This is an optimization exercise on Yosys and OpenROAD, whose aim is small area, a short achievable clock period and few clock cycles per item, not a production implementation.
At most, simulation tests tie the RTL to the original design; equivalence was not proved.
Not every run is shown, and edits may drop behaviour that the tests do not exercise.
No functional check of the RTL was part of runs 3, 4 and 6.

==> design/flow/design.v <==
module Rsa256Core (
	input          i_clk,
	input          i_rst,
	input          i_start,
	input  [255:0] i_a,  
	input  [255:0] i_d,  
	input  [255:0] i_n,
	output [255:0] o_a_pow_d,  
	output         o_finished
);
localparam S_IDLE = 2'd0;
localparam S_PREP = 2'd1;
localparam S_MONT = 2'd2;
localparam S_CALC = 2'd3;
logic i_prep_flag;
logic i_mont_flag;
logic o_mont1_flag;
logic o_mont2_flag;
logic o_prep_flag;
logic [255:0] o_mont1;
logic [255:0] o_mont2;
logic [255:0] o_prep;
logic [1:0] state;
logic [1:0] state_nxt;
logic [7:0] counter;
logic [7:0] counter_nxt;
logic [255:0] t,t_nxt,m,m_nxt;
logic [255:0] s_a, s_a_nxt;
logic [255:0] c_d, c_d_nxt;
logic finish, finish_nxt;
RsaMont rsa_mont1(.i_clk(i_clk), .i_rst(i_rst), .i_start(i_mont_flag), .i_a(m), .i_b(t), .i_n(i_n), .o_ab(o_mont1), .o_finished(o_mont1_flag));
RsaMont rsa_mont2(.i_clk(i_clk), .i_rst(i_rst), .i_start(i_mont_flag), .i_a(t), .i_b(t), .i_n(i_n), .o_ab(o_mont2), .o_finished(o_mont2_flag));
PreMult pre_mult(.i_clk(i_clk), .i_rst(i_rst),  .i_start(i_prep_flag), .i_a(s_a), .i_n(i_n), .o_aMul256(o_prep), .o_finished(o_prep_flag));
assign o_a_pow_d = m;
assign o_finished = finish;
always_comb begin
	case(state)
	S_IDLE: begin
		if(i_start) begin
			state_nxt = S_PREP;
			s_a_nxt = i_a;
		end
		else begin
			state_nxt = state;
			s_a_nxt = s_a;
		end
		counter_nxt = 8'd0;
		i_prep_flag = 1'd0;
		i_mont_flag = 1'd0;
		t_nxt = 256'd0;
		m_nxt = 256'd1;
		finish_nxt = 1'd0;
		c_d_nxt = i_d;
	end
	S_PREP: begin
		if(o_prep_flag) begin
			state_nxt = S_MONT;
			i_prep_flag = 1'd0;
			t_nxt = o_prep;
		end
		else begin
			state_nxt = state;
			i_prep_flag = 1'd1;
			t_nxt = t;
		end
		counter_nxt = 8'd0;
		i_mont_flag = 1'd0;
		m_nxt = m;
		finish_nxt = 1'd0;
		s_a_nxt = s_a;
		c_d_nxt = i_d;
	end
	S_MONT: begin
		if(o_mont1_flag&o_mont2_flag) begin
			state_nxt = S_CALC;
			i_mont_flag = 1'd0;
			t_nxt = o_mont2;
			m_nxt = (c_d[0])? o_mont1 : m;
		end
		else begin
			state_nxt = state;
			i_mont_flag = 1'd1;
			t_nxt = t;
			m_nxt = m;
		end
		counter_nxt = counter;
		i_prep_flag = 1'd0;
		finish_nxt = 1'd0;
		s_a_nxt = s_a;
		c_d_nxt = c_d;
	end
	S_CALC: begin
		if(counter == 8'd255) begin
			state_nxt = S_IDLE;
			counter_nxt = 8'd0;
			finish_nxt = 1'd1;
		end
		else begin
			state_nxt = S_MONT;
			counter_nxt = counter + 8'd1;
			finish_nxt = 1'd0;
		end
		i_prep_flag = 1'd0;
		i_mont_flag = 1'd0;
		t_nxt = t;
		m_nxt = m;
		s_a_nxt = s_a;
		c_d_nxt = c_d >> 1;
	end
	endcase
end
always_ff @(posedge i_clk) begin
	if(i_rst) begin
		state <= S_IDLE;
		counter <= 8'd0;
		t <= 256'd0;
		m <= 256'd1;
		finish <= 1'd0;
		c_d <= i_d;
	end 
	else begin
		state <= state_nxt;
		counter <= counter_nxt;
		t <= t_nxt;
		m <= m_nxt;
		finish <= finish_nxt;
		c_d <= c_d_nxt;
	end
	s_a <= s_a_nxt;
end
endmodule
module RsaMont (
	input          i_clk,
	input          i_rst,
	input 		   reset_flag,
	input          i_start,
	input  [255:0] i_a, 
	input  [255:0] i_b, 
	input  [255:0] i_n,
	output [255:0] o_ab, 
	output         o_finished
);
localparam S_IDLE = 1'b0;
localparam S_PROC = 1'b1;
logic [257:0] m1,m2,m3;  
logic state;
logic state_nxt;
logic [7:0] counter;
logic [7:0] counter_nxt;
logic [257:0] data;  
logic [257:0] data_nxt;  
logic [255:0] c_a;
logic [255:0] c_a_next;
logic finish, finish_nxt;
assign o_finished = finish;
assign o_ab = data[255:0];
always_comb begin 
	if(c_a[0]) begin
		m1 = data + {2'b0,i_b};
	end
	else begin
		m1 = data;
	end
	if(m1[0]) begin
		m2 = m1 + {2'b0,i_n};
	end
	else begin
		m2 = m1;
	end
	m3 = m2 >> 1;
end
always_comb begin
	case(state)
	S_IDLE: begin
		if(i_start) begin
			state_nxt = S_PROC;
		end
		else begin
			state_nxt = state;
		end
		counter_nxt = 8'd0;
		data_nxt = 257'd0;
		c_a_next = i_a;
		finish_nxt =1'd0;
	end
	S_PROC: begin
		if(counter == 8'd255) begin
			state_nxt = S_IDLE;
			counter_nxt = 8'd0;
			data_nxt = (m3 >= {2'b0,i_n})? m3 - {2'b0,i_n} : m3;
			finish_nxt = 1'd1;
		end
		else begin
			state_nxt = state;
			counter_nxt = counter + 8'd1;
			data_nxt = m3;
			finish_nxt =1'd0;
		end
		c_a_next = c_a >> 1;
	end
	endcase
end
always_ff @(posedge i_clk) begin
	if(i_rst) begin
		state <= S_IDLE;
		counter <= 8'd0;
		data <= 257'd0;
		c_a <= i_a;
		finish <= 1'd0;
	end 
	else begin
		state <= state_nxt;
		counter <= counter_nxt;
		data <= data_nxt;
		c_a <= c_a_next;
		finish <= finish_nxt;
	end
end
endmodule
module PreMult (
	input          i_clk,
	input          i_rst,
	input 		   reset_flag,
	input          i_start,
	input  [255:0] i_a, 
	input  [255:0] i_n,
	output [255:0] o_aMul256,
	output         o_finished
);
localparam S_IDLE = 1'b0;
localparam S_PROC = 1'b1;
logic [256:0] tempt1,tempt2;
logic state;
logic state_nxt;
logic [7:0] counter;
logic [7:0] counter_nxt;
logic [256:0] data;
logic [256:0] data_nxt;
logic finish, finish_nxt;
assign o_finished = finish;
assign o_aMul256 = data[255:0];
always_comb begin 
	tempt1 = data << 1;
	tempt2 = (tempt1 > i_n)? tempt1 - i_n : tempt1; 
end
always_comb begin
	case(state)
	S_IDLE: begin
		if(i_start) begin
			state_nxt = S_PROC;
			data_nxt = {1'b0,i_a};
		end
		else begin
			state_nxt = state;
			data_nxt = 257'd0;
		end
		counter_nxt = 8'd0;
		finish_nxt =1'd0;
	end
	S_PROC: begin
		if(counter == 8'd255) begin
			state_nxt = S_IDLE;
			counter_nxt = 8'd0;
			finish_nxt =1'd1;
		end
		else begin
			state_nxt = state;
			counter_nxt = counter + 8'd1;
			finish_nxt =1'd0;
		end
		data_nxt = tempt2;
	end
	endcase
end
always_ff @(posedge i_clk) begin
	if(i_rst) begin
		state <= S_IDLE;
		counter <= 8'd0;
		data <= 257'd0;
		finish <= 1'd0;
	end 
	else begin
		state <= state_nxt;
		counter <= counter_nxt;
		data <= data_nxt;
		finish <= finish_nxt;
	end
end
endmodule
==> design/flow/run.sh <==
#!/bin/bash
# synth_recipe.tcl (not shown) runs the flow's synth.tcl, then flattens the netlist and writes it again
# the make line also repeats each setting of config.mk as NAME=value (left out here)
make -C /OpenROAD-flow-scripts/flow DESIGN_CONFIG=/design/flow/config.mk WORK_HOME=/design/flow/orfs CLKGATE_MAP_FILE= SYNTH_SCRIPT=/design/flow/synth_recipe.tcl finish
==> design/flow/config.mk <==
export PLATFORM = sky130hd
export DESIGN_NAME = Rsa256Core
export DESIGN_NICKNAME = Rsa256Core
export VERILOG_FILES = /design/flow/design.v
export SDC_FILE = /design/flow/constraint.sdc
export NUM_CORES = 4
export LEC_CHECK = 0
export CAP_MARGIN = 30
export CORE_MARGIN = 2
export CORE_UTILIZATION = 35
export SETUP_SLACK_MARGIN = 0.6
export SLEW_MARGIN = 20
==> design/flow/constraint.sdc <==
create_clock -name core_clock -period 14.0 [get_ports {i_clk}]
set_input_delay 2.8000 -clock core_clock [delete_from_list [all_inputs] [get_ports {i_clk}]]
set_output_delay 2.8000 -clock core_clock [all_outputs]
set_load 0.01 [all_outputs]
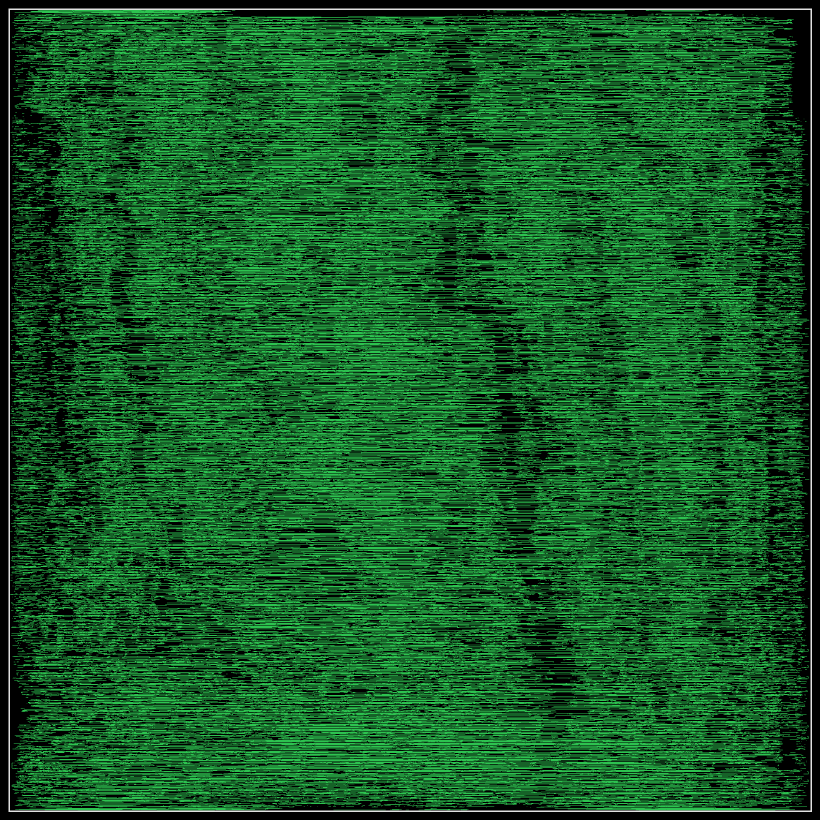
Fig. 1. The metal 1 layer (run 1).
Scale: 1 px per um.
share of all routed wire: 44%
longest straight run: 347 um

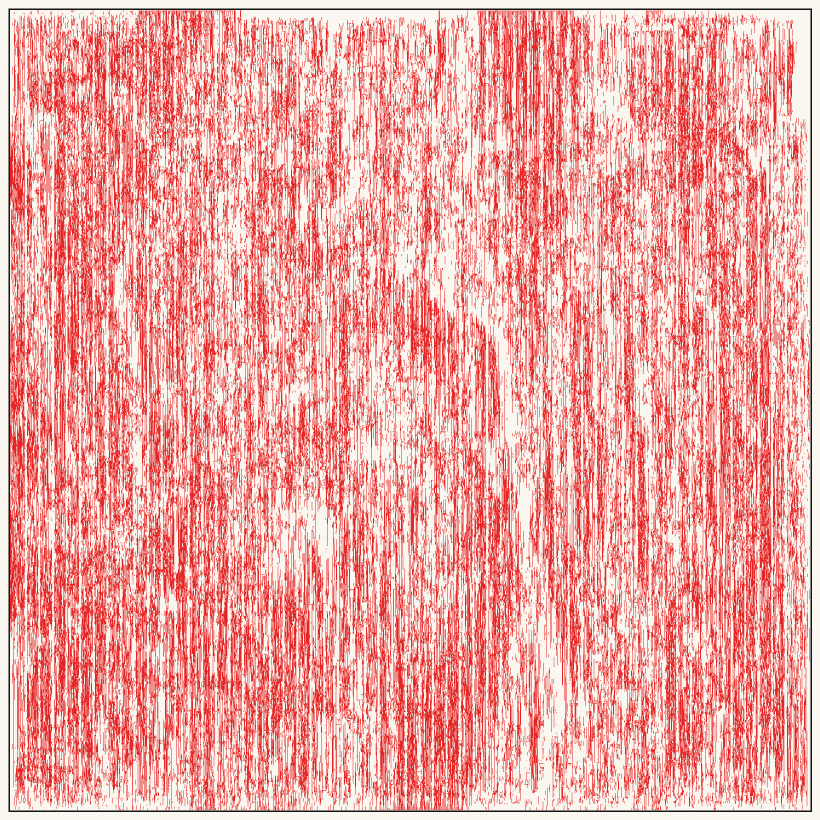
Fig. 2. Met2 routing (run 1).
Scale: 1 px per um.
nets with wire on the layer: 32765
longest straight run: 199 um

==> run_results.csv, run 1 <==
group,metric,value,unit
route,drt-met1-wl,704000,um
floorplanning,die_w,800,um
floorplanning,initial_core_util,35.1,%
setup_path,cpPeakStageDelay,0.54,ns
sta,fmax,0.0739,GHz
layout,design_area,292000,um^2
synthesis,synth-async-reset-ratio,0,%
route,routed.top_layer,"met5",
synthesis,synth_area,222000,um^2
sta,setup_viol,0,
setup_path,critPathRequiredTime,14.88,ns
route,routed_wl,1610000,um
setup_path,crit_arrival,14.41,ns
place,pre_cts_slack,-0.627,ns
sta,min_period,13.53,ns
clock_network,postCtsHoldBufs,0,
hold_path,hold_path_class,"reg2reg",
clock_network,clkSlewWorstSetupHoldPaths,0.06,ns
setup_path,cp_max_fo,18,
sta,drv_slew,0,
status,status,"no timing/DRC/antenna violations",
synthesis,synthSimpleGateAreaFrac,22.1,%
layout,areaGrowthSynthToFinish,31.7,%
route,drt_iter0_markers,46000,
floorplanning,die_area,641000,um^2
place,place.gp.congestion,1.21,
synthesis,synth_compound_area_share,27.9,%
layout,nets,39000,
route,wl_per_cell,35.6,um
sta,worst_pin_slew,1.26,ns
clock_network,numCtsBuffers,286,
sta,rsz0062_at_grt,"true",
route,wl_met3,324000,um
route,dr_wl_met2,514000,um
global_routing,grt_pass1_wl,2120000,um
global_routing,grt_use_total,47.2,%
synthesis,ys_warn_count,3,
clock_network,post_cts_buffers,7,
synthesis,synth.top_cell.area_share,16.6,%
synthesis,synth_fa_ha_area_share,10.2,%
synthesis,yosys.cell_count.top_type,"nand2_1",
synthesis,yosysTopAreaCell,"dfxtp_1",
global_routing,grt_pass1_vias,252000,
sta,skew,0.106,ns
layout,drive_gt1_share,20.5,%
place,place_hpwl,1390000,um
sta,hold_violations,0,
global_routing,overflow,0,
flow_run,cap_violations,0,
route,via_per_inst,6.23,
place,io_buffers,1027,
route,num_vias,282000,
route,firstDrtPassIters,8,
clock_network,tritoncts,"yes",
synthesis,synthDistinctLibCells,118,
route,drtAntennaViolNets,0,
synthesis,syn_inst,31200,
synthesis,synth_area_leaders,"dfxtp_1 17%, ha_1 10%, a21oi_1 9.9%",
sta,period_share,96.6,%
floorplanning,core,632000,um^2
synthesis,avgSynthCellArea,7.12,um^2
floorplanning,dieHeight,800,um
synthesis,ys.flop_type,"dfxtp_1",
clock_network,insertion_delay,1.09,ns
synthesis,synth_mux_area_share,4.27,%
sta,relSlewSlack,15.7,%
global_routing,grt_start_max_net_pins,154,
global_routing,antenna_found_initial,343,
clock_network,cts_buffer_depth,4,
synthesis,yosys.area_share.xor_xnor,6.98,%
setup_path,crit_top_cell,"buf_4",
setup_path,critical_path_class,"reg2reg",
clock_network,cts_root_buf,"clkbuf_16",
synthesis,synth_top_family_by_area,"compound AO/OA/AOI/OAI gates",
clock_network,cts_max_level,5,
sta,setup_ws,0.474,ns
setup_path,crit_path_start_kind,"flop",
route,post-route-drc-count,0,
synthesis,synth_edf_count,512,
floorplanning,io_pins,1028,
setup_path,crit_slowest_cell,"dfxtp_1",
synthesis,ys_top_cells_by_count,"5209 x nand2_1, 4384 x a21oi_1, 2617 x nor2_1",
clock_network,cts_resized,47,
synthesis,ys_ff_latch,2349,
synthesis,ys_seq_area_share,23.5,%
sta,hold_ws,0.381,ns
place,place_area,280000,um^2
sta,tns,0,ns
floorplanning,rows,292,
setup_path,critical_path.endpoint_type,"flop",
clock_network,clock-sinks,2349,
Testbench counts for the RTL of run 1, summed over its fixed seeds: cycles 1,597,512, items 24.
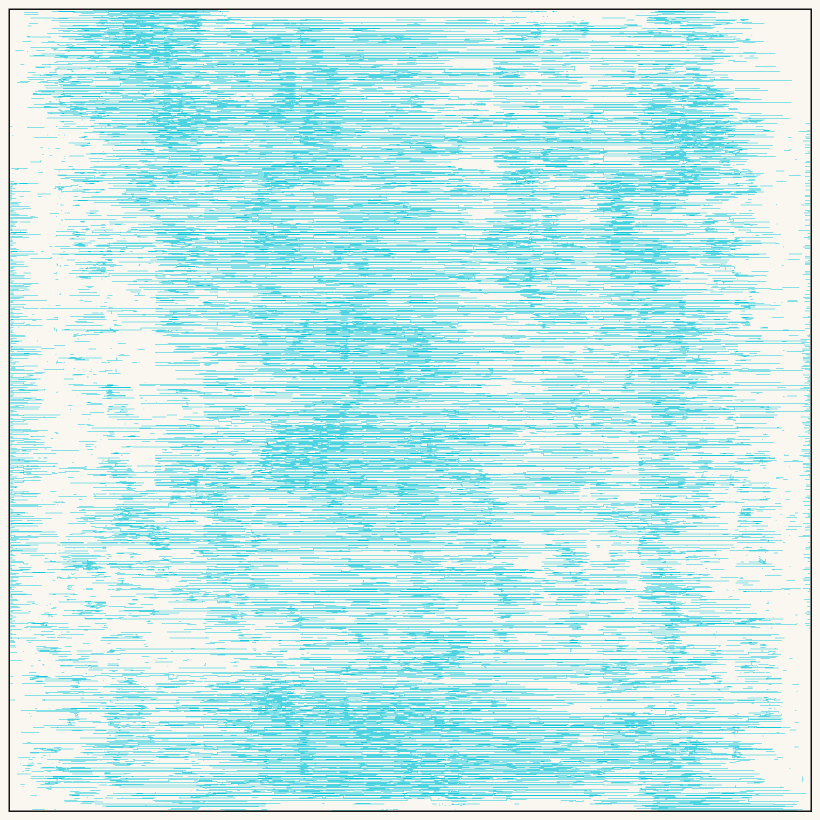
Fig. 3. The metal 3 layer (run 1).
Scale: 1 px per um.
longest straight run: 507 um
main direction: horizontal

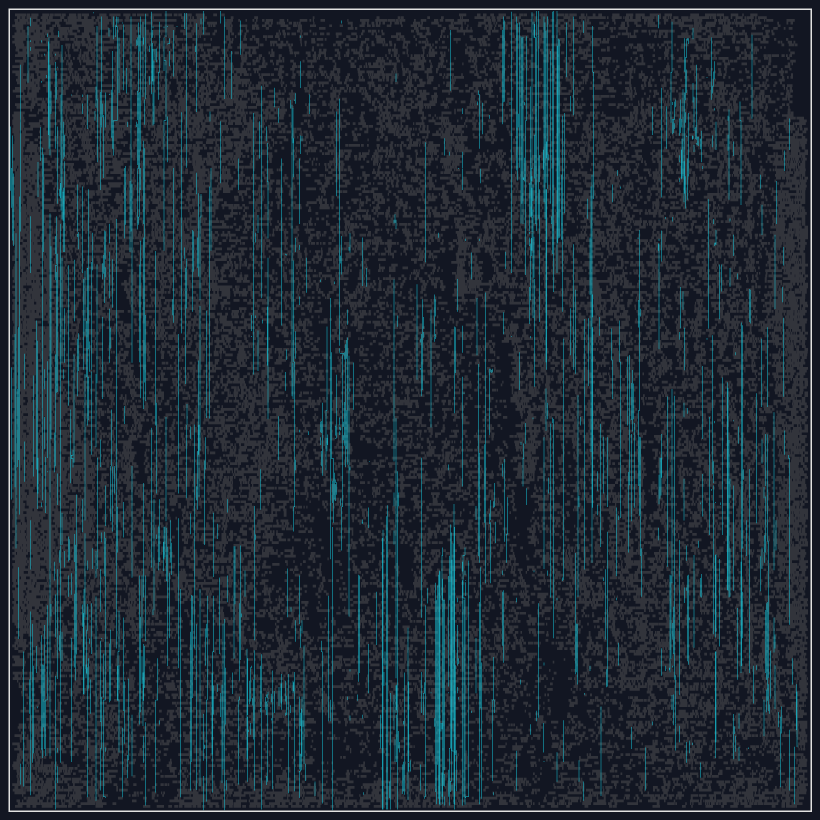
Fig. 4. Met4 routing (run 1).
Scale: 1 px per um.
main direction: vertical
wire length on this layer: 66.3 mm
nets with wire on the layer: 776

run 1: state kept, by name, summed over array words and instances (netlist names), 2 cells and up:
| register | count |
|---|---|
| rsa_mont1.data | 258 |
| t | 256 |
| rsa_mont2.c_a | 256 |
| rsa_mont1.c_a | 256 |
| counter | 8 |
| rsa_mont2.counter | 8 |
| c_d | 256 |
| pre_mult.data | 256 |
| s_a | 256 |
| rsa_mont1.counter | 8 |
| rsa_mont2.data | 258 |
| state | 2 |
| pre_mult.counter | 8 |
| m | 256 |
run 1: cells in the final DEF, fill, tap and decap left out, types with 301 or more instances in the layout:
cell / instances
a21o_1: 766
a21oi_1: 4343
buf_4: 5668
clkbuf_16: 301
clkdlybuf4s50_1: 1026
dfxtp_1: 1827
edfxtp_1: 512
ha_1: 1784
inv_1: 995
mux2_2: 731
nand2_1: 5203
nand3_1: 794
nand4_1: 1029
nor2_1: 2602
nor3_1: 461
o21ai_0: 2234
o21bai_1: 635
xnor2_1: 1080
xor2_1: 672
run 1: metrics by stage:
step           utilization [%]  cells
6_report                  46.3  45200
2_1_floorplan                -  31200
4_1_cts                   45.9  45000
3_3_place_gp              44.3  44400
5_1_grt                   46.2  45100
3_5_place_dp              44.3  44400
run 1: critical path, delay by kind of cell (launching register included):
kind / cells / cell delay [ns]
flops: 1 / 0.54
compound gates: 24 / 5.22
simple gates: 13 / 2.30
fa+ha+maj: 3 / 1.09
buf+inv: 16 / 3.00
xor+xnor: 2 / 0.67
mux: 1 / 0.36
run 1: cell type report:
cell class	count	area [um^2]
antenna	214	536
clock buffer	394	8150
clock inverter	128	1640
fill	64500	340000
inverter	1000	3760
multi-input combinational	25900	160000
sequential	2349	52200
tap	8379	10500
timing repair buffer	6843	55600
run 1: path summary, 6_finish.rpt:
kind                   endpoint  depth (start not counted)  slack (ns)                from
min           rsa_mont2.c_a[81]                          2        0.38   rsa_mont2.c_a[82]
min reg2reg   rsa_mont2.c_a[81]                          2        0.38   rsa_mont2.c_a[82]
max          rsa_mont2.data[23]                         59        0.47  rsa_mont2.data[35]
max reg2reg  rsa_mont2.data[23]                         59        0.47  rsa_mont2.data[35]
run 1: layer usage:
metal	vias up	GRT usage (%)
met1	137000	67.1
li1	123000	-
met5	-	3.77
met4	154	16.3
met2	19900	52.3
met3	2220	33.3
Fig. 5: run 1, clock tree after CTS
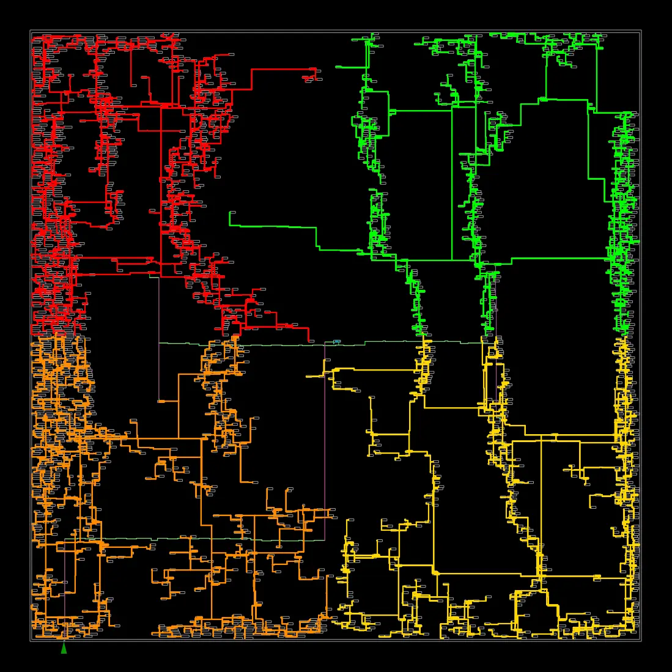

--- run 2 (changed files replaced; the others as in run 1) ---
==> design/flow/design.v <==
module Rsa256Core (
	input          i_clk,
	input          i_rst,
	input          i_start,
	input  [255:0] i_a,  
	input  [255:0] i_d,  
	input  [255:0] i_n,
	output [255:0] o_a_pow_d,  
	output         o_finished
);
localparam int W  = 260;    
localparam int NI = 129;    
localparam int J  = 4;      
localparam int RT = W / 2;  
localparam logic [2:0] P_PRE  = 3'd0;
localparam logic [2:0] P_FIX  = 3'd1;
localparam logic [2:0] P_ONE  = 3'd2;
localparam logic [2:0] P_ZERO = 3'd3;
localparam logic [2:0] P_SQ   = 3'd4;
localparam logic [2:0] P_MUL  = 3'd5;
localparam logic [2:0] P_FIN  = 3'd6;
localparam logic [1:0] S_IDLE = 2'd0;
localparam logic [1:0] S_ACT  = 2'd1;  
localparam logic [1:0] S_CONV = 2'd2;  
localparam logic [1:0] S_WAIT = 2'd3;  
logic [255:0] Nr;        
logic [127:0] Dr;        
logic [256:0] A;         
logic [W-1:0] M;         
logic [W-1:0] S, C;      
logic [1:0] st;
logic [2:0] pk;          
logic [7:0] cnt;         
logic [7:0] rc;          
logic [8:0] k;           
logic [7:0] e;           
logic       found, dzero, dvalid;
logic       neg;         
logic       allq;
logic       finish;
logic       clr, mult, x1M, x1A, x2M, x2A, nNeg, one, q1f, q2f;
assign o_a_pow_d  = M[255:0];
assign o_finished = finish;
logic [W-1:0] Nw, Sg, Cg, y1, y2, n1, n2;
logic [W-1:0] aS, aCr, aC, bS, bCr, bC, rS, rC;
logic [W-1:0] cS, cCr, cC, dS, dCr, dC;
logic         q1, q2;
always_comb begin
	Nw = {{(W-256){1'b0}}, Nr};
	Sg = clr ? '0 : S;
	Cg = clr ? '0 : C;
	y1 = ({W{x1M}} & M) | ({W{x1A}} & {{(W-257){1'b0}}, A}) | ({W{nNeg}} & ~Nw)
	   | {{(W-1){1'b0}}, one};
	y2 = ({W{x2M}} & M) | ({W{x2A}} & {{(W-257){1'b0}}, A});
	q1  = (mult & (Sg[0] ^ Cg[0] ^ y1[0])) | q1f;
	n1  = {W{q1}} & Nw;
	aS  = Sg ^ Cg ^ y1;
	aCr = (Sg & Cg) | (Sg & y1) | (Cg & y1);
	aC  = {aCr[W-2:0], aCr[W-1]};
	bS  = aS ^ aC ^ n1;
	bCr = (aS & aC) | (aS & n1) | (aC & n1);
	bC  = {bCr[W-2:0], bCr[W-1]};
	rS  = {bS[0], bS[W-1:1]};
	rC  = {bC[0], bC[W-1:1]};
	q2  = (mult & ((Sg[1] ^ Cg[1] ^ y1[1]) ^ ((Sg[0] & Cg[0]) | (Sg[0] & y1[0]) | (Cg[0] & y1[0]))
	              ^ (q1 & Nr[1]) ^ q1 ^ y2[0])) | q2f;
	n2  = {W{q2}} & Nw;
	cS  = rS ^ rC ^ y2;
	cCr = (rS & rC) | (rS & y2) | (rC & y2);
	cC  = {cCr[W-2:0], cCr[W-1]};
	dS  = cS ^ cC ^ n2;
	dCr = (cS & cC) | (cS & n2) | (cC & n2);
	dC  = {dCr[W-2:0], dCr[W-1]};
end
always_ff @(posedge i_clk) begin
	S <= {dS[0], dS[W-1:1]};
	C <= {dC[0], dC[W-1:1]};
end
logic [W-1:0] Srot;
assign Srot = {S[W-1-2*J:0], S[W-1:W-2*J]};
logic Czero, cap;
assign Czero = ~|C;
assign cap   = (st == S_CONV) && (rc == J) && Czero;
logic Dbit;
assign Dbit = Dr[e[7:1]];
always_ff @(posedge i_clk) begin
	for (int j = 0; j < 128; j++) Dr[j] <= e[0] ? i_d[2*j+1] : i_d[2*j];
	Nr <= i_n;
end
always_ff @(posedge i_clk) begin
	if (cap) M <= Srot;
	if (st == S_IDLE) A <= {1'b0, i_a};
	else if (cap && (pk == P_PRE || pk == P_FIX)) A <= Srot[256:0];
end
logic [2:0] nxt_after_pre;
always_comb begin
	if (dzero)        nxt_after_pre = P_ONE;
	else if (e == 0)  nxt_after_pre = P_FIN;
	else              nxt_after_pre = P_SQ;
end
logic [7:0] ni;
logic [1:0] xnext;
assign ni = cnt + 8'd1;
always_comb begin
	if (st == S_ACT) xnext = {M[{ni, 1'b1}], M[{ni, 1'b0}]};
	else if (cap)    xnext = Srot[1:0];
	else             xnext = M[1:0];
end
logic       go;      
logic [2:0] gok;     
logic       gneg;    
always_comb begin
	go = 1'b0; gok = P_PRE; gneg = neg;
	if (st == S_IDLE) begin
		go = i_start; gok = P_PRE; gneg = 1'b0;
	end else if (st == S_WAIT) begin
		go = found; gok = nxt_after_pre;
	end else if (cap) begin
		gneg = Srot[W-1];
		go = 1'b1;
		case (pk)
		P_PRE: begin
			if (k != 9'd257)   gok = P_PRE;
			else if (Srot[W-1]) gok = P_FIX;
			else begin go = found; gok = nxt_after_pre; end
		end
		P_FIX: begin go = found; gok = nxt_after_pre; end
		P_SQ: begin
			if (Dbit)         gok = P_MUL;
			else if (e == 0)  gok = P_FIN;
			else              gok = P_SQ;
		end
		P_MUL: gok = (e == 0) ? P_FIN : P_SQ;
		P_FIN: begin go = allq; gok = P_ZERO; end
		default: go = 1'b0;  
		endcase
	end
end
always_ff @(posedge i_clk) begin
	clr <= 1'b0; mult <= 1'b0; x1M <= 1'b0; x1A <= 1'b0; x2M <= 1'b0; x2A <= 1'b0;
	nNeg <= 1'b0; one <= 1'b0; q1f <= 1'b0; q2f <= 1'b0;
	finish <= 1'b0;
	if (st != S_IDLE && !found) begin
		if (dvalid) begin
			if (Dbit) found <= 1'b1;
			else if (e == 0) begin found <= 1'b1; dzero <= 1'b1; end
			else begin e <= e - 8'd1; dvalid <= 1'b0; end
		end else dvalid <= 1'b1;
	end
	case (st)
	S_ACT: begin
		if (cnt == NI - 1) begin
			st <= S_CONV; rc <= 8'd0;
		end else begin
			cnt  <= cnt + 8'd1;
			mult <= 1'b1;
			if (pk != P_FIN) begin
				x1M <= xnext[0] & (pk != P_MUL);
				x1A <= xnext[0] & (pk == P_MUL);
				x2M <= xnext[1] & (pk != P_MUL);
				x2A <= xnext[1] & (pk == P_MUL);
			end
		end
		if (pk == P_FIN) allq <= allq & q1 & q2;
	end
	S_CONV: begin
		rc <= (rc == RT - 1) ? 8'd0 : rc + 8'd1;
		if (cap) begin
			neg <= Srot[W-1];
			if (pk == P_PRE) k <= k + 9'd1;
			if (!go) begin
				st <= (pk == P_PRE || pk == P_FIX) ? S_WAIT : S_IDLE;
				finish <= !(pk == P_PRE || pk == P_FIX);
			end
		end
	end
	default: ;
	endcase
	if (go) begin
		pk  <= gok;
		clr <= 1'b1;
		if (gok == P_SQ || gok == P_MUL || gok == P_FIN) begin
			st   <= S_ACT;
			cnt  <= 8'd0;
			mult <= 1'b1;
			allq <= 1'b1;
			if (gok == P_FIN) x1M <= 1'b1;
			else begin
				x1M <= xnext[0] & (gok == P_SQ);
				x1A <= xnext[0] & (gok == P_MUL);
				x2M <= xnext[1] & (gok == P_SQ);
				x2A <= xnext[1] & (gok == P_MUL);
			end
			if (gok == P_SQ) e <= e - 8'd1;
		end else begin
			st <= S_CONV;
			rc <= 8'd0;
			case (gok)
			P_PRE: begin
				if (st == S_IDLE) x2A <= 1'b1; else x2M <= 1'b1;
				if (gneg) q1f <= 1'b1; else nNeg <= 1'b1;
			end
			P_FIX: begin x1M <= 1'b1; q2f <= 1'b1; end
			P_ONE: one <= 1'b1;
			default: ;
			endcase
		end
	end
	if (st == S_IDLE && i_start) begin
		k <= 9'd0; e <= 8'd255; found <= 1'b0; dzero <= 1'b0; dvalid <= 1'b0; neg <= 1'b0;
	end
	if (i_rst) begin
		st <= S_IDLE;
		finish <= 1'b0;
		clr <= 1'b0; mult <= 1'b0; x1M <= 1'b0; x1A <= 1'b0; x2M <= 1'b0; x2A <= 1'b0;
		nNeg <= 1'b0; one <= 1'b0; q1f <= 1'b0; q2f <= 1'b0;
	end
end
endmodule
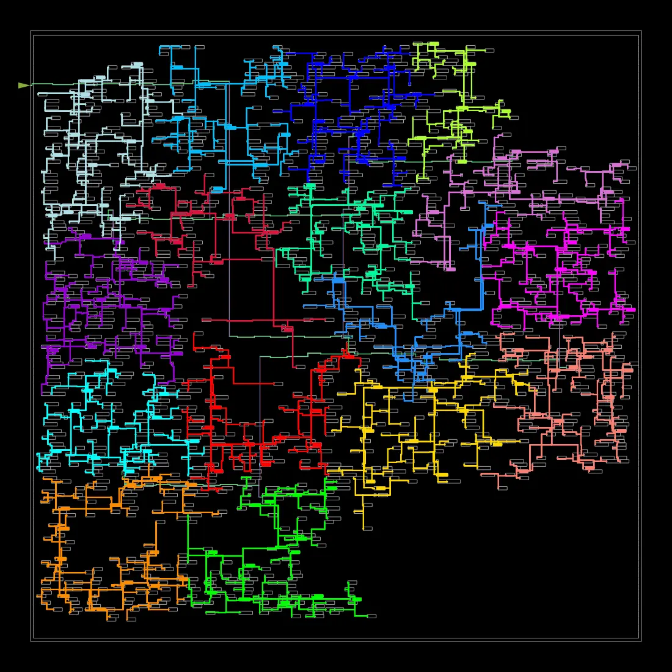
Fig. 6. Clock tree after CTS (run 2).
total CTS buffers: 175
Seq Cell Count: 1475
clock root cell: clkbuf_16
clock sinks: 1475

==> run 2 against run 1 <==
Against the previous run:
- worst setup slack gained 7.3 ns
- cell area is 65% lower
- global-route usage decreased by 21 points
- synthesized cell count decreased by 78%
- flip-flop and latch count decreased by 874
- first-iteration DRC count fell by 89%
- fmax up 120%
- highest routed layer unchanged
==> run_results.csv, run 2 <==
group,metric,value,unit
status,status,"no timing/DRC/antenna violations",
synthesis,avgSynthCellArea,12.1,um^2
global_routing,grt_use_total,26.4,%
synthesis,synth.top_cell.area_share,24.6,%
sta,fmax,0.160,GHz
hold_path,hold_path_class,"reg2reg",
setup_path,crit_arrival,6.94,ns
synthesis,ys_seq_area_share,41.4,%
layout,largest_registers,"C: 260 flops, M: 260 flops, S: 260 flops",
clock_network,insertion_delay,0.84,ns
clock_network,cts_buffer_depth,3,
clock_network,post_cts_buffers,0,
route,drt_iter0_markers,5074,
route,post-route-drc-count,0,
setup_path,crit_path_start_kind,"flop",
synthesis,ys_warn_count,1,
global_routing,overflow,0,
layout,design_area,102000,um^2
sta,hold_violations,0,
place,place_hpwl,248000,um
layout,layout_common_cells,"1063 x inv_1, 1032 x fa_1, 1027 x clkdlybuf4s50_1",
route,routed_wl,326000,um
sta,min_period,6.25,ns
sta,skew,0.0596,ns
synthesis,synth_edf_count,519,
global_routing,grt_pass1_wl,455000,um
global_routing,grt_start_max_net_pins,153,
synthesis,synth_area,83900,um^2
sta,worst_pin_slew,1.07,ns
synthesis,yosys.cell_count.top_type,"inv_1",
layout,multi_input_area,41900,um^2
layout,drive_gt1_share,11.3,%
sta,drv_slew,0,
layout,final_common_cell,"inv_1",
clock_network,cts_resized,0,
sta,setup_viol,0,
place,pre_cts_slack,7.51,ns
layout,areaGrowthSynthToFinish,21.2,%
place,place_area,95500,um^2
sta,rsz0062_at_grt,"false",
setup_path,critPathRequiredTime,14.69,ns
clock_network,tritoncts,"yes",
synthesis,yosysTopAreaCell,"fa_1",
floorplanning,die_w,494,um
synthesis,syn_inst,6949,
layout,regArea,34800,um^2
floorplanning,rows,179,
sta,hold_ws,0.436,ns
flow_run,cap_violations,0,
place,io_buffers,1027,
synthesis,ys_ff_latch,1475,
sta,period_share,44.6,%
route,num_vias,56800,
synthesis,synthDistinctLibCells,83,
layout,nFillCells,22000,
floorplanning,initial_core_util,35.2,%
sta,relSlewSlack,28.5,%
place,place.gp.congestion,0.941,
sta,tns,0,ns
setup_path,critical_path.endpoint_type,"flop",
floorplanning,core,238000,um^2
Testbench counts for the RTL of run 2, summed over its fixed seeds: cycles 1,266,033, items 24.
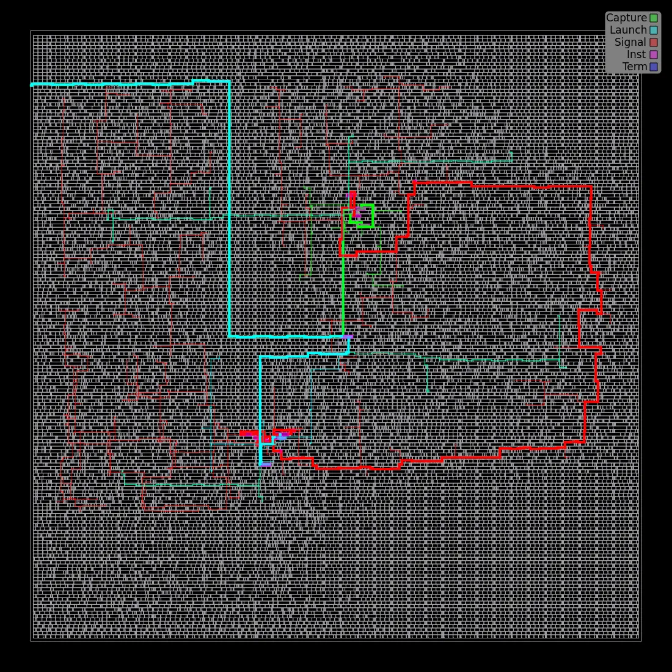
Fig. 7. Worst path highlighted (run 2).
final std cells w/o fill: 11000
final setup margin: 7.75 ns

[run 2: worst max-delay path: stages, from the launching register on]
cell      delay [ns]
dfxtp_1         0.39
inv_8           0.54
o21ai_0         0.20
a211oi_1        0.32
fa_1            0.45
inv_1           0.12
a21o_4          0.54
nand2_1         0.17
fa_1            0.54
xnor2_1         0.20
a21oi_4         0.18
buf_4           0.60
buf_4           0.91
nor2b_1         0.18
fa_1            0.54
[run 2: path summary, 6_finish.rpt]
kind,from,to,slack (ns),cells past startpoint
worst max-delay path,nNeg,S[179],7.75,14
worst min-delay path,S[138],M[146],0.44,0
worst max register to register,nNeg,S[179],7.75,14
worst min register to register,S[138],M[146],0.44,0
[run 2: routing by layer]
metal	global-route usage, %	wire length [um]	vias to the layer above
met5	0	516	-
met4	13.4	17200	84
met3	6.95	28900	594
met2	43.1	156000	2716
met1	32.3	123000	29500
li1	-	-	23900
[run 2: logic make-up after synthesis]
logic type	Yosys count	share of synthesized area [%]
buf+inv	1666	8.69
flops	1475	41.4
simple gates	1314	8.79
fa+ha+maj	1052	24.9
compound gates	893	7.59
mux	531	8.40
xor+xnor	18	0.197
[run 2: area by class of cell]
cell class              count  area share (%)
flip-flops and latches   1475            34.2
inverters                1066            3.95
clock buffers             230            4.74
diodes                     39          0.0960
clock inverters           100            1.07
well taps                3167            3.90
repair buffers           1095            10.8
multi-input cells        3808            41.3
[run 2: per-stage QoR]
step | utilization (%)
after floorplan | -
after global placement | 40.1
after detailed placement | 40.1
after CTS | 42.6
final | 42.7
after global routing | 42.7
Fig. 8: run 2, the metal 3 layer
Scale: 1 px per um.
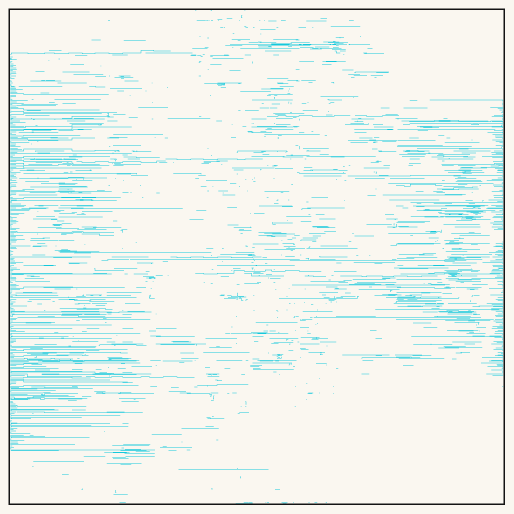

==> run 3: a larger rewrite; changed files in full <==
removed: design/flow/run.sh
==> design/flow/design.v <==
module Rsa256Core (
	input          i_clk,
	input          i_rst,
	input          i_start,
	input  [255:0] i_a,  
	input  [255:0] i_d,  
	input  [255:0] i_n,
	output [255:0] o_a_pow_d,  
	output         o_finished
);
localparam int W  = 260;    
localparam int NI = 129;    
localparam int J  = 4;      
localparam int RT = W / 2;  
localparam int CL = 132;    
localparam logic [2:0] P_PRE  = 3'd0;
localparam logic [2:0] P_FIX  = 3'd1;
localparam logic [2:0] P_ONE  = 3'd2;
localparam logic [2:0] P_ZERO = 3'd3;
localparam logic [2:0] P_SQ   = 3'd4;
localparam logic [2:0] P_MUL  = 3'd5;
localparam logic [2:0] P_FIN  = 3'd6;
localparam logic [2:0] S_IDLE  = 3'd0;
localparam logic [2:0] S_ACT   = 3'd1;  
localparam logic [2:0] S_CONV  = 3'd2;  
localparam logic [2:0] S_WAIT  = 3'd3;  
localparam logic [2:0] S_CLEAN = 3'd4;  
logic [255:0] Nr;        
logic [15:0]  Dr;        
logic [256:0] A;         
logic [W-1:0] M;         
logic [W-1:0] S, C;      
logic [2:0] st;
logic [2:0] pk;          
logic [7:0] cnt;         
logic [7:0] rc;          
logic [8:0] k;           
logic [7:0] e;           
logic [7:0] cl;          
logic       found, dzero, dvalid;
logic       neg;         
logic       allq;
logic       finish;
logic       clr, mult, x1M, x1A, x2M, x2A, nNeg, one, q1f, q2f;
logic       mq, y10, y11, y20;
assign o_a_pow_d  = M[255:0];
assign o_finished = finish;
logic [W-1:0] Nw, Sg, y1, y2, n1, n2;
logic [W-1:0] aS, aCr, aC, bS, bCr, bC, rS, rC;
logic [W-1:0] cS, cCr, cC, dS, dCr, dC;
logic         q1, q1m, q2;
always_comb begin
	Nw = {{(W-256){1'b0}}, Nr};
	Sg = clr ? '0 : S;
	y1 = ({W{x1M}} & M) | ({W{x1A}} & {{(W-257){1'b0}}, A}) | ({W{nNeg}} & ~Nw)
	   | {{(W-1){1'b0}}, one};
	y2 = ({W{x2M}} & M) | ({W{x2A}} & {{(W-257){1'b0}}, A});
	q1m = (mq & (S[0] ^ C[0])) ^ y10;
	q1  = q1m | q1f;
	q2  = ((mq & (S[1] ^ C[1])) ^ y11 ^ ((mq & S[0] & C[0]) | (mq & (S[0] | C[0]) & y10))
	      ^ (q1m & ~Nr[1]) ^ y20) | q2f;
	n1  = {W{q1}} & Nw;
	n2  = {W{q2}} & Nw;
	aC  = {aCr[W-2:0], aCr[W-1]};
	bC  = {bCr[W-2:0], bCr[W-1]};
	rS  = {bS[0], bS[W-1:1]};
	rC  = {bC[0], bC[W-1:1]};
	cC  = {cCr[W-2:0], cCr[W-1]};
	dC  = {dCr[W-2:0], dCr[W-1]};
end
for (genvar i = 0; i < W; i++) begin : g_csa
	RsaFa fa_a (.a(Sg[i]), .b(C[i]),  .c(y1[i]), .s(aS[i]), .co(aCr[i]));
	RsaFa fa_b (.a(aS[i]), .b(aC[i]), .c(n1[i]), .s(bS[i]), .co(bCr[i]));
	RsaFa fa_c (.a(rS[i]), .b(rC[i]), .c(y2[i]), .s(cS[i]), .co(cCr[i]));
	RsaFa fa_d (.a(cS[i]), .b(cC[i]), .c(n2[i]), .s(dS[i]), .co(dCr[i]));
end
always_ff @(posedge i_clk) begin
	S <= {dS[0], dS[W-1:1]};
	C <= {dC[0], dC[W-1:1]};
end
logic [W-1:0] Srot;
assign Srot = {S[W-1-2*J:0], S[W-1:W-2*J]};
logic Czero, cap;
assign Czero = ~|C;
assign cap   = (st == S_CONV) && (rc == J) && Czero;
logic Dbit;
assign Dbit = Dr[e[7:4]];
always_ff @(posedge i_clk) begin
	for (int j = 0; j < 16; j++) Dr[j] <= i_d[16*j + e[3:0]];
	Nr <= i_n;
end
logic ldA;
assign ldA = cap && (pk == P_PRE || pk == P_FIX);
always_ff @(posedge i_clk) begin
	if (cap) M <= Srot;
	if (st == S_IDLE) A <= {1'b0, i_a};
	else if (ldA) A <= Srot[256:0];
end
logic [2:0] nxt_after_pre;
always_comb begin
	if (dzero)        nxt_after_pre = P_ONE;
	else if (e == 0)  nxt_after_pre = P_FIN;
	else              nxt_after_pre = P_SQ;
end
logic [7:0] ni;
logic [1:0] xnext, mn, an;
assign ni = cnt + 8'd1;
always_comb begin
	if (st == S_ACT) xnext = {M[{ni, 1'b1}], M[{ni, 1'b0}]};
	else if (cap)    xnext = Srot[1:0];
	else             xnext = M[1:0];
	mn = cap ? Srot[1:0] : M[1:0];
	an = ldA ? Srot[1:0] : A[1:0];
end
logic       go;      
logic [2:0] gok;     
logic       gneg;    
always_comb begin
	go = 1'b0; gok = P_PRE; gneg = neg;
	if (st == S_IDLE) begin
		go = i_start && cl == CL; gok = P_PRE; gneg = 1'b0;
	end else if (st == S_CLEAN) begin
		go = cl == CL; gok = P_PRE; gneg = 1'b0;
	end else if (st == S_WAIT) begin
		go = found; gok = nxt_after_pre;
	end else if (cap) begin
		gneg = Srot[W-1];
		go = 1'b1;
		case (pk)
		P_PRE: begin
			if (k != 9'd257)   gok = P_PRE;
			else if (Srot[W-1]) gok = P_FIX;
			else begin go = found; gok = nxt_after_pre; end
		end
		P_FIX: begin go = found; gok = nxt_after_pre; end
		P_SQ: begin
			if (Dbit)         gok = P_MUL;
			else if (e == 0)  gok = P_FIN;
			else              gok = P_SQ;
		end
		P_MUL: gok = (e == 0) ? P_FIN : P_SQ;
		P_FIN: begin go = allq; gok = P_ZERO; end
		default: go = 1'b0;  
		endcase
	end
end
logic       n_mult, n_x1M, n_x1A, n_x2M, n_x2A;
logic       n_yM;    
always_comb begin
	n_mult = 1'b0; n_x1M = 1'b0; n_x1A = 1'b0; n_x2M = 1'b0; n_x2A = 1'b0;
	n_yM = 1'b1;
	if (go && (gok == P_SQ || gok == P_MUL || gok == P_FIN)) begin
		n_mult = 1'b1;
		n_yM = gok != P_MUL;
		if (gok == P_FIN) n_x1M = 1'b1;
		else begin
			n_x1M = xnext[0] & n_yM;
			n_x1A = xnext[0] & !n_yM;
			n_x2M = xnext[1] & n_yM;
			n_x2A = xnext[1] & !n_yM;
		end
	end else if (st == S_ACT && cnt != NI - 1) begin
		n_mult = 1'b1;
		n_yM = pk != P_MUL;
		if (pk != P_FIN) begin
			n_x1M = xnext[0] & n_yM;
			n_x1A = xnext[0] & !n_yM;
			n_x2M = xnext[1] & n_yM;
			n_x2A = xnext[1] & !n_yM;
		end
	end
end
always_ff @(posedge i_clk) begin
	clr <= 1'b0; nNeg <= 1'b0; one <= 1'b0; q1f <= 1'b0; q2f <= 1'b0; x1M <= 1'b0; x2M <= 1'b0;
	finish <= 1'b0;
	mult <= n_mult; x1A <= n_x1A; x2A <= n_x2A;
	if (n_mult) begin x1M <= n_x1M; x2M <= n_x2M; end
	mq  <= n_mult & !go;
	y10 <= (n_x1M & mn[0]) | (n_x1A & an[0]);
	y11 <= (n_x1M & mn[1]) | (n_x1A & an[1]);
	y20 <= (n_x2M & mn[0]) | (n_x2A & an[0]);
	if (cl != CL) cl <= cl + 8'd1;
	if (st != S_IDLE && !found) begin
		if (dvalid) begin
			if (Dbit) found <= 1'b1;
			else if (e == 0) begin found <= 1'b1; dzero <= 1'b1; end
			else begin e <= e - 8'd1; dvalid <= 1'b0; end
		end else dvalid <= 1'b1;
	end
	case (st)
	S_ACT: begin
		if (cnt == NI - 1) begin
			st <= S_CONV; rc <= 8'd0;
		end else begin
			cnt <= cnt + 8'd1;
		end
		if (pk == P_FIN) allq <= allq & q1 & q2;
	end
	S_CONV: begin
		rc <= (rc == RT - 1) ? 8'd0 : rc + 8'd1;
		if (cap) begin
			neg <= Srot[W-1];
			if (pk == P_PRE) k <= k + 9'd1;
			if (!go) begin
				st <= (pk == P_PRE || pk == P_FIX) ? S_WAIT : S_IDLE;
				finish <= !(pk == P_PRE || pk == P_FIX);
			end
		end
	end
	default: ;
	endcase
	if (go) begin
		pk  <= gok;
		clr <= 1'b1;
		if (gok == P_SQ || gok == P_MUL || gok == P_FIN) begin
			st   <= S_ACT;
			cnt  <= 8'd0;
			allq <= 1'b1;
			if (gok == P_SQ) e <= e - 8'd1;
		end else begin
			st <= S_CONV;
			rc <= 8'd0;
			case (gok)
			P_PRE: begin
				if (st == S_IDLE || st == S_CLEAN) x2A <= 1'b1; else x2M <= 1'b1;
				if (gneg) q1f <= 1'b1; else nNeg <= 1'b1;
			end
			P_FIX: begin x1M <= 1'b1; q2f <= 1'b1; end
			P_ONE: one <= 1'b1;
			default: ;
			endcase
		end
	end
	if (st == S_IDLE && i_start) begin
		k <= 9'd0; e <= 8'd255; found <= 1'b0; dzero <= 1'b0; dvalid <= 1'b0; neg <= 1'b0;
		if (cl != CL) st <= S_CLEAN;
	end
	if (i_rst) begin
		st <= S_IDLE;
		finish <= 1'b0;
		cl <= 8'd0;
		clr <= 1'b0; mult <= 1'b0; x1M <= 1'b0; x1A <= 1'b0; x2M <= 1'b0; x2A <= 1'b0;
		nNeg <= 1'b0; one <= 1'b0; q1f <= 1'b0; q2f <= 1'b0;
		mq <= 1'b0; y10 <= 1'b0; y11 <= 1'b0; y20 <= 1'b0;
	end
end
endmodule
module RsaFa (
	input  a,
	input  b,
	input  c,
	output s,
	output co
);
assign s  = a ^ b ^ c;
assign co = (a & b) | (a & c) | (b & c);
endmodule
==> design/flow/flow/run.sh <==
#!/bin/bash
# Standard synthesis, then the standard layout steps with timing repair aimed
# at a period of about 14 - SETUP_SLACK_MARGIN ns (the constraints stay those
# of the design) and smaller port buffers.
set -euo pipefail
MARGIN=${MARGIN:-9.8}
bash standard.sh synth > synth.log 2>&1
bash standard.sh SETUP_SLACK_MARGIN=$MARGIN "BUFFER_PORTS_ARGS=-buffer_cell sky130_fd_sc_hd__buf_2" finish > layout.log 2>&1
==> design/flow/standard.sh <==
#!/bin/bash
# synth_recipe.tcl (not shown) runs the flow's synth.tcl, then flattens the netlist and writes it again
# the make line also repeats each setting of config.mk as NAME=value (left out here)
make -C /OpenROAD-flow-scripts/flow DESIGN_CONFIG=/design/flow/config.mk WORK_HOME=/design/flow/orfs CLKGATE_MAP_FILE= SYNTH_SCRIPT=/design/flow/synth_recipe.tcl "${@:-finish}"
==> design/flow/config.mk <==
export PLATFORM = sky130hd
export DESIGN_NAME = Rsa256Core
export DESIGN_NICKNAME = Rsa256Core
export VERILOG_FILES = /design/flow/design.v
export SDC_FILE = /design/flow/constraint.sdc
export NUM_CORES = 4
export LEC_CHECK = 0
export ABC_CLOCK_PERIOD_IN_PS = 3500
export CAP_MARGIN = 30
export CORE_MARGIN = 2
export CORE_UTILIZATION = 35
export SETUP_SLACK_MARGIN = 0.6
export SLEW_MARGIN = 20
export SYNTH_HIERARCHICAL = 1
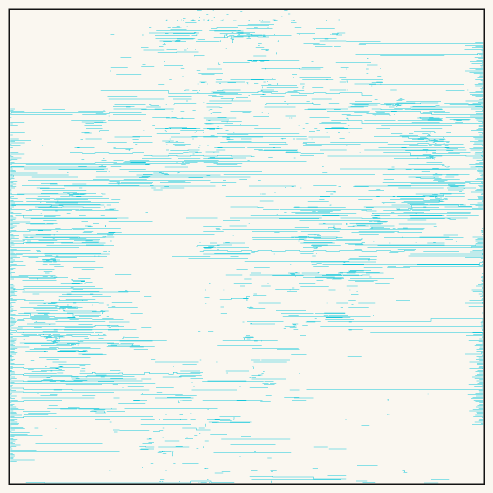
Fig. 9. The metal 3 layer (run 3).
Scale: 1 px per um.
main direction: horizontal
wire length on this layer: 32.9 mm
nets with wire on the layer: 1282
longest straight run: 218 um

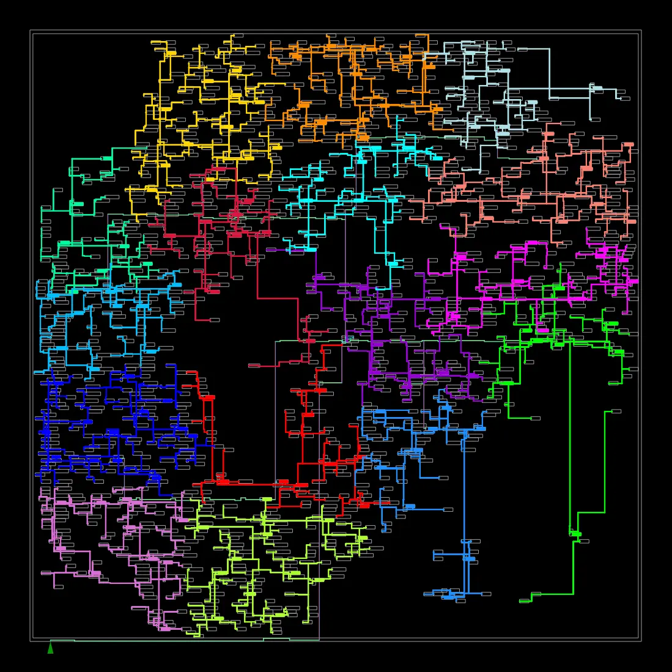
Fig. 10. Clock tree after CTS (run 3).
total CTS buffers: 162
clock sinks: 1375

==> run 3 against run 2 <==
Against the previous run:
- worst hold slack worse by 0.00075 ns
- clock skew is 0.0092 ns lower
- non-clock buffer count is 337 higher
- critical path depth is 13 lower
- critical endpoint is now o_a_pow_d[31]
- cell area is 8.2% lower
- first-iteration DRC count is 11% higher
- worst setup slack better by 1.9 ns
==> run_results.csv, run 3 <==
group,metric,value,unit
hold_path,min-delay-start,"S[250]",
clock_network,postCtsHoldBufs,0,
synthesis,synth-async-reset-ratio,0,%
synthesis,synth_area_leaders,"fa_1 27%, dfxtp_1 22%, edfxtp_1 20%",
status,status,"no timing/DRC/antenna violations",
synthesis,ys_top_cells_by_count,"1040 x fa_1, 856 x dfxtp_1, 814 x nand2_1",
synthesis,synthDistinctLibCells,81,
global_routing,grt_use_total,28.4,%
layout,nFillCells,20200,
global_routing,top_usage_layer,"met2",
synthesis,synth_top_family_by_area,"adder cells",
sta,setup_ws,9.62,ns
sta,worst_pin_slew,1.33,ns
synthesis,yosys.area_share.xor_xnor,0.399,%
route,routed.top_layer,"met5",
synthesis,synthSimpleGateAreaFrac,12.5,%
route,firstDrtPassIters,6,
route,num_vias,55200,
hold_path,hold_depth,0,
synthesis,synth_mux_area_share,4.95,%
route,routed_wl,322000,um
sta,hold_violations,0,
setup_path,r2r_slack,9.73,ns
synthesis,yosys.cell_count.top_type,"fa_1",
route,wl_met3,32900,um
place,pre_cts_slack,8.56,ns
place,place_hpwl,230000,um
layout,areaGrowthSynthToFinish,20.9,%
setup_path,reg2reg_to,"x1M",
setup_path,cp_num_buf_inv,1,
synthesis,ys.flop_type,"dfxtp_1",
global_routing,grt_pass1_vias,58000,
setup_path,r2r_cells,12,
route,drt_iter0_markers,5655,
global_routing,overflow,0,
layout,drive_gt1_share,26.8,%
hold_path,hold_path_class,"reg2reg",
layout,regArea,32800,um^2
floorplanning,rows,172,
clock_network,tritoncts,"yes",
sta,setup_viol,0,
setup_path,crit_slowest_cell,"edfxtp_1",
synthesis,avgSynthCellArea,12.7,um^2
floorplanning,die_area,224000,um^2
route,post-route-drc-count,0,
setup_path,rr_startpoint,"cnt[0]",
floorplanning,core,219000,um^2
global_routing,grt.met2_usage,43.1,%
layout,final_common_cell,"fa_1",
sta,skew,0.0504,ns
global_routing,antenna_found_initial,42,
route,dr_wl_met2,143000,um
-- run 3: metrics by stage --
step | utilization, % | area, um^2 | std cells | hold slack [ns]
floorplan | - | 77200 | 6058 | 0.401
global placement | 38.0 | 83300 | 9409 | 0.431
detailed placement | 38.1 | 83500 | 9417 | 0.432
CTS | 42.1 | 92400 | 9995 | 0.437
global route | 42.5 | 93200 | 10100 | 0.441
finish | 42.5 | 93300 | 10100 | 0.435
-- run 3: repair_timing --
action | in CTS | in global routing
pin swaps | 4 | 1
buffers inserted | 263 | 70
endpoints found under the setup margin | 1127 | 499
hold endpoints to repair | 0 | 0
cloned | 10 | 3
resized for setup | 304 | 34
-- run 3: final cells by class --
class,instances,area share (%)
sequential,1375,35.1
inverter,25,0.129
clock inverter,84,1.13
clock buffer,221,4.89
tap,2871,3.85
timing repair buffer,1432,10.5
timing repair inverter,3,0.0282
antenna,18,0.0483
multi-input combinational,4059,44.3
-- run 3: worst max path at each step --
stage | slack (ns) | endpoint | cells past startpoint | startpoint
4_1_cts | 9.55 | o_a_pow_d[2] | 1 | M[2]
6_report | 9.62 | o_a_pow_d[31] | 1 | M[31]
3_5_place_dp | 8.56 | S[73] | 12 | C[0]
3_3_place_gp | 8.01 | A[216] | 8 | C[113]
5_1_grt | 9.56 | o_a_pow_d[2] | 1 | M[2]
2_1_floorplan | 7.75 | x1M | 9 | C[213]
-- run 3: per-module statistics from Yosys (local to each module, per instance) --
| module | flops+latches | copies in the design | cells |
|---|---|---|---|
| Rsa256Core | 1375 | 1 | 5011 |
| RsaFa | 0 | 1040 | 1 |
-- run 3: cell families (layout without fill, tap and decap cells) --
family	after synthesis	count (layout)
adder cells (fa/ha/maj)	1051	1051
XOR/XNOR	33	33
AO/OA/AOI/OAI	886	886
multiplexers	186	186
flip-flops	1375	1375
buffers and inverters	626	1765
other	1	26
AND/OR/NAND/NOR	1893	1895
Fig. 11: run 3, met4 routing
Scale: 1 px per um.
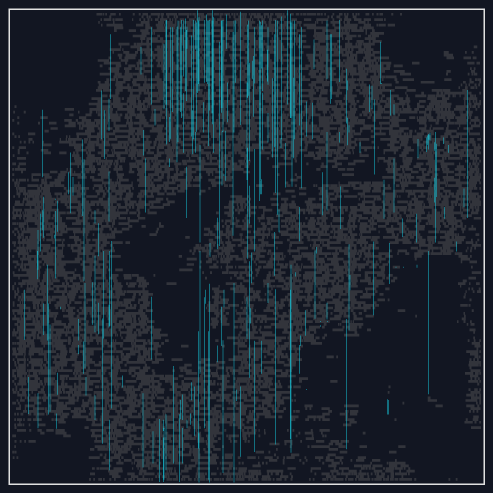

==> run 3 -> run 4 <==
--- a/design/flow/design.v
+++ b/design/flow/design.v
@@ -43,7 +43,6 @@
 logic       finish;
 logic       clr, mult, x1M, x1A, x2M, x2A, nNeg, one, q1f, q2f;
 logic       mq, y10, y11, y20;
-assign o_a_pow_d  = M[255:0];
 assign o_finished = finish;
 logic [W-1:0] Nw, Sg, y1, y2, n1, n2;
 logic [W-1:0] aS, aCr, aC, bS, bCr, bC, rS, rC;
@@ -83,6 +82,9 @@
 logic Czero, cap;
 assign Czero = ~|C;
 assign cap   = (st == S_CONV) && (rc == J) && Czero;
+logic [W-1:0] Sout;
+assign Sout = {S[W-3-2*J:0], S[W-1:W-2-2*J]};
+assign o_a_pow_d = Sout[255:0];
 logic Dbit;
 assign Dbit = Dr[e[7:4]];
 always_ff @(posedge i_clk) begin
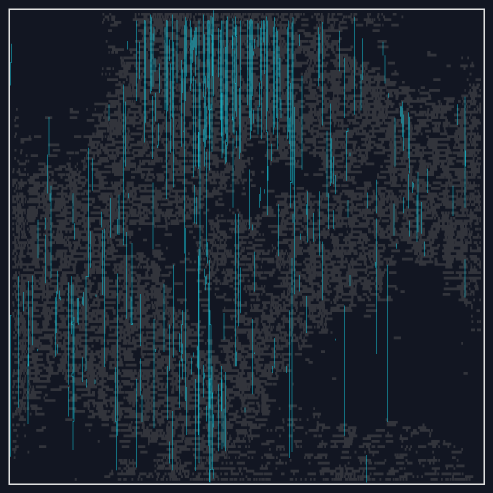
Fig. 12. Met4 routing (run 4).
Scale: 1 px per um.
main direction: vertical
share of all routed wire: 5.3%
wire length on this layer: 17200 um
nets with wire on the layer: 216

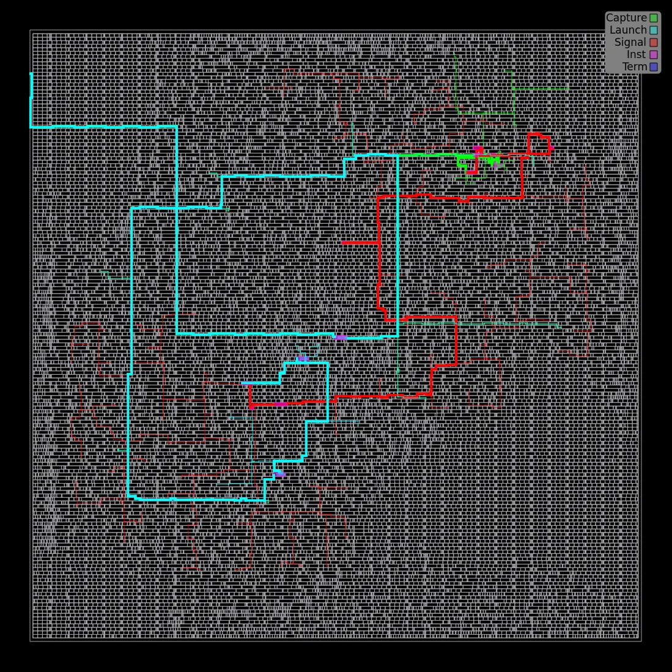
Fig. 13. Worst path highlighted (run 4).
final core utilization: 42.5%
final setup margin: 9.75 ns

==> run 4 against run 3 <==
Against the previous run:
- flip-flop and latch count unchanged
- critical path depth grew 5
- clock skew increased by 0.0038 ns
- first-iteration DRC count rose by 7.9%
- synthesized cell count is the same
- highest routed layer unchanged
==> run_results.csv, run 4 <==
group,metric,value,unit
sta,rsz0062_at_grt,"true",
synthesis,synth_fa_ha_area_share,27.2,%
setup_path,crit_path_start_kind,"flop",
layout,areaGrowthSynthToFinish,20.9,%
synthesis,ys_seq_area_share,42.4,%
global_routing,antenna_found_initial,53,
clock_network,postCtsHoldBufs,0,
sta,setup_viol,0,
layout,layout_common_cells,"1040 x fa_1, 859 x buf_2, 811 x nand2_1",
floorplanning,die_area,224000,um^2
synthesis,synthDistinctLibCells,81,
setup_path,critical_path.endpoint_type,"flop",
layout,fin_cells,9959,
synthesis,synth.top_cell.area_share,27.0,%
synthesis,ys_top_cells_by_count,"1040 x fa_1, 856 x dfxtp_1, 814 x nand2_1",
global_routing,grt_pass1_vias,58200,
sta,fmax,0.235,GHz
synthesis,synth_top_family_by_area,"adder cells",
synthesis,synth_area,77100,um^2
setup_path,critical_path_class,"reg2reg",
place,pre_cts_slack,7.74,ns
place,place_inst,9423,
sta,skew,0.0542,ns
place,io_buffers,1027,
sta,hold_violations,0,
clock_network,numCtsBuffers,163,
synthesis,ys_warn_count,7,
layout,final_common_cell,"fa_1",
floorplanning,initial_core_util,35.2,%
route,via_per_inst,5.54,
synthesis,synthSimpleGateAreaFrac,12.5,%
floorplanning,core,219000,um^2
place,place.gp.congestion,0.937,
route,post-route-drc-count,0,
clock_network,tritoncts,"yes",
clock_network,insertion_delay,0.85,ns
route,num_vias,55200,
sta,period_share,30.4,%
synthesis,yosysTopAreaCell,"fa_1",
sta,relSlewSlack,25.9,%
global_routing,overflow,0,
setup_path,cp_max_fo,63,
synthesis,synth_edf_count,519,
synthesis,avgSynthCellArea,12.7,um^2
route,firstDrtPassIters,8,
synthesis,ys_ff_latch,1375,
layout,nFillCells,20300,
hold_path,hold_path_class,"reg2reg",
status,status,"no timing/DRC/antenna violations",
global_routing,grt_use_total,28.8,%
sta,hold_ws,0.438,ns
sta,min_period,4.25,ns
setup_path,crit_arrival,4.95,ns
route,routed_wl,325000,um
global_routing,grt_pass1_wl,452000,um
synthesis,ys.flop_type,"dfxtp_1",
clock_network,clock-sinks,1375,
synthesis,synth-async-reset-ratio,0,%
synthesis,synth_compound_area_share,8.13,%
synthesis,synth_mux_area_share,4.95,%
synthesis,syn_inst,6051,
clock_network,clkSlewWorstSetupHoldPaths,0.06,ns
layout,nets,8756,
synthesis,synth_area_leaders,"fa_1 27%, dfxtp_1 22%, edfxtp_1 20%",
route,drtAntennaViolNets,0,
floorplanning,io_pins,1028,
flow_run,cap_violations,0,
route,drt_iter0_markers,6101,
clock_network,cts_buffer_depth,3,
floorplanning,dieHeight,473,um
layout,largest_registers,"C: 260 flops, M: 260 flops, S: 260 flops",
setup_path,critPathRequiredTime,14.69,ns
global_routing,grt_start_max_net_pins,140,
sta,worst_pin_slew,1.11,ns
sta,tns,0,ns
clock_network,cts_max_level,4,
floorplanning,die_w,473,um
clock_network,cts_root_buf,"clkbuf_16",
layout,drive_gt1_share,29.1,%
synthesis,yosys.cell_count.top_type,"fa_1",
sta,drv_slew,0,
floorplanning,rows,172,
place,place_hpwl,231000,um
route,wl_per_cell,32.7,um
synthesis,yosys.area_share.xor_xnor,0.399,%
==> run 4: cell counts after synthesis <==
No cell type changed its count.
==> run 4: metrics by stage <==
stage / utilization (%) / cell area, um^2
final: 42.5 / 93300
after floorplan: - / 77200
after detailed placement: 38.1 / 83500
after global placement: 38.0 / 83300
after global routing: 42.5 / 93200
after CTS: 42.5 / 93100
==> run 4: final timing paths <==
check                             from  endpoint  slack (ns)  depth (start not counted)
worst min register to register  S[249]    M[257]        0.44                          0
worst max-delay path               x2A     S[59]        9.75                          6
worst min-delay path            S[249]    M[257]        0.44                          0
worst max register to register     x2A     S[59]        9.75                          6
==> run 4: worst max-delay path, stage by stage (launching register included) <==
cell and delay, ns:
dfxtp_4 1.00, buf_4 0.52, buf_16 0.30, buf_4 0.81, a22o_1 0.34, fa_1 0.47
fa_1 0.52
==> run 4: timing repair <==
item                        CTS  global route
pin swaps                     6             2
gates cloned                  9             1
buffers inserted            203             3
setup endpoints to repair  1149           507
gates resized for setup     792             9
==> run 4: Yosys stat by module (local to each module, per instance) <==
module | cells | times used | flip-flops and latches
RsaFa | 1 | 1040 | 0
Rsa256Core | 5011 | 1 | 1375
==> run 4: layer usage <==
layer  vias to the layer above  GRT usage (%)  wire (um)
met3                       640           9.35      37600
met2                      3292           42.3     141000
met5                         -              0        171
met1                     28800           38.4     129000
li1                      22400              -          -
met4                        22           13.5      17200
==> run 4: logic make-up after synthesis <==
| kind of cell | after synthesis |
|---|---|
| compound gates | 886 |
| xor+xnor | 33 |
| fa+ha+maj | 1051 |
| buf+inv | 626 |
| flops | 1375 |
| mux | 186 |
| other cells | 1 |
| simple gates | 1893 |
==> run 4: cell type report <==
class                   count  area (um^2)  area share (%)
multi-input cells        4060        41300            44.3
repair inverters            2         17.5          0.0188
diodes                     15         37.5          0.0403
repair buffers           1307         8850            9.49
well taps                2871         3590            3.85
clock inverters            84         1060            1.13
clock buffers             220         4560            4.89
flip-flops and latches   1375        33700            36.1
inverters                  25          120           0.129
Fig. 14: run 4, clock tree after CTS
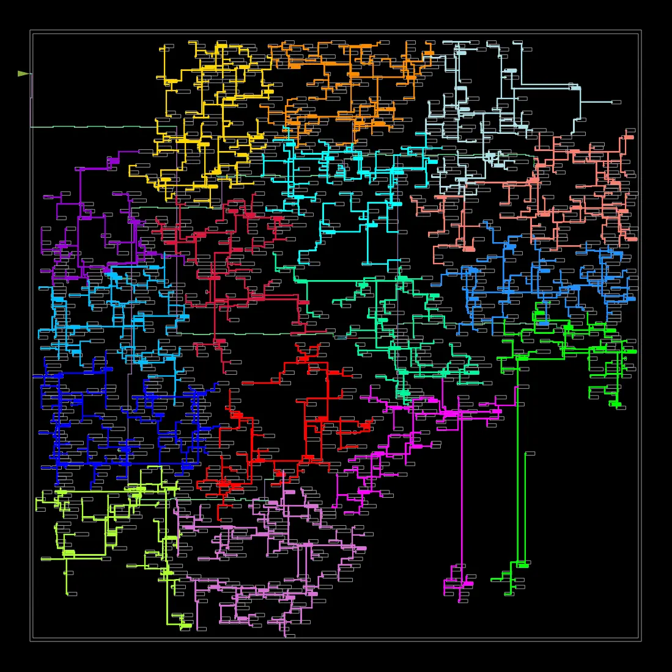

==> run 4 -> run 5 <==
--- a/design/flow/design.v
+++ b/design/flow/design.v
@@ -25,7 +25,7 @@
 localparam logic [2:0] S_CONV  = 3'd2;  
 localparam logic [2:0] S_WAIT  = 3'd3;  
 localparam logic [2:0] S_CLEAN = 3'd4;  
-logic [255:0] Nr;        
+logic         Nr1;       
 logic [15:0]  Dr;        
 logic [256:0] A;         
 logic [W-1:0] M;         
@@ -33,6 +33,7 @@
 logic [2:0] st;
 logic [2:0] pk;          
 logic [7:0] cnt;         
+logic [7:0] cnt1;        
 logic [7:0] rc;          
 logic [8:0] k;           
 logic [7:0] e;           
@@ -49,16 +50,15 @@
 logic [W-1:0] cS, cCr, cC, dS, dCr, dC;
 logic         q1, q1m, q2;
 always_comb begin
-	Nw = {{(W-256){1'b0}}, Nr};
+	Nw = {{(W-256){1'b0}}, i_n};
 	Sg = clr ? '0 : S;
-	y1 = ({W{x1M}} & M) | ({W{x1A}} & {{(W-257){1'b0}}, A}) | ({W{nNeg}} & ~Nw)
-	   | {{(W-1){1'b0}}, one};
+	y1 = ({W{x1M}} & M) | ({W{x1A}} & {{(W-257){1'b0}}, A}) | {{(W-1){1'b0}}, one};
 	y2 = ({W{x2M}} & M) | ({W{x2A}} & {{(W-257){1'b0}}, A});
 	q1m = (mq & (S[0] ^ C[0])) ^ y10;
 	q1  = q1m | q1f;
 	q2  = ((mq & (S[1] ^ C[1])) ^ y11 ^ ((mq & S[0] & C[0]) | (mq & (S[0] | C[0]) & y10))
-	      ^ (q1m & ~Nr[1]) ^ y20) | q2f;
-	n1  = {W{q1}} & Nw;
+	      ^ (q1m & ~Nr1) ^ y20) | q2f;
+	n1  = ({W{q1}} & Nw) | ({W{nNeg}} & ~Nw);
 	n2  = {W{q2}} & Nw;
 	aC  = {aCr[W-2:0], aCr[W-1]};
 	bC  = {bCr[W-2:0], bCr[W-1]};
@@ -89,7 +89,7 @@
 assign Dbit = Dr[e[7:4]];
 always_ff @(posedge i_clk) begin
 	for (int j = 0; j < 16; j++) Dr[j] <= i_d[16*j + e[3:0]];
-	Nr <= i_n;
+	Nr1 <= i_n[1];
 end
 logic ldA;
 assign ldA = cap && (pk == P_PRE || pk == P_FIX);
@@ -104,11 +104,9 @@
 	else if (e == 0)  nxt_after_pre = P_FIN;
 	else              nxt_after_pre = P_SQ;
 end
-logic [7:0] ni;
 logic [1:0] xnext, mn, an;
-assign ni = cnt + 8'd1;
-always_comb begin
-	if (st == S_ACT) xnext = {M[{ni, 1'b1}], M[{ni, 1'b0}]};
+always_comb begin
+	if (st == S_ACT) xnext = {M[{cnt1, 1'b1}], M[{cnt1, 1'b0}]};
 	else if (cap)    xnext = Srot[1:0];
 	else             xnext = M[1:0];
 	mn = cap ? Srot[1:0] : M[1:0];
@@ -195,6 +193,7 @@
 			st <= S_CONV; rc <= 8'd0;
 		end else begin
 			cnt <= cnt + 8'd1;
+			cnt1 <= cnt1 + 8'd1;
 		end
 		if (pk == P_FIN) allq <= allq & q1 & q2;
 	end
@@ -217,6 +216,7 @@
 		if (gok == P_SQ || gok == P_MUL || gok == P_FIN) begin
 			st   <= S_ACT;
 			cnt  <= 8'd0;
+			cnt1 <= 8'd1;
 			allq <= 1'b1;
 			if (gok == P_SQ) e <= e - 8'd1;
 		end else begin
==> design/flow/flow/run.sh (replaced) <==
#!/bin/bash
set -euo pipefail
PRE=${PRE:-8.5}
POST=${POST:-9.8}
BUF="BUFFER_PORTS_ARGS=-buffer_cell sky130_fd_sc_hd__buf_2"
bash standard.sh synth > synth.log 2>&1
bash standard.sh SETUP_SLACK_MARGIN=$PRE "$BUF" place > place.log 2>&1
bash standard.sh SETUP_SLACK_MARGIN=$POST "$BUF" finish > finish.log 2>&1
--- a/design/flow/config.mk
+++ b/design/flow/config.mk
@@ -8,7 +8,7 @@
 export ABC_CLOCK_PERIOD_IN_PS = 3500
 export CAP_MARGIN = 30
 export CORE_MARGIN = 2
-export CORE_UTILIZATION = 35
+export CORE_UTILIZATION = 50
 export SETUP_SLACK_MARGIN = 0.6
 export SLEW_MARGIN = 20
 export SYNTH_HIERARCHICAL = 1
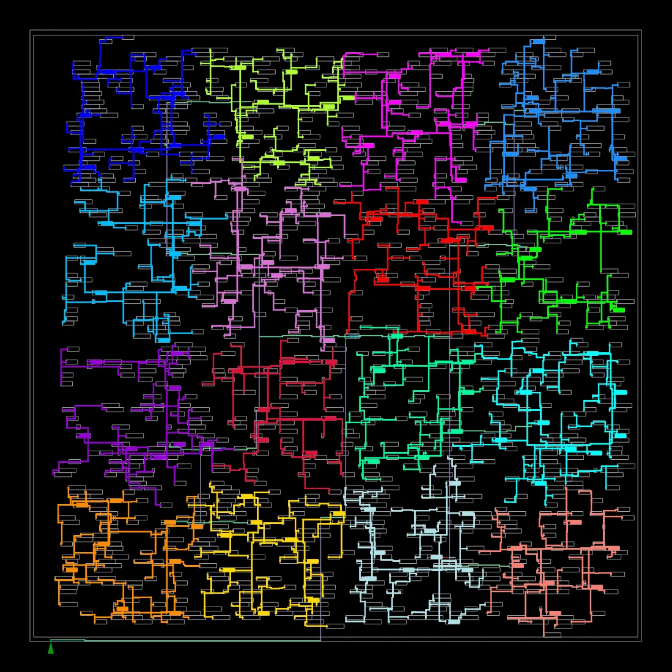
Fig. 15. Clock tree after CTS (run 5).
clock sinks: 1128
Seq Cell Count: 1128

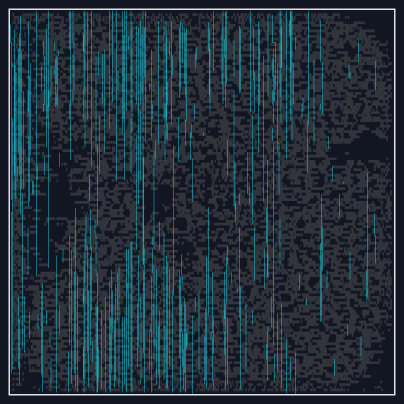
Fig. 16. Met4 routing (run 5).
Scale: 1 px per um.
main direction: vertical
share of all routed wire: 7.5%
nets with wire on the layer: 265
wire length on this layer: 20.9 mm
longest straight run: 265 um

==> run 5 against run 4 <==
Against the previous run:
- critical path type is now reg2out
- worst setup slack improved by 0.044 ns
- cell area is 11% lower
- fmax is 1.1% higher
- cell count is 13% lower
- global-route usage grew 8.9 points
- worst hold slack better by 0.026 ns
- area after synthesis down 6.4%
- non-clock buffer count is 186 lower
- register-to-register slack improved by 0.08 ns
- still clean
==> run_results.csv, run 5 <==
group,metric,value,unit
status,status,"no timing/DRC/antenna violations",
clock_network,numCtsBuffers,135,
synthesis,yosysTopAreaCell,"fa_1",
route,drtAntennaViolNets,0,
place,place_hpwl,201000,um
route,drt_iter0_markers,5450,
clock_network,cts_root_buf,"clkbuf_16",
sta,skew,0.0335,ns
sta,hold_ws,0.464,ns
synthesis,synth_area,72200,um^2
floorplanning,die_area,147000,um^2
setup_path,r2r_cells,6,
setup_path,crit_path_start_kind,"flop",
synthesis,syn_inst,5874,
flow_run,cap_violations,0,
route,firstDrtPassIters,5,
layout,nets,8356,
global_routing,grtUsageMet1,48.5,%
global_routing,grt_use_total,37.7,%
synthesis,ys_top_cells_by_count,"1040 x fa_1, 819 x nand2_1, 609 x dfxtp_1",
sta,drv_slew,0,
setup_path,critical_path_class,"reg2out",
layout,largest_registers,"C: 260 flops, M: 260 flops, S: 260 flops",
synthesis,yosys.cell_count.top_type,"fa_1",
setup_path,critPathRequiredTime,11.20,ns
global_routing,grt_start_max_net_pins,160,
route,num_vias,52300,
floorplanning,rows,139,
floorplanning,dieHeight,384,um
synthesis,synthDistinctLibCells,89,
setup_path,critical_path.endpoint_type,"output port",
global_routing,grt_pass1_vias,54700,
route,wl_per_cell,32.1,um
sta,relSlewSlack,15.1,%
hold_path,hold_depth,1,
floorplanning,io_pins,1028,
route,dr_wl_met2,129000,um
route,wl_met3,24400,um
setup_path,crit_slowest_cell,"dfxtp_1",
sta,worst_pin_slew,1.27,ns
setup_path,reg2reg_to,"S[113]",
clock_network,postCtsHoldBufs,0,
layout,regArea,28300,um^2
global_routing,grt_pass1_wl,394000,um
floorplanning,core,143000,um^2
hold_path,min-delay-start,"k[8]",
hold_path,hold_end,"k[8]",
synthesis,ys_warn_count,7,
sta,period_share,30.1,%
layout,layout_common_cells,"1040 x fa_1, 985 x buf_2, 817 x nand2_1",
setup_path,cpPeakStageDelay,0.45,ns
synthesis,synth-async-reset-ratio,0,%
floorplanning,initial_core_util,50.3,%
sta,tns,0,ns
clock_network,clkSlewWorstSetupHoldPaths,0.06,ns
setup_path,cp_max_fo,1,
sta,fmax,0.238,GHz
layout,nFillCells,12200,
route,post-route-drc-count,0,
setup_path,crit_arrival,1.41,ns
global_routing,grt.met2_usage,58.3,%
synthesis,ys_ff_latch,1128,
global_routing,overflow,0,
synthesis,synth_edf_count,519,
clock_network,insertion_delay,0.80,ns
clock_network,cts_buffer_depth,3,
floorplanning,die_w,384,um
route,routed.top_layer,"met5",
route,drt-met1-wl,103000,um
setup_path,r2r_slack,9.83,ns
global_routing,grt_util_met3,7.20,%
synthesis,synth_area_leaders,"fa_1 29%, edfxtp_1 22%, dfxtp_1 17%",
clock_network,cts_max_level,4,
sta,hold_violations,0,
setup_path,cp_top_family,"flip-flops",
layout,final_common_cell,"fa_1",
synthesis,synth.top_cell.area_share,28.8,%
setup_path,cp_cell_sequence,"buf_2",
layout,multi_input_area,41300,um^2
place,place.gp.congestion,0.952,
setup_path,cp_num_buf_inv,1,
synthesis,avgSynthCellArea,12.3,um^2
layout,areaGrowthSynthToFinish,15.2,%
sta,rsz0062_at_grt,"false",
setup_path,rr_startpoint,"clr",
route,routed_wl,277000,um
route,via_per_inst,6.06,
sta,min_period,4.21,ns
hold_path,hold_path_class,"reg2reg",
synthesis,ys_seq_area_share,38.5,%
global_routing,antenna_found_initial,105,
global_routing,top_usage_layer,"met2",
synthesis,ys.flop_type,"dfxtp_1",
layout,drive_gt1_share,26.5,%
place,io_buffers,1027,
clock_network,tritoncts,"yes",
sta,setup_viol,0,
Testbench counts for the RTL of run 5, summed over its fixed seeds: cycles 1,267,081, items 24.
==> run 5: cell count changes after synthesis, moves of 12 or more <==
cell,previous run,this run
a21oi_1,32,282
a22o_1,257,521
a22oi_1,258,2
and3_1,9,21
dfxtp_1,856,609
mux4_2,155,137
nor2_1,69,337
nor2b_1,784,525
nor4_1,92,108
o21ai_0,271,19
==> run 5: area by class of cell <==
class	count	area share (%)
Clock buffer	209	4.93
Sequential cell	1128	34.0
Multi-Input combinational cell	4122	49.6
Timing Repair Buffer	1121	7.77
Clock inverter	41	0.438
Inverter	25	0.113
Antenna cell	80	0.241
Tap cell	1903	2.86
==> run 5: kinds of logic (layout without fill, tap and decap cells) <==
logic type | Yosys count | in the layout | synth area share (%)
compound gates | 895 | 895 | 9.30
xor+xnor | 34 | 34 | 0.412
fa+ha+maj | 1052 | 1052 | 29.0
buf+inv | 630 | 1396 | 4.77
flops | 1128 | 1128 | 38.5
mux | 176 | 176 | 4.98
other cells | 1 | 84 | 0.00519
simple gates | 1958 | 1961 | 13.0
==> run 5: per-stage QoR <==
stage | std cells | util [%] | setup WS (ns) | cell area, um^2
floorplan | 5877 | - | 7.54 | 72300
global placement | 8252 | 53.7 | 7.53 | 77000
detailed placement | 8264 | 53.8 | 7.73 | 77200
CTS | 8537 | 57.7 | 9.80 | 82700
global route | 8623 | 58.0 | 9.80 | 83200
finish | 8629 | 58.0 | 9.79 | 83200
==> run 5: repair_timing <==
action | CTS | global route
setup endpoints to repair | 1110 | 419
gates cloned | 4 | 1
buffers inserted | 19 | 9
pin swaps | 6 | 6
resized for setup | 378 | 23
==> run 5: how the worst max path moves through the flow <==
stage                           to    start  slack, ns  depth (start not counted)
finish                  o_finished   finish       9.79                          1
global route                   y11  i_start       9.80                         10
CTS                 o_a_pow_d[174]   S[164]       9.80                          1
detailed placement          A[107]     C[6]       7.73                          9
global placement            A[107]   C[124]       7.53                          9
floorplan                     k[4]    st[2]       7.54                         11
==> run 5: per-module statistics from Yosys (local to each module, per instance) <==
module / flip-flops and latches / copies in the design / area (um^2) / cells
Rsa256Core: 1128 / 1 / 51400 / 4834
RsaFa: 0 / 1040 / 20.0 / 1
Fig. 17: run 5, the metal 3 layer
Scale: 1 px per um.
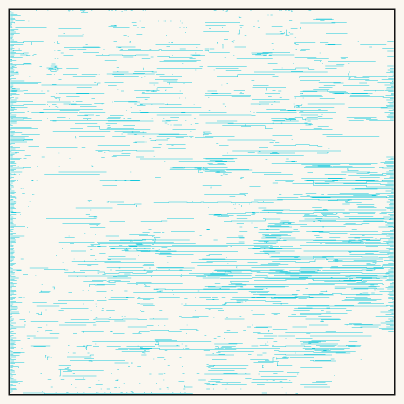

==> run 5 -> run 6 <==
--- a/design/flow/design.v
+++ b/design/flow/design.v
@@ -44,38 +44,42 @@
 logic       finish;
 logic       clr, mult, x1M, x1A, x2M, x2A, nNeg, one, q1f, q2f;
 logic       mq, y10, y11, y20;
+logic       cb;          
 assign o_finished = finish;
-logic [W-1:0] Nw, Sg, y1, y2, n1, n2;
-logic [W-1:0] aS, aCr, aC, bS, bCr, bC, rS, rC;
+logic [W-1:0] Nw, Sg, y1, y2, y2s, n1, n2, n2s;
+logic [W-1:0] aS, aCr, aC, bS, bCr, bC;
 logic [W-1:0] cS, cCr, cC, dS, dCr, dC;
-logic         q1, q1m, q2;
+logic         q1, q1m, q2, c0p;
+logic [2:0]   t0;
 always_comb begin
 	Nw = {{(W-256){1'b0}}, i_n};
 	Sg = clr ? '0 : S;
 	y1 = ({W{x1M}} & M) | ({W{x1A}} & {{(W-257){1'b0}}, A}) | {{(W-1){1'b0}}, one};
 	y2 = ({W{x2M}} & M) | ({W{x2A}} & {{(W-257){1'b0}}, A});
-	q1m = (mq & (S[0] ^ C[0])) ^ y10;
+	t0  = {2'b0, mq & S[0]} + {2'b0, mq & C[0]} + {2'b0, y10} + {2'b0, cb};
+	q1m = t0[0];
 	q1  = q1m | q1f;
-	q2  = ((mq & (S[1] ^ C[1])) ^ y11 ^ ((mq & S[0] & C[0]) | (mq & (S[0] | C[0]) & y10))
-	      ^ (q1m & ~Nr1) ^ y20) | q2f;
+	c0p = (t0 == 3'd1) || (t0 == 3'd2);  
+	q2  = ((mq & (S[1] ^ C[1])) ^ y11 ^ y20 ^ (q1m & Nr1) ^ c0p) | q2f;
 	n1  = ({W{q1}} & Nw) | ({W{nNeg}} & ~Nw);
 	n2  = {W{q2}} & Nw;
+	y2s = {y2[W-2:0], y2[W-1] | cb};
+	n2s = {n2[W-2:0], n2[W-1]};
 	aC  = {aCr[W-2:0], aCr[W-1]};
 	bC  = {bCr[W-2:0], bCr[W-1]};
-	rS  = {bS[0], bS[W-1:1]};
-	rC  = {bC[0], bC[W-1:1]};
 	cC  = {cCr[W-2:0], cCr[W-1]};
 	dC  = {dCr[W-2:0], dCr[W-1]};
 end
 for (genvar i = 0; i < W; i++) begin : g_csa
-	RsaFa fa_a (.a(Sg[i]), .b(C[i]),  .c(y1[i]), .s(aS[i]), .co(aCr[i]));
-	RsaFa fa_b (.a(aS[i]), .b(aC[i]), .c(n1[i]), .s(bS[i]), .co(bCr[i]));
-	RsaFa fa_c (.a(rS[i]), .b(rC[i]), .c(y2[i]), .s(cS[i]), .co(cCr[i]));
-	RsaFa fa_d (.a(cS[i]), .b(cC[i]), .c(n2[i]), .s(dS[i]), .co(dCr[i]));
-end
-always_ff @(posedge i_clk) begin
-	S <= {dS[0], dS[W-1:1]};
-	C <= {dC[0], dC[W-1:1]};
+	RsaFa fa_a (.a(Sg[i]), .b(C[i]),  .c(y1[i]),  .s(aS[i]), .co(aCr[i]));
+	RsaFa fa_b (.a(aS[i]), .b(aC[i]), .c(y2s[i]), .s(bS[i]), .co(bCr[i]));
+	RsaFa fa_c (.a(bS[i]), .b(bC[i]), .c(n1[i]),  .s(cS[i]), .co(cCr[i]));
+	RsaFa fa_d (.a(cS[i]), .b(cC[i]), .c(n2s[i]), .s(dS[i]), .co(dCr[i]));
+end
+always_ff @(posedge i_clk) begin
+	S  <= {dS[1:0] & {2{!mult}}, dS[W-1:2]};
+	C  <= {dC[1:0] & {2{!mult}}, dC[W-1:2]};
+	cb <= mult & dS[1];
 end
 logic [W-1:0] Srot;
 assign Srot = {S[W-1-2*J:0], S[W-1:W-2*J]};
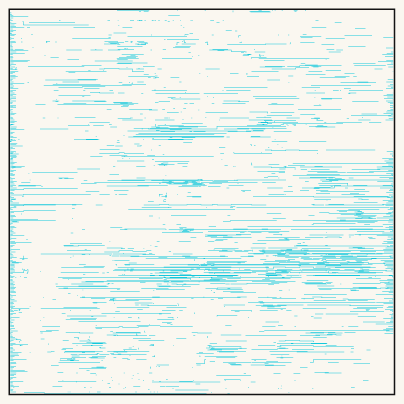
Fig. 18. The metal 3 layer (run 6).
Scale: 1 px per um.
wire length on this layer: 23.7 mm
nets with wire on the layer: 1173
share of all routed wire: 9.0%
longest straight run: 243 um

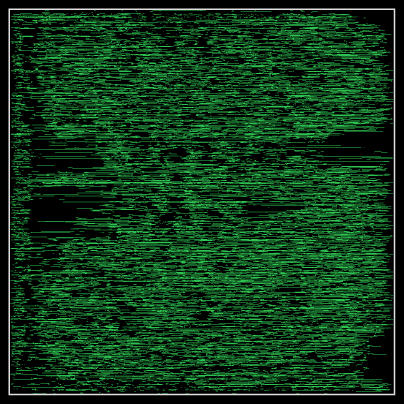
Fig. 19. The metal 1 layer (run 6).
Scale: 1 px per um.
nets with wire on the layer: 7040
share of all routed wire: 37%
wire length on this layer: 98.0 mm

==> run 6 against run 5 <==
Against the previous run:
- the layout now fails its checks (slew limit)
- critical path depth unchanged
- cell count down 4.7%
- fmax up 1.0%
- die area down 0.11%
- core utilization down 0.25 points
- count of clock-buffer cells in the layout down 5
==> run_results.csv, run 6 <==
group,metric,value,unit
status,status,"finished with violations",
status,so.violations,"slew limit",
setup_path,r2r_cells,7,
synthesis,ys_warn_count,7,
layout,largest_registers,"C: 260 flops, M: 260 flops, S: 260 flops",
synthesis,synth_area_leaders,"fa_1 29%, edfxtp_1 22%, dfxtp_1 17%",
hold_path,min-delay-start,"S[249]",
route,via_per_inst,6.07,
floorplanning,rows,139,
setup_path,cpPeakStageDelay,0.44,ns
sta,skew,0.0334,ns
clock_network,clock-sinks,1130,
setup_path,crit_path_start_kind,"flop",
clock_network,clkSlewWorstSetupHoldPaths,0.06,ns
synthesis,ys_ff_latch,1130,
setup_path,reg2reg_to,"S[39]",
synthesis,avgSynthCellArea,13.2,um^2
setup_path,cp_num_buf_inv,1,
global_routing,grt_pass1_vias,51700,
clock_network,insertion_delay,0.77,ns
global_routing,grt_use_total,35.8,%
synthesis,synth_edf_count,519,
layout,layout_common_cells,"1041 x fa_1, 1018 x buf_2, 528 x nor2b_1",
floorplanning,io_pins,1028,
sta,min_period,4.17,ns
global_routing,grt_pass1_wl,372000,um
setup_path,cp_top_family,"flip-flops",
synthesis,synth_area,72100,um^2
synthesis,syn_inst,5448,
hold_path,hold_path_class,"reg2reg",
place,place_hpwl,193000,um
setup_path,rr_startpoint,"x1M",
layout,final_util,57.7,%
flow_run,cap_violations,0,
layout,design_area,82800,um^2
clock_network,numCtsBuffers,135,
place,place_area,77200,um^2
hold_path,hold_depth,0,
setup_path,critPathRequiredTime,11.20,ns
setup_path,critical_path_class,"reg2out",
layout,final_common_cell,"fa_1",
setup_path,crit_arrival,1.37,ns
floorplanning,dieHeight,384,um
place,place.gp.congestion,0.940,
synthesis,ys_seq_area_share,38.6,%
floorplanning,core,143000,um^2
synthesis,synthDistinctLibCells,79,
synthesis,synth.top_cell.area_share,28.9,%
sta,drv_slew,55,
place,io_buffers,1027,
sta,hold_ws,0.442,ns
route,routed_wl,264000,um
synthesis,yosysTopAreaCell,"fa_1",
clock_network,cts_root_buf,"clkbuf_16",
route,post-route-drc-count,0,
clock_network,postCtsHoldBufs,0,
setup_path,critical_path.endpoint_type,"output port",
layout,nets,7956,
global_routing,antenna_found_initial,106,
sta,tns,0,ns
sta,relSlewSlack,-6.10,%
global_routing,overflow,0,
sta,fmax,0.240,GHz
sta,worst_pin_slew,1.59,ns
global_routing,grt_start_max_net_pins,167,
route,drt_iter0_markers,4351,
synthesis,synth-async-reset-ratio,0,%
floorplanning,die_w,384,um
floorplanning,initial_core_util,50.3,%
setup_path,cp_max_fo,4,
synthesis,ys_top_cells_by_count,"1041 x fa_1, 611 x dfxtp_1, 528 x nor2b_1",
setup_path,crit_slowest_cell,"dfxtp_4",
clock_network,cts_max_level,4,
hold_path,hold_end,"M[257]",
sta,rsz0062_at_grt,"false",
setup_path,r2r_slack,9.87,ns
clock_network,tritoncts,"yes",
floorplanning,die_area,147000,um^2
route,firstDrtPassIters,5,
synthesis,ys.flop_type,"dfxtp_1",
route,num_vias,49900,
sta,setup_viol,0,
setup_path,cp_cell_sequence,"buf_2",
clock_network,cts_buffer_depth,3,
layout,areaGrowthSynthToFinish,14.8,%
route,drtAntennaViolNets,0,
layout,drive_gt1_share,31.2,%
synthesis,yosys.cell_count.top_type,"fa_1",
sta,hold_violations,0,
sta,period_share,29.8,%
route,wl_per_cell,32.1,um
## run 6: how the worst max path moves through the flow
stage | depth (start not counted) | slack (ns) | end | from
after global placement | 8 | 8.16 | A[178] | C[34]
after CTS | 6 | 9.79 | C[164] | clr
after floorplan | 8 | 3.04 | st[1] | C[257]
after global routing | 1 | 9.80 | o_a_pow_d[234] | S[224]
final | 1 | 9.83 | o_a_pow_d[92] | S[82]
after detailed placement | 8 | 8.12 | A[180] | C[6]
## run 6: kinds of logic after synthesis
kind of cell             Yosys count  share of synthesized area (%)
AO/OA/AOI/OAI                    963                           9.84
XOR/XNOR                          31                          0.376
adder cells (fa/ha/maj)         1054                           29.1
buffers and inverters            601                           4.50
flip-flops                      1130                           38.6
multiplexers                     469                           8.49
other                              1                        0.00520
AND/OR/NAND/NOR                 1199                           9.11
## run 6: modules after synthesis (local to each module, per instance)
module	cells inside	area, um^2
RsaFa	1	20.0
Rsa256Core	4408	51300
## run 6: stage by stage
step	instances	setup slack, ns
finish	8221	9.83
global placement	7855	8.16
floorplan	5451	3.04
detailed placement	7862	8.12
global route	8207	9.80
CTS	8135	9.79
## run 6: what timing repair did
action,in CTS,in global routing
resized for setup,322,17
setup endpoints to repair,1100,342
pin swaps,5,1
setup buffers,22,4
gates cloned,4,1
## run 6: cell type report
type                       instances  area [um^2]
antenna                           77          193
clock buffer                     204         4040
clock inverter                    43          304
fill                           11900        60700
inverter                          21         78.8
multi-input combinational       3723        41200
sequential                      1130        28300
tap                             1903         2380
timing repair buffer            1120         6300
## run 6: routing by layer
metal | global-route usage (%) | wire length (um)
met3 | 8.92 | 23700
met1 | 44.7 | 98000
met2 | 55.5 | 124000
met5 | 0 | 230
met4 | 23.3 | 18000
Fig. 20: run 6, worst path highlighted
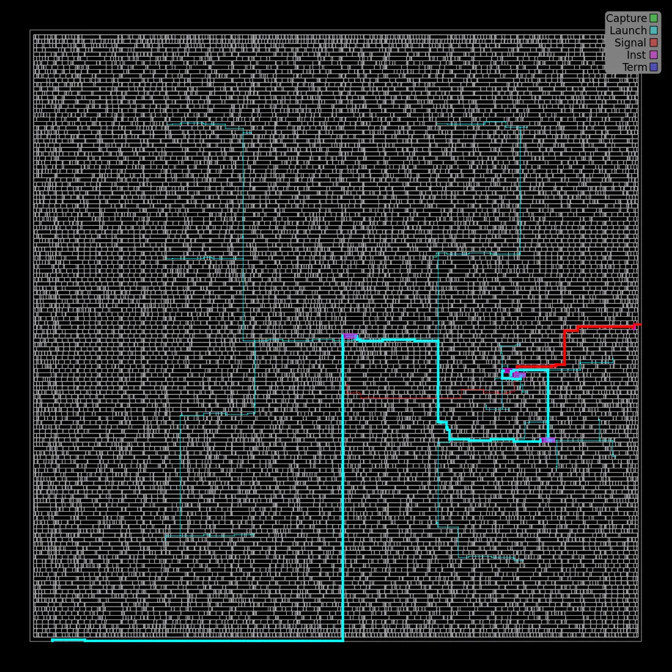

==> run 6 -> run 7 <==
--- a/design/flow/design.v
+++ b/design/flow/design.v
@@ -13,6 +13,8 @@
 localparam int J  = 4;      
 localparam int RT = W / 2;  
 localparam int CL = 132;    
+localparam int NS = 4;      
+localparam int SW = W / NS;
 localparam logic [2:0] P_PRE  = 3'd0;
 localparam logic [2:0] P_FIX  = 3'd1;
 localparam logic [2:0] P_ONE  = 3'd2;
@@ -42,27 +44,34 @@
 logic       neg;         
 logic       allq;
 logic       finish;
-logic       clr, mult, x1M, x1A, x2M, x2A, nNeg, one, q1f, q2f;
+logic       mult, one, q1f, q2f;
+logic [5:0] ctl [NS];    
+logic [5:0] ctl_n;
 logic       mq, y10, y11, y20;
 logic       cb;          
 assign o_finished = finish;
-logic [W-1:0] Nw, Sg, y1, y2, y2s, n1, n2, n2s;
+logic [W-1:0] Nw, Aw, Sg, y1, y2, y2s, n1, n2, n2s;
 logic [W-1:0] aS, aCr, aC, bS, bCr, bC;
 logic [W-1:0] cS, cCr, cC, dS, dCr, dC;
-logic         q1, q1m, q2, c0p;
-logic [2:0]   t0;
-always_comb begin
-	Nw = {{(W-256){1'b0}}, i_n};
-	Sg = clr ? '0 : S;
-	y1 = ({W{x1M}} & M) | ({W{x1A}} & {{(W-257){1'b0}}, A}) | {{(W-1){1'b0}}, one};
-	y2 = ({W{x2M}} & M) | ({W{x2A}} & {{(W-257){1'b0}}, A});
-	t0  = {2'b0, mq & S[0]} + {2'b0, mq & C[0]} + {2'b0, y10} + {2'b0, cb};
-	q1m = t0[0];
-	q1  = q1m | q1f;
-	c0p = (t0 == 3'd1) || (t0 == 3'd2);  
-	q2  = ((mq & (S[1] ^ C[1])) ^ y11 ^ y20 ^ (q1m & Nr1) ^ c0p) | q2f;
-	n1  = ({W{q1}} & Nw) | ({W{nNeg}} & ~Nw);
-	n2  = {W{q2}} & Nw;
+logic [NS-1:0] q1s, q2s;
+logic         q1, q2;
+for (genvar s = 0; s < NS; s++) begin : g_slice
+	RsaCtlReg u_ctl (.clk(i_clk), .d(ctl_n), .q(ctl[s]));
+	RsaQ u_q (.s0(S[0]), .s1(S[1]), .c0(C[0]), .c1(C[1]), .cb(cb), .mq(mq), .y10(y10),
+	          .y11(y11), .y20(y20), .n1(Nr1), .q1f(q1f), .q2f(q2f), .q1(q1s[s]), .q2(q2s[s]));
+	for (genvar i = s * SW; i < (s + 1) * SW; i++) begin : g_bit
+		assign Sg[i] = S[i] & !ctl[s][5];
+		assign y1[i] = (ctl[s][4] & M[i]) | (ctl[s][3] & Aw[i]) | (i == 0 && one);
+		assign y2[i] = (ctl[s][2] & M[i]) | (ctl[s][1] & Aw[i]);
+		assign n1[i] = (q1s[s] & Nw[i]) | (ctl[s][0] & !Nw[i]);
+		assign n2[i] = q2s[s] & Nw[i];
+	end
+end
+assign q1 = q1s[0];
+assign q2 = q2s[0];
+always_comb begin
+	Nw  = {{(W-256){1'b0}}, i_n};
+	Aw  = {{(W-257){1'b0}}, A};
 	y2s = {y2[W-2:0], y2[W-1] | cb};
 	n2s = {n2[W-2:0], n2[W-1]};
 	aC  = {aCr[W-2:0], aCr[W-1]};
@@ -174,11 +183,26 @@
 		end
 	end
 end
-always_ff @(posedge i_clk) begin
-	clr <= 1'b0; nNeg <= 1'b0; one <= 1'b0; q1f <= 1'b0; q2f <= 1'b0; x1M <= 1'b0; x2M <= 1'b0;
+logic n_pre, n_pre_a;
+always_comb begin
+	n_pre   = go && gok == P_PRE;
+	n_pre_a = n_pre && (st == S_IDLE || st == S_CLEAN);
+	ctl_n = '0;
+	if (!i_rst) begin
+		ctl_n[5] = go;                                               
+		ctl_n[4] = (n_mult & n_x1M) | (go && gok == P_FIX);          
+		ctl_n[3] = n_x1A;                                            
+		ctl_n[2] = (n_mult & n_x2M) | (n_pre & !n_pre_a);            
+		ctl_n[1] = n_x2A | n_pre_a;                                  
+		ctl_n[0] = n_pre & !gneg;                                    
+	end
+end
+always_ff @(posedge i_clk) begin
 	finish <= 1'b0;
-	mult <= n_mult; x1A <= n_x1A; x2A <= n_x2A;
-	if (n_mult) begin x1M <= n_x1M; x2M <= n_x2M; end
+	mult <= n_mult;
+	one  <= go && gok == P_ONE;
+	q1f  <= n_pre && gneg;
+	q2f  <= go && gok == P_FIX;
 	mq  <= n_mult & !go;
 	y10 <= (n_x1M & mn[0]) | (n_x1A & an[0]);
 	y11 <= (n_x1M & mn[1]) | (n_x1A & an[1]);
@@ -216,7 +240,6 @@
 	endcase
 	if (go) begin
 		pk  <= gok;
-		clr <= 1'b1;
 		if (gok == P_SQ || gok == P_MUL || gok == P_FIN) begin
 			st   <= S_ACT;
 			cnt  <= 8'd0;
@@ -226,15 +249,6 @@
 		end else begin
 			st <= S_CONV;
 			rc <= 8'd0;
-			case (gok)
-			P_PRE: begin
-				if (st == S_IDLE || st == S_CLEAN) x2A <= 1'b1; else x2M <= 1'b1;
-				if (gneg) q1f <= 1'b1; else nNeg <= 1'b1;
-			end
-			P_FIX: begin x1M <= 1'b1; q2f <= 1'b1; end
-			P_ONE: one <= 1'b1;
-			default: ;
-			endcase
 		end
 	end
 	if (st == S_IDLE && i_start) begin
@@ -245,11 +259,29 @@
 		st <= S_IDLE;
 		finish <= 1'b0;
 		cl <= 8'd0;
-		clr <= 1'b0; mult <= 1'b0; x1M <= 1'b0; x1A <= 1'b0; x2M <= 1'b0; x2A <= 1'b0;
-		nNeg <= 1'b0; one <= 1'b0; q1f <= 1'b0; q2f <= 1'b0;
+		mult <= 1'b0; one <= 1'b0; q1f <= 1'b0; q2f <= 1'b0;
 		mq <= 1'b0; y10 <= 1'b0; y11 <= 1'b0; y20 <= 1'b0;
 	end
 end
+endmodule
+module RsaCtlReg (
+	input              clk,
+	input        [5:0] d,
+	output logic [5:0] q
+);
+always_ff @(posedge clk) q <= d;
+endmodule
+module RsaQ (
+	input  s0, s1, c0, c1, cb, mq, y10, y11, y20, n1, q1f, q2f,
+	output q1, q2
+);
+logic [2:0] t0;   
+logic       q1m, c0p;
+assign t0  = {2'b0, mq & s0} + {2'b0, mq & c0} + {2'b0, y10} + {2'b0, cb};
+assign q1m = t0[0];
+assign q1  = q1m | q1f;
+assign c0p = (t0 == 3'd1) || (t0 == 3'd2);  
+assign q2  = ((mq & (s1 ^ c1)) ^ y11 ^ y20 ^ (q1m & n1) ^ c0p) | q2f;
 endmodule
 module RsaFa (
 	input  a,
--- a/design/flow/config.mk
+++ b/design/flow/config.mk
@@ -8,7 +8,7 @@
 export ABC_CLOCK_PERIOD_IN_PS = 3500
 export CAP_MARGIN = 30
 export CORE_MARGIN = 2
-export CORE_UTILIZATION = 50
+export CORE_UTILIZATION = 55
 export SETUP_SLACK_MARGIN = 0.6
 export SLEW_MARGIN = 20
 export SYNTH_HIERARCHICAL = 1
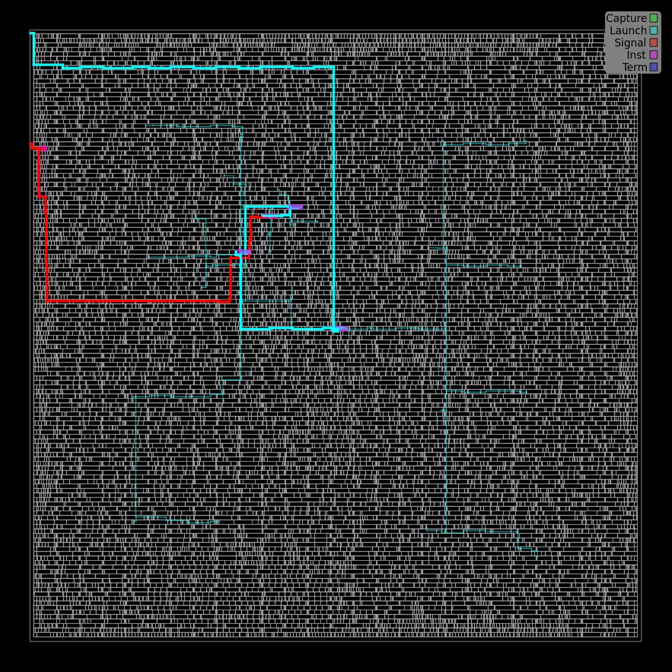
Fig. 21. Worst path highlighted (run 7).
final std cells w/o fill: 8197
Setup Total Neg Slack: 0 ns
final worst path period need: 4.18 ns
final core utilization: 63.0%
final setup margin: 9.82 ns

==> run 7 against run 6 <==
Against the previous run:
- now clean on timing, DRC and antenna
- cell count shrank 0.29%
- die area decreased by 7.3%
- first-iteration DRC count increased by 4.8%
- worst hold slack got worse by 0.022 ns
- area after synthesis increased by 1.9%
- worst setup slack got worse by 0.015 ns
- non-clock buffer count decreased by 19
- fmax is 0.35% lower
- synthesized cell count rose by 3.7%
- core utilization rose by 5.2 points
==> run_results.csv, run 7 <==
group,metric,value,unit
setup_path,critPathRequiredTime,11.20,ns
route,post-route-drc-count,0,
hold_path,hold_depth,0,
global_routing,overflow,0,
synthesis,avgSynthCellArea,13.0,um^2
clock_network,clock-sinks,1148,
synthesis,synth_top_family_by_area,"adder cells",
setup_path,cp_top_family,"flip-flops",
setup_path,r2r_cells,7,
synthesis,yosys.area_share.xor_xnor,0.587,%
floorplanning,dieHeight,370,um
layout,multi_input_area,42100,um^2
global_routing,grt_use_total,38.6,%
floorplanning,initial_core_util,55.3,%
synthesis,synth_compound_area_share,7.57,%
sta,fmax,0.239,GHz
sta,period_share,29.9,%
clock_network,cts_max_level,4,
synthesis,yosysTopAreaCell,"fa_1",
place,place.gp.congestion,0.933,
route,num_vias,50500,
route,via_per_inst,6.16,
sta,worst_pin_slew,1.09,ns
global_routing,antenna_found_initial,42,
layout,final_common_cell,"fa_1",
setup_path,cp_num_buf_inv,1,
synthesis,synth_edf_count,519,
clock_network,cts_root_buf,"clkbuf_16",
synthesis,ys_top_cells_by_count,"1044 x fa_1, 824 x nand2_1, 629 x dfxtp_1",
global_routing,grt_pass1_wl,375000,um
setup_path,crit_path_start_kind,"flop",
floorplanning,die_w,370,um
setup_path,crit_arrival,1.38,ns
clock_network,cts_buffer_depth,3,
hold_path,min-delay-start,"S[249]",
layout,drive_gt1_share,32.0,%
hold_path,hold_end,"M[257]",
setup_path,crit_slowest_cell,"dfxtp_4",
route,wl_per_cell,31.7,um
layout,nets,8136,
floorplanning,core,133000,um^2
layout,areaGrowthSynthToFinish,13.9,%
clock_network,clkSlewWorstSetupHoldPaths,0.06,ns
global_routing,grt_start_max_net_pins,152,
synthesis,syn_inst,5649,
floorplanning,io_pins,1028,
setup_path,rr_startpoint,"C[163]",
route,drtAntennaViolNets,0,
setup_path,critical_path.endpoint_type,"output port",
route,routed_wl,260000,um
setup_path,path_depth,1,
setup_path,critical_path_class,"reg2out",
floorplanning,rows,134,
route,firstDrtPassIters,6,
clock_network,insertion_delay,0.79,ns
layout,design_area,83700,um^2
synthesis,synthDistinctLibCells,86,
setup_path,cpPeakStageDelay,0.45,ns
setup_path,cp_cell_sequence,"buf_6",
synthesis,synth_area_leaders,"fa_1 28%, edfxtp_1 21%, dfxtp_1 17%",
synthesis,synthSimpleGateAreaFrac,11.4,%
flow_run,cap_violations,0,
synthesis,ys.flop_type,"dfxtp_1",
place,place_area,78200,um^2
sta,hold_violations,0,
clock_network,postCtsHoldBufs,0,
setup_path,cp_max_fo,4,
setup_path,r2r_slack,9.92,ns
floorplanning,die_area,137000,um^2
synthesis,ys_seq_area_share,38.3,%
route,drt_iter0_markers,4558,
synthesis,yosys.cell_count.top_type,"fa_1",
layout,largest_registers,"C: 260 flops, M: 260 flops, S: 260 flops",
layout,layout_common_cells,"1044 x fa_1, 985 x buf_2, 822 x nand2_1",
sta,drv_slew,0,
route,drt-met1-wl,102000,um
clock_network,numCtsBuffers,135,
synthesis,synth_fa_ha_area_share,28.8,%
sta,relSlewSlack,27.3,%
sta,rsz0062_at_grt,"true",
layout,nFillCells,10500,
place,place_hpwl,189000,um
synthesis,synth_mux_area_share,8.70,%
status,status,"no timing/DRC/antenna violations",
layout,regArea,28700,um^2
setup_path,reg2reg_to,"M[153]",
place,io_buffers,1027,
synthesis,synth.top_cell.area_share,28.4,%
route,dr_wl_met2,118000,um
clock_network,tritoncts,"yes",
synthesis,synth_area,73500,um^2
sta,setup_viol,0,
global_routing,grt_pass1_vias,52800,
synthesis,synth-async-reset-ratio,0,%
sta,skew,0.0297,ns
synthesis,ys_warn_count,9,
route,routed.top_layer,"met5",
route,wl_met3,24700,um
hold_path,hold_path_class,"reg2reg",
synthesis,ys_ff_latch,1148,
Testbench counts for the RTL of run 7, summed over its fixed seeds: cycles 1,267,081, items 24.
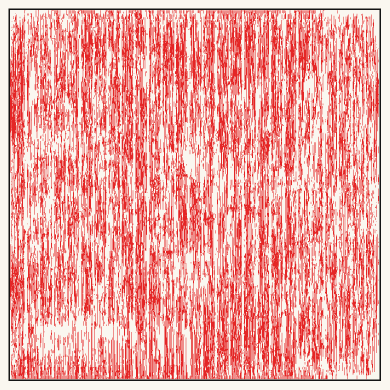
Fig. 22. Met2 routing (run 7).
Scale: 1 px per um.
share of all routed wire: 46%
longest straight run: 189 um
nets with wire on the layer: 7191
wire length on this layer: 118 mm

==> run 7: changes by cell type after synthesis, sizes merged, moves of 17 or more <==
| cell | before | now |
|---|---|---|
| nand2 | 71 | 825 |
| dfxtp | 611 | 629 |
| a21oi | 302 | 24 |
| buf | 301 | 320 |
| inv | 21 | 38 |
| nor2b | 528 | 270 |
| and2 | 14 | 272 |
| mux4 | 88 | 142 |
| nor2 | 359 | 89 |
| mux2i | 117 | 29 |
| a22oi | 26 | 6 |
==> run 7: metrics by stage <==
| step | setup slack, ns | instances | util, % | hold slack (ns) |
|---|---|---|---|---|
| CTS | 9.79 | 8178 | 62.8 | 0.422 |
| global route | 9.79 | 8190 | 62.9 | 0.448 |
| global placement | 7.88 | 7910 | 58.8 | 0.415 |
| finish | 9.82 | 8197 | 63.0 | 0.420 |
| floorplan | 5.15 | 5652 | - | 0.401 |
| detailed placement | 8.49 | 7911 | 58.8 | 0.414 |
==> run 7: how the worst max path moves through the flow <==
stage                       from        endpoint  slack (ns)
after floorplan           C[103]           st[1]        5.15
after global placement     C[30]          A[110]        7.88
after detailed placement   rc[0]          A[109]        8.49
after CTS                 S[189]  o_a_pow_d[199]        9.79
after global routing      S[189]  o_a_pow_d[199]        9.79
final                     S[189]  o_a_pow_d[199]        9.82
==> run 7: layer usage <==
metal | vias up | track usage (%)
met1 | 26500 | 52.2
li1 | 20800 | -
met4 | 34 | 17.1
met5 | - | 0
met3 | 519 | 9.63
met2 | 2661 | 59.3
==> run 7: modules after synthesis (local to each module, per instance) <==
module	cells	cell area, um^2
Rsa256Core	4501	51500
RsaFa	1	20.0
RsaQ	21	178
RsaCtlReg	6	120
==> run 7: area by class of cell <==
cell class	count	area share [%]
sequential	1148	34.3
tap	1768	2.64
multi-input combinational	3878	50.3
clock buffer	183	4.62
inverter	38	0.170
antenna	15	0.0448
clock inverter	66	0.776
timing repair buffer	1101	7.16
==> run 7: what timing repair did <==
| item | CTS | global route |
|---|---|---|
| setup buffers | 15 | 2 |
| gates resized for setup | 373 | 16 |
| pin swaps | 1 | 1 |
| endpoints found under the setup margin | 566 | 355 |
| cloned | 3 | 1 |
Fig. 23: run 7, the metal 1 layer
Scale: 1 px per um.
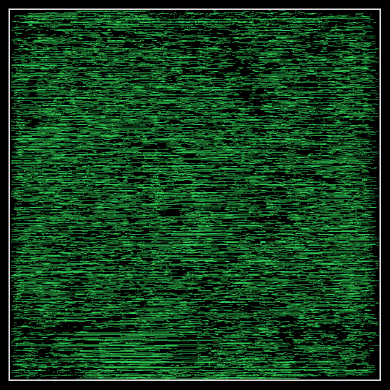

==> run 7 -> run 8 <==
==> design/flow/flow/run.sh (replaced) <==
#!/bin/bash
set -euo pipefail
PRE=${PRE:-8.5}
POST=${POST:-10.3}
BUF="BUFFER_PORTS_ARGS=-buffer_cell sky130_fd_sc_hd__buf_2"
bash standard.sh synth > synth.log 2>&1
bash standard.sh SETUP_SLACK_MARGIN=$PRE "$BUF" place > place.log 2>&1
bash standard.sh SETUP_SLACK_MARGIN=$POST "$BUF" finish > finish.log 2>&1
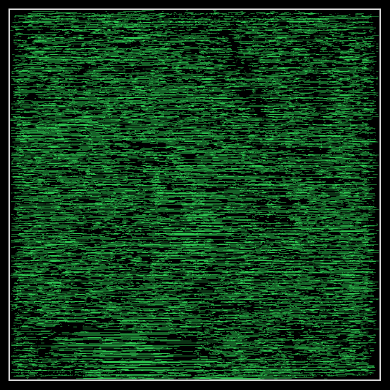
Fig. 24. The metal 1 layer (run 8).
Scale: 1 px per um.
nets with wire on the layer: 7498
main direction: horizontal

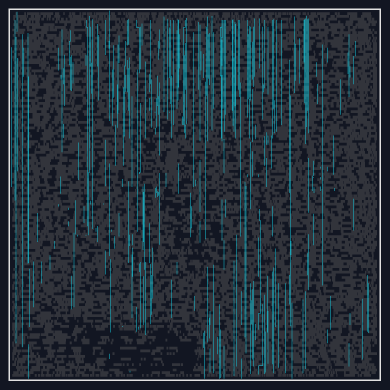
Fig. 25. Met4 routing (run 8).
Scale: 1 px per um.
share of all routed wire: 5.9%
nets with wire on the layer: 228
main direction: vertical
longest straight run: 313 um
wire length on this layer: 16100 um

==> run 8 against run 7 <==
Against the previous run:
- register-to-register slack better by 0.36 ns
- clock skew is 0.0013 ns lower
- first-iteration DRC count up 8.5%
- worst hold slack gained 0.0019 ns
- fmax is essentially flat
- cell area increased by 5.0%
- highest routed layer unchanged
==> run_results.csv, run 8 <==
group,metric,value,unit
status,status,"no timing/DRC/antenna violations",
hold_path,hold_end,"M[257]",
synthesis,yosys.cell_count.top_type,"fa_1",
sta,drv_slew,0,
route,firstDrtPassIters,6,
layout,areaGrowthSynthToFinish,19.6,%
layout,drive_gt1_share,35.0,%
synthesis,synth_top_family_by_area,"adder cells",
floorplanning,die_w,370,um
layout,final_util,66.1,%
route,wl_per_cell,32.4,um
layout,final_common_cell,"fa_1",
floorplanning,core,133000,um^2
setup_path,rr_startpoint,"cnt1[1]",
synthesis,avgSynthCellArea,13.0,um^2
synthesis,synthSimpleGateAreaFrac,11.4,%
sta,relSlewSlack,27.3,%
route,wl_met3,28200,um
synthesis,synth_area,73500,um^2
synthesis,synth_edf_count,519,
clock_network,clock-sinks,1148,
synthesis,synthDistinctLibCells,86,
global_routing,grt_use_total,40.3,%
global_routing,grt_start_max_net_pins,152,
setup_path,critical_path_class,"reg2out",
layout,multi_input_area,42300,um^2
sta,period_share,29.9,%
sta,setup_viol,0,
flow_run,cap_violations,0,
layout,fin_cells,8433,
place,place_inst,7911,
floorplanning,dieHeight,370,um
sta,worst_pin_slew,1.09,ns
route,drt-met1-wl,104000,um
global_routing,grt_pass1_vias,54900,
layout,largest_registers,"C: 260 flops, M: 260 flops, S: 260 flops",
layout,nFillCells,10000,
synthesis,syn_inst,5649,
hold_path,hold_path_class,"reg2reg",
floorplanning,initial_core_util,55.3,%
synthesis,synth.top_cell.area_share,28.4,%
clock_network,tritoncts,"yes",
route,routed_wl,273000,um
global_routing,antenna_found_initial,45,
sta,tns,0,ns
sta,rsz0062_at_grt,"true",
global_routing,overflow,0,
clock_network,cts_buffer_depth,3,
route,dr_wl_met2,125000,um
place,place.gp.congestion,0.933,
setup_path,reg2reg_to,"g_slice[1].u_ctl.q[4]",
synthesis,synth_mux_area_share,8.70,%
floorplanning,die_area,137000,um^2
setup_path,crit_arrival,1.38,ns
synthesis,yosysTopAreaCell,"fa_1",
floorplanning,io_pins,1028,
clock_network,insertion_delay,0.79,ns
route,post-route-drc-count,0,
setup_path,cpPeakStageDelay,0.45,ns
synthesis,ys_warn_count,9,
synthesis,synth_compound_area_share,7.57,%
synthesis,ys_ff_latch,1148,
sta,hold_violations,0,
clock_network,cts_root_buf,"clkbuf_16",
hold_path,hold_depth,0,
clock_network,cts_max_level,4,
layout,layout_common_cells,"1043 x fa_1, 822 x nand2_1, 768 x buf_2",
floorplanning,rows,134,
global_routing,grt_pass1_wl,390000,um
setup_path,cp_top_family,"flip-flops",
place,io_buffers,1027,
route,drtAntennaViolNets,0,
route,via_per_inst,6.18,
synthesis,synth-async-reset-ratio,0,%
setup_path,r2r_cells,10,
sta,skew,0.0284,ns
setup_path,critPathRequiredTime,11.20,ns
route,routed.top_layer,"met5",
layout,nets,8371,
synthesis,synth_fa_ha_area_share,28.8,%
clock_network,clkSlewWorstSetupHoldPaths,0.06,ns
hold_path,min-delay-start,"S[249]",
synthesis,ys_top_cells_by_count,"1044 x fa_1, 824 x nand2_1, 629 x dfxtp_1",
synthesis,ys.flop_type,"dfxtp_1",
setup_path,critical_path.endpoint_type,"output port",
clock_network,numCtsBuffers,135,
synthesis,yosys.area_share.xor_xnor,0.587,%
setup_path,crit_path_start_kind,"flop",
route,num_vias,52100,
setup_path,cp_cell_sequence,"buf_6",
sta,min_period,4.18,ns
setup_path,crit_slowest_cell,"dfxtp_4",
setup_path,cp_num_buf_inv,1,
synthesis,ys_seq_area_share,38.3,%
clock_network,postCtsHoldBufs,0,
setup_path,r2r_slack,10.28,ns
synthesis,synth_area_leaders,"fa_1 28%, edfxtp_1 21%, dfxtp_1 17%",
route,drt_iter0_markers,4946,
layout,regArea,29200,um^2
sta,fmax,0.239,GHz
setup_path,cp_max_fo,4,
place,place_hpwl,189000,um
## run 8: cell counts after synthesis
No cell type changed its count.
## run 8: cell families after synthesis
family	after synthesis
buffers and inverters	629
xor gates and xnor gates	43
muxes	429
DFF	1148
other	1
and+or+nand+nor	1678
AOI/OAI and AO/OA	658
adders and majority gates	1063
## run 8: cell type report
cell class              count  share of cell area, %
diodes                     16                 0.0456
clock buffers             183                   4.40
clock inverters            66                  0.739
inverters                  38                  0.162
multi-input cells        3881                   48.2
flip-flops and latches   1148                   33.2
well taps                1768                   2.52
repair buffers           1333                   10.7
## run 8: what timing repair did
action	CTS	global route
gates cloned	10	2
pin swaps	2	10
buffers inserted	237	7
setup endpoints to repair	1280	731
gates resized for setup	877	42
## run 8: worst max path at each step
stage | from | slack, ns | endpoint | cells after the start
finish | S[189] | 9.82 | o_a_pow_d[199] | 1
CTS | S[189] | 9.79 | o_a_pow_d[199] | 1
global placement | C[30] | 7.88 | A[110] | 9
floorplan | C[103] | 5.15 | st[1] | 8
global route | S[189] | 9.80 | o_a_pow_d[199] | 1
detailed placement | rc[0] | 8.49 | A[109] | 11
## run 8: routing by layer
metal / global-route usage [%] / up-vias
met5: 0 / -
met4: 20.1 / 34
met3: 10.7 / 603
li1: - / 21300
met1: 53.1 / 27200
met2: 62.0 / 2955
## run 8: per-stage QoR
stage                     cell area (um^2)  worst slack (ns)  hold WS, ns
final                                87900              9.82        0.422
after global routing                 87800              9.80        0.448
after detailed placement             78200              8.49        0.414
after CTS                            87500              9.79        0.422
after floorplan                      73500              5.15        0.401
after global placement               78100              7.88        0.415
## run 8: Yosys stat by module (local to each module, per instance)
module	copies in the design	cells inside	flops+latches
Rsa256Core	1	4501	1124
RsaQ	4	21	0
RsaCtlReg	4	6	6
RsaFa	1040	1	0

==> gallery <==
Worst path highlighted.
(a)
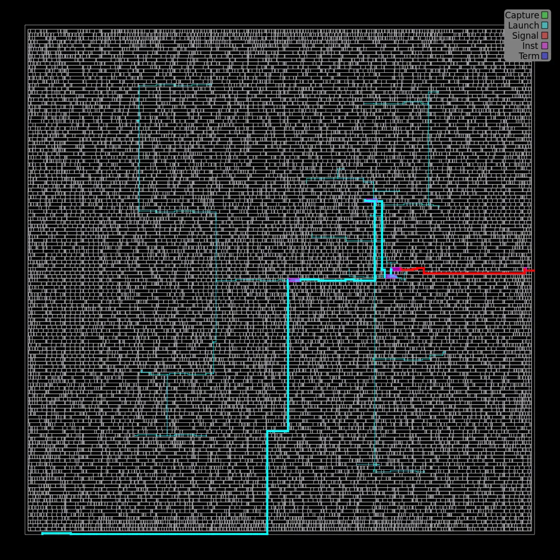
(b)
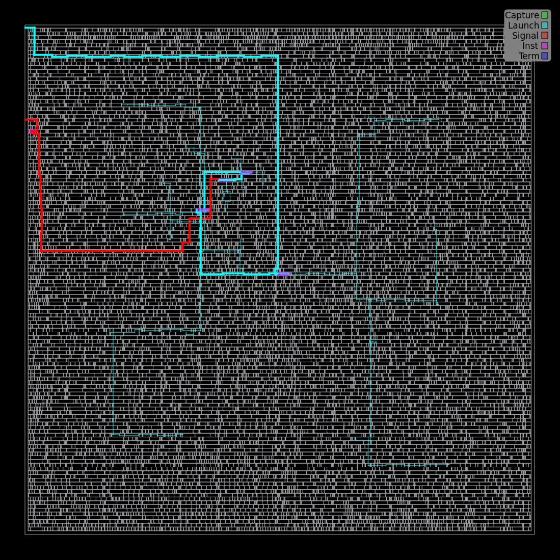
(b) -> run 8
(a) -> run 5


==> gallery <==
Met2 routing.
Scale: 1 px per um.
image #1
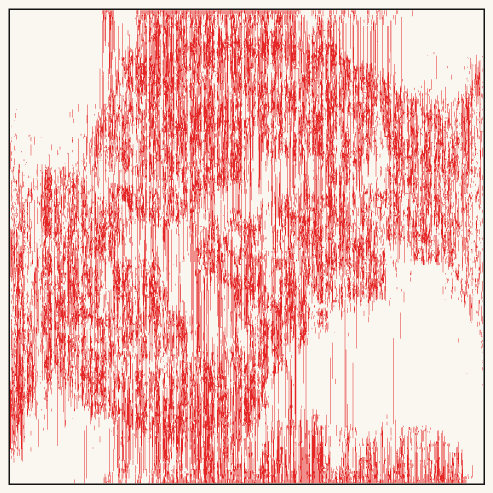
image #2
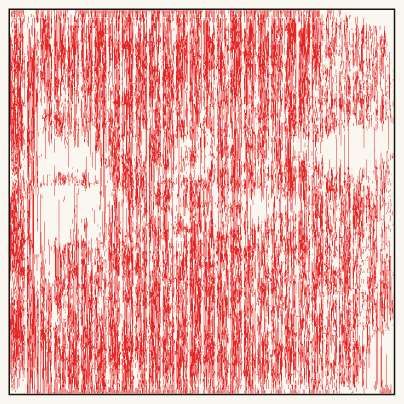
image #3
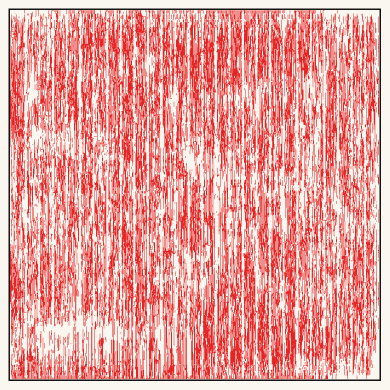
image #4
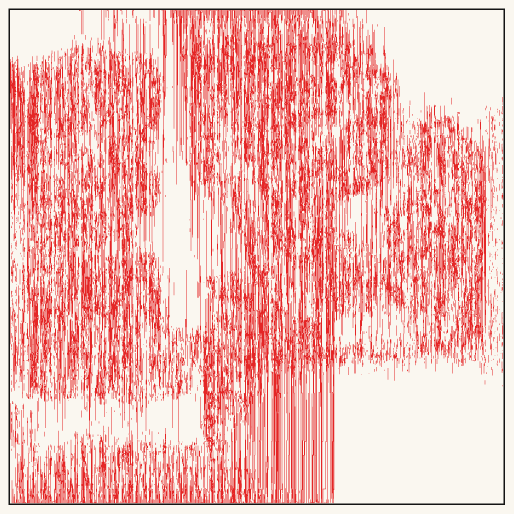
image #5
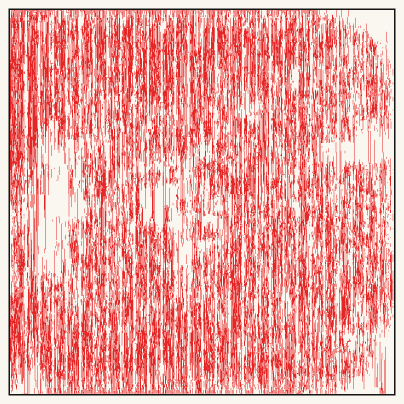
run 6 -> image #2
run 8 -> image #3
run 4 -> image #1
run 2 -> image #4
run 5 -> image #5

static timing again, ports no longer ideal:
No port has a modelled driver above. Below, the same layouts with a new extraction and two added sets of constraints. Step 1 sets driving cells, clkbuf_16 on the clock port and buf_2 on the other inputs (assumed; they add their load-dependent delay and slew). Step 2, shift: input delay + t, output delay - t, t = (earliest + latest rising clock arrival at the registers) / 2. This alone moves slack from input paths to output paths. Three values: ideal ports, drivers, drivers and shift; two values: the first two.
run	t (ns)	slack for setup (ns)	worst hold slack (ns)	latest minus earliest clock arrival (ns)	worst slew at a driven data input, ns
run 1	1.191	0.474 / 0.474 / 0.264	0.381 / 0.381 / 0.381	0.117 / 0.118	0.48
run 2	0.903	7.751 / 7.751 / 7.751	0.436 / 0.436 / 0.436	0.060 / 0.061	0.27
run 3	0.922	9.624 / 9.528 / 8.907	0.435 / 0.435 / 0.435	0.051 / 0.051	0.21
run 4	0.917	9.746 / 9.689 / 9.145	0.438 / 0.438 / 0.438	0.054 / 0.054	0.24
run 5	0.859	9.790 / 9.711 / 9.013	0.464 / 0.464 / 0.464	0.034 / 0.033	0.34
run 6	0.834	9.832 / 9.753 / 8.932	0.442 / 0.442 / 0.442	0.033 / 0.034	0.29
run 7	0.863	9.817 / 9.726 / 9.284	0.420 / 0.420 / 0.420	0.030 / 0.030	0.30
run 8	0.869	9.816 / 9.724 / 9.378	0.422 / 0.422 / 0.422	0.029 / 0.028	0.30
The setup slack of run 6, which loses most, moves by -0.079 ns with the drivers and by -0.900 ns with both steps.
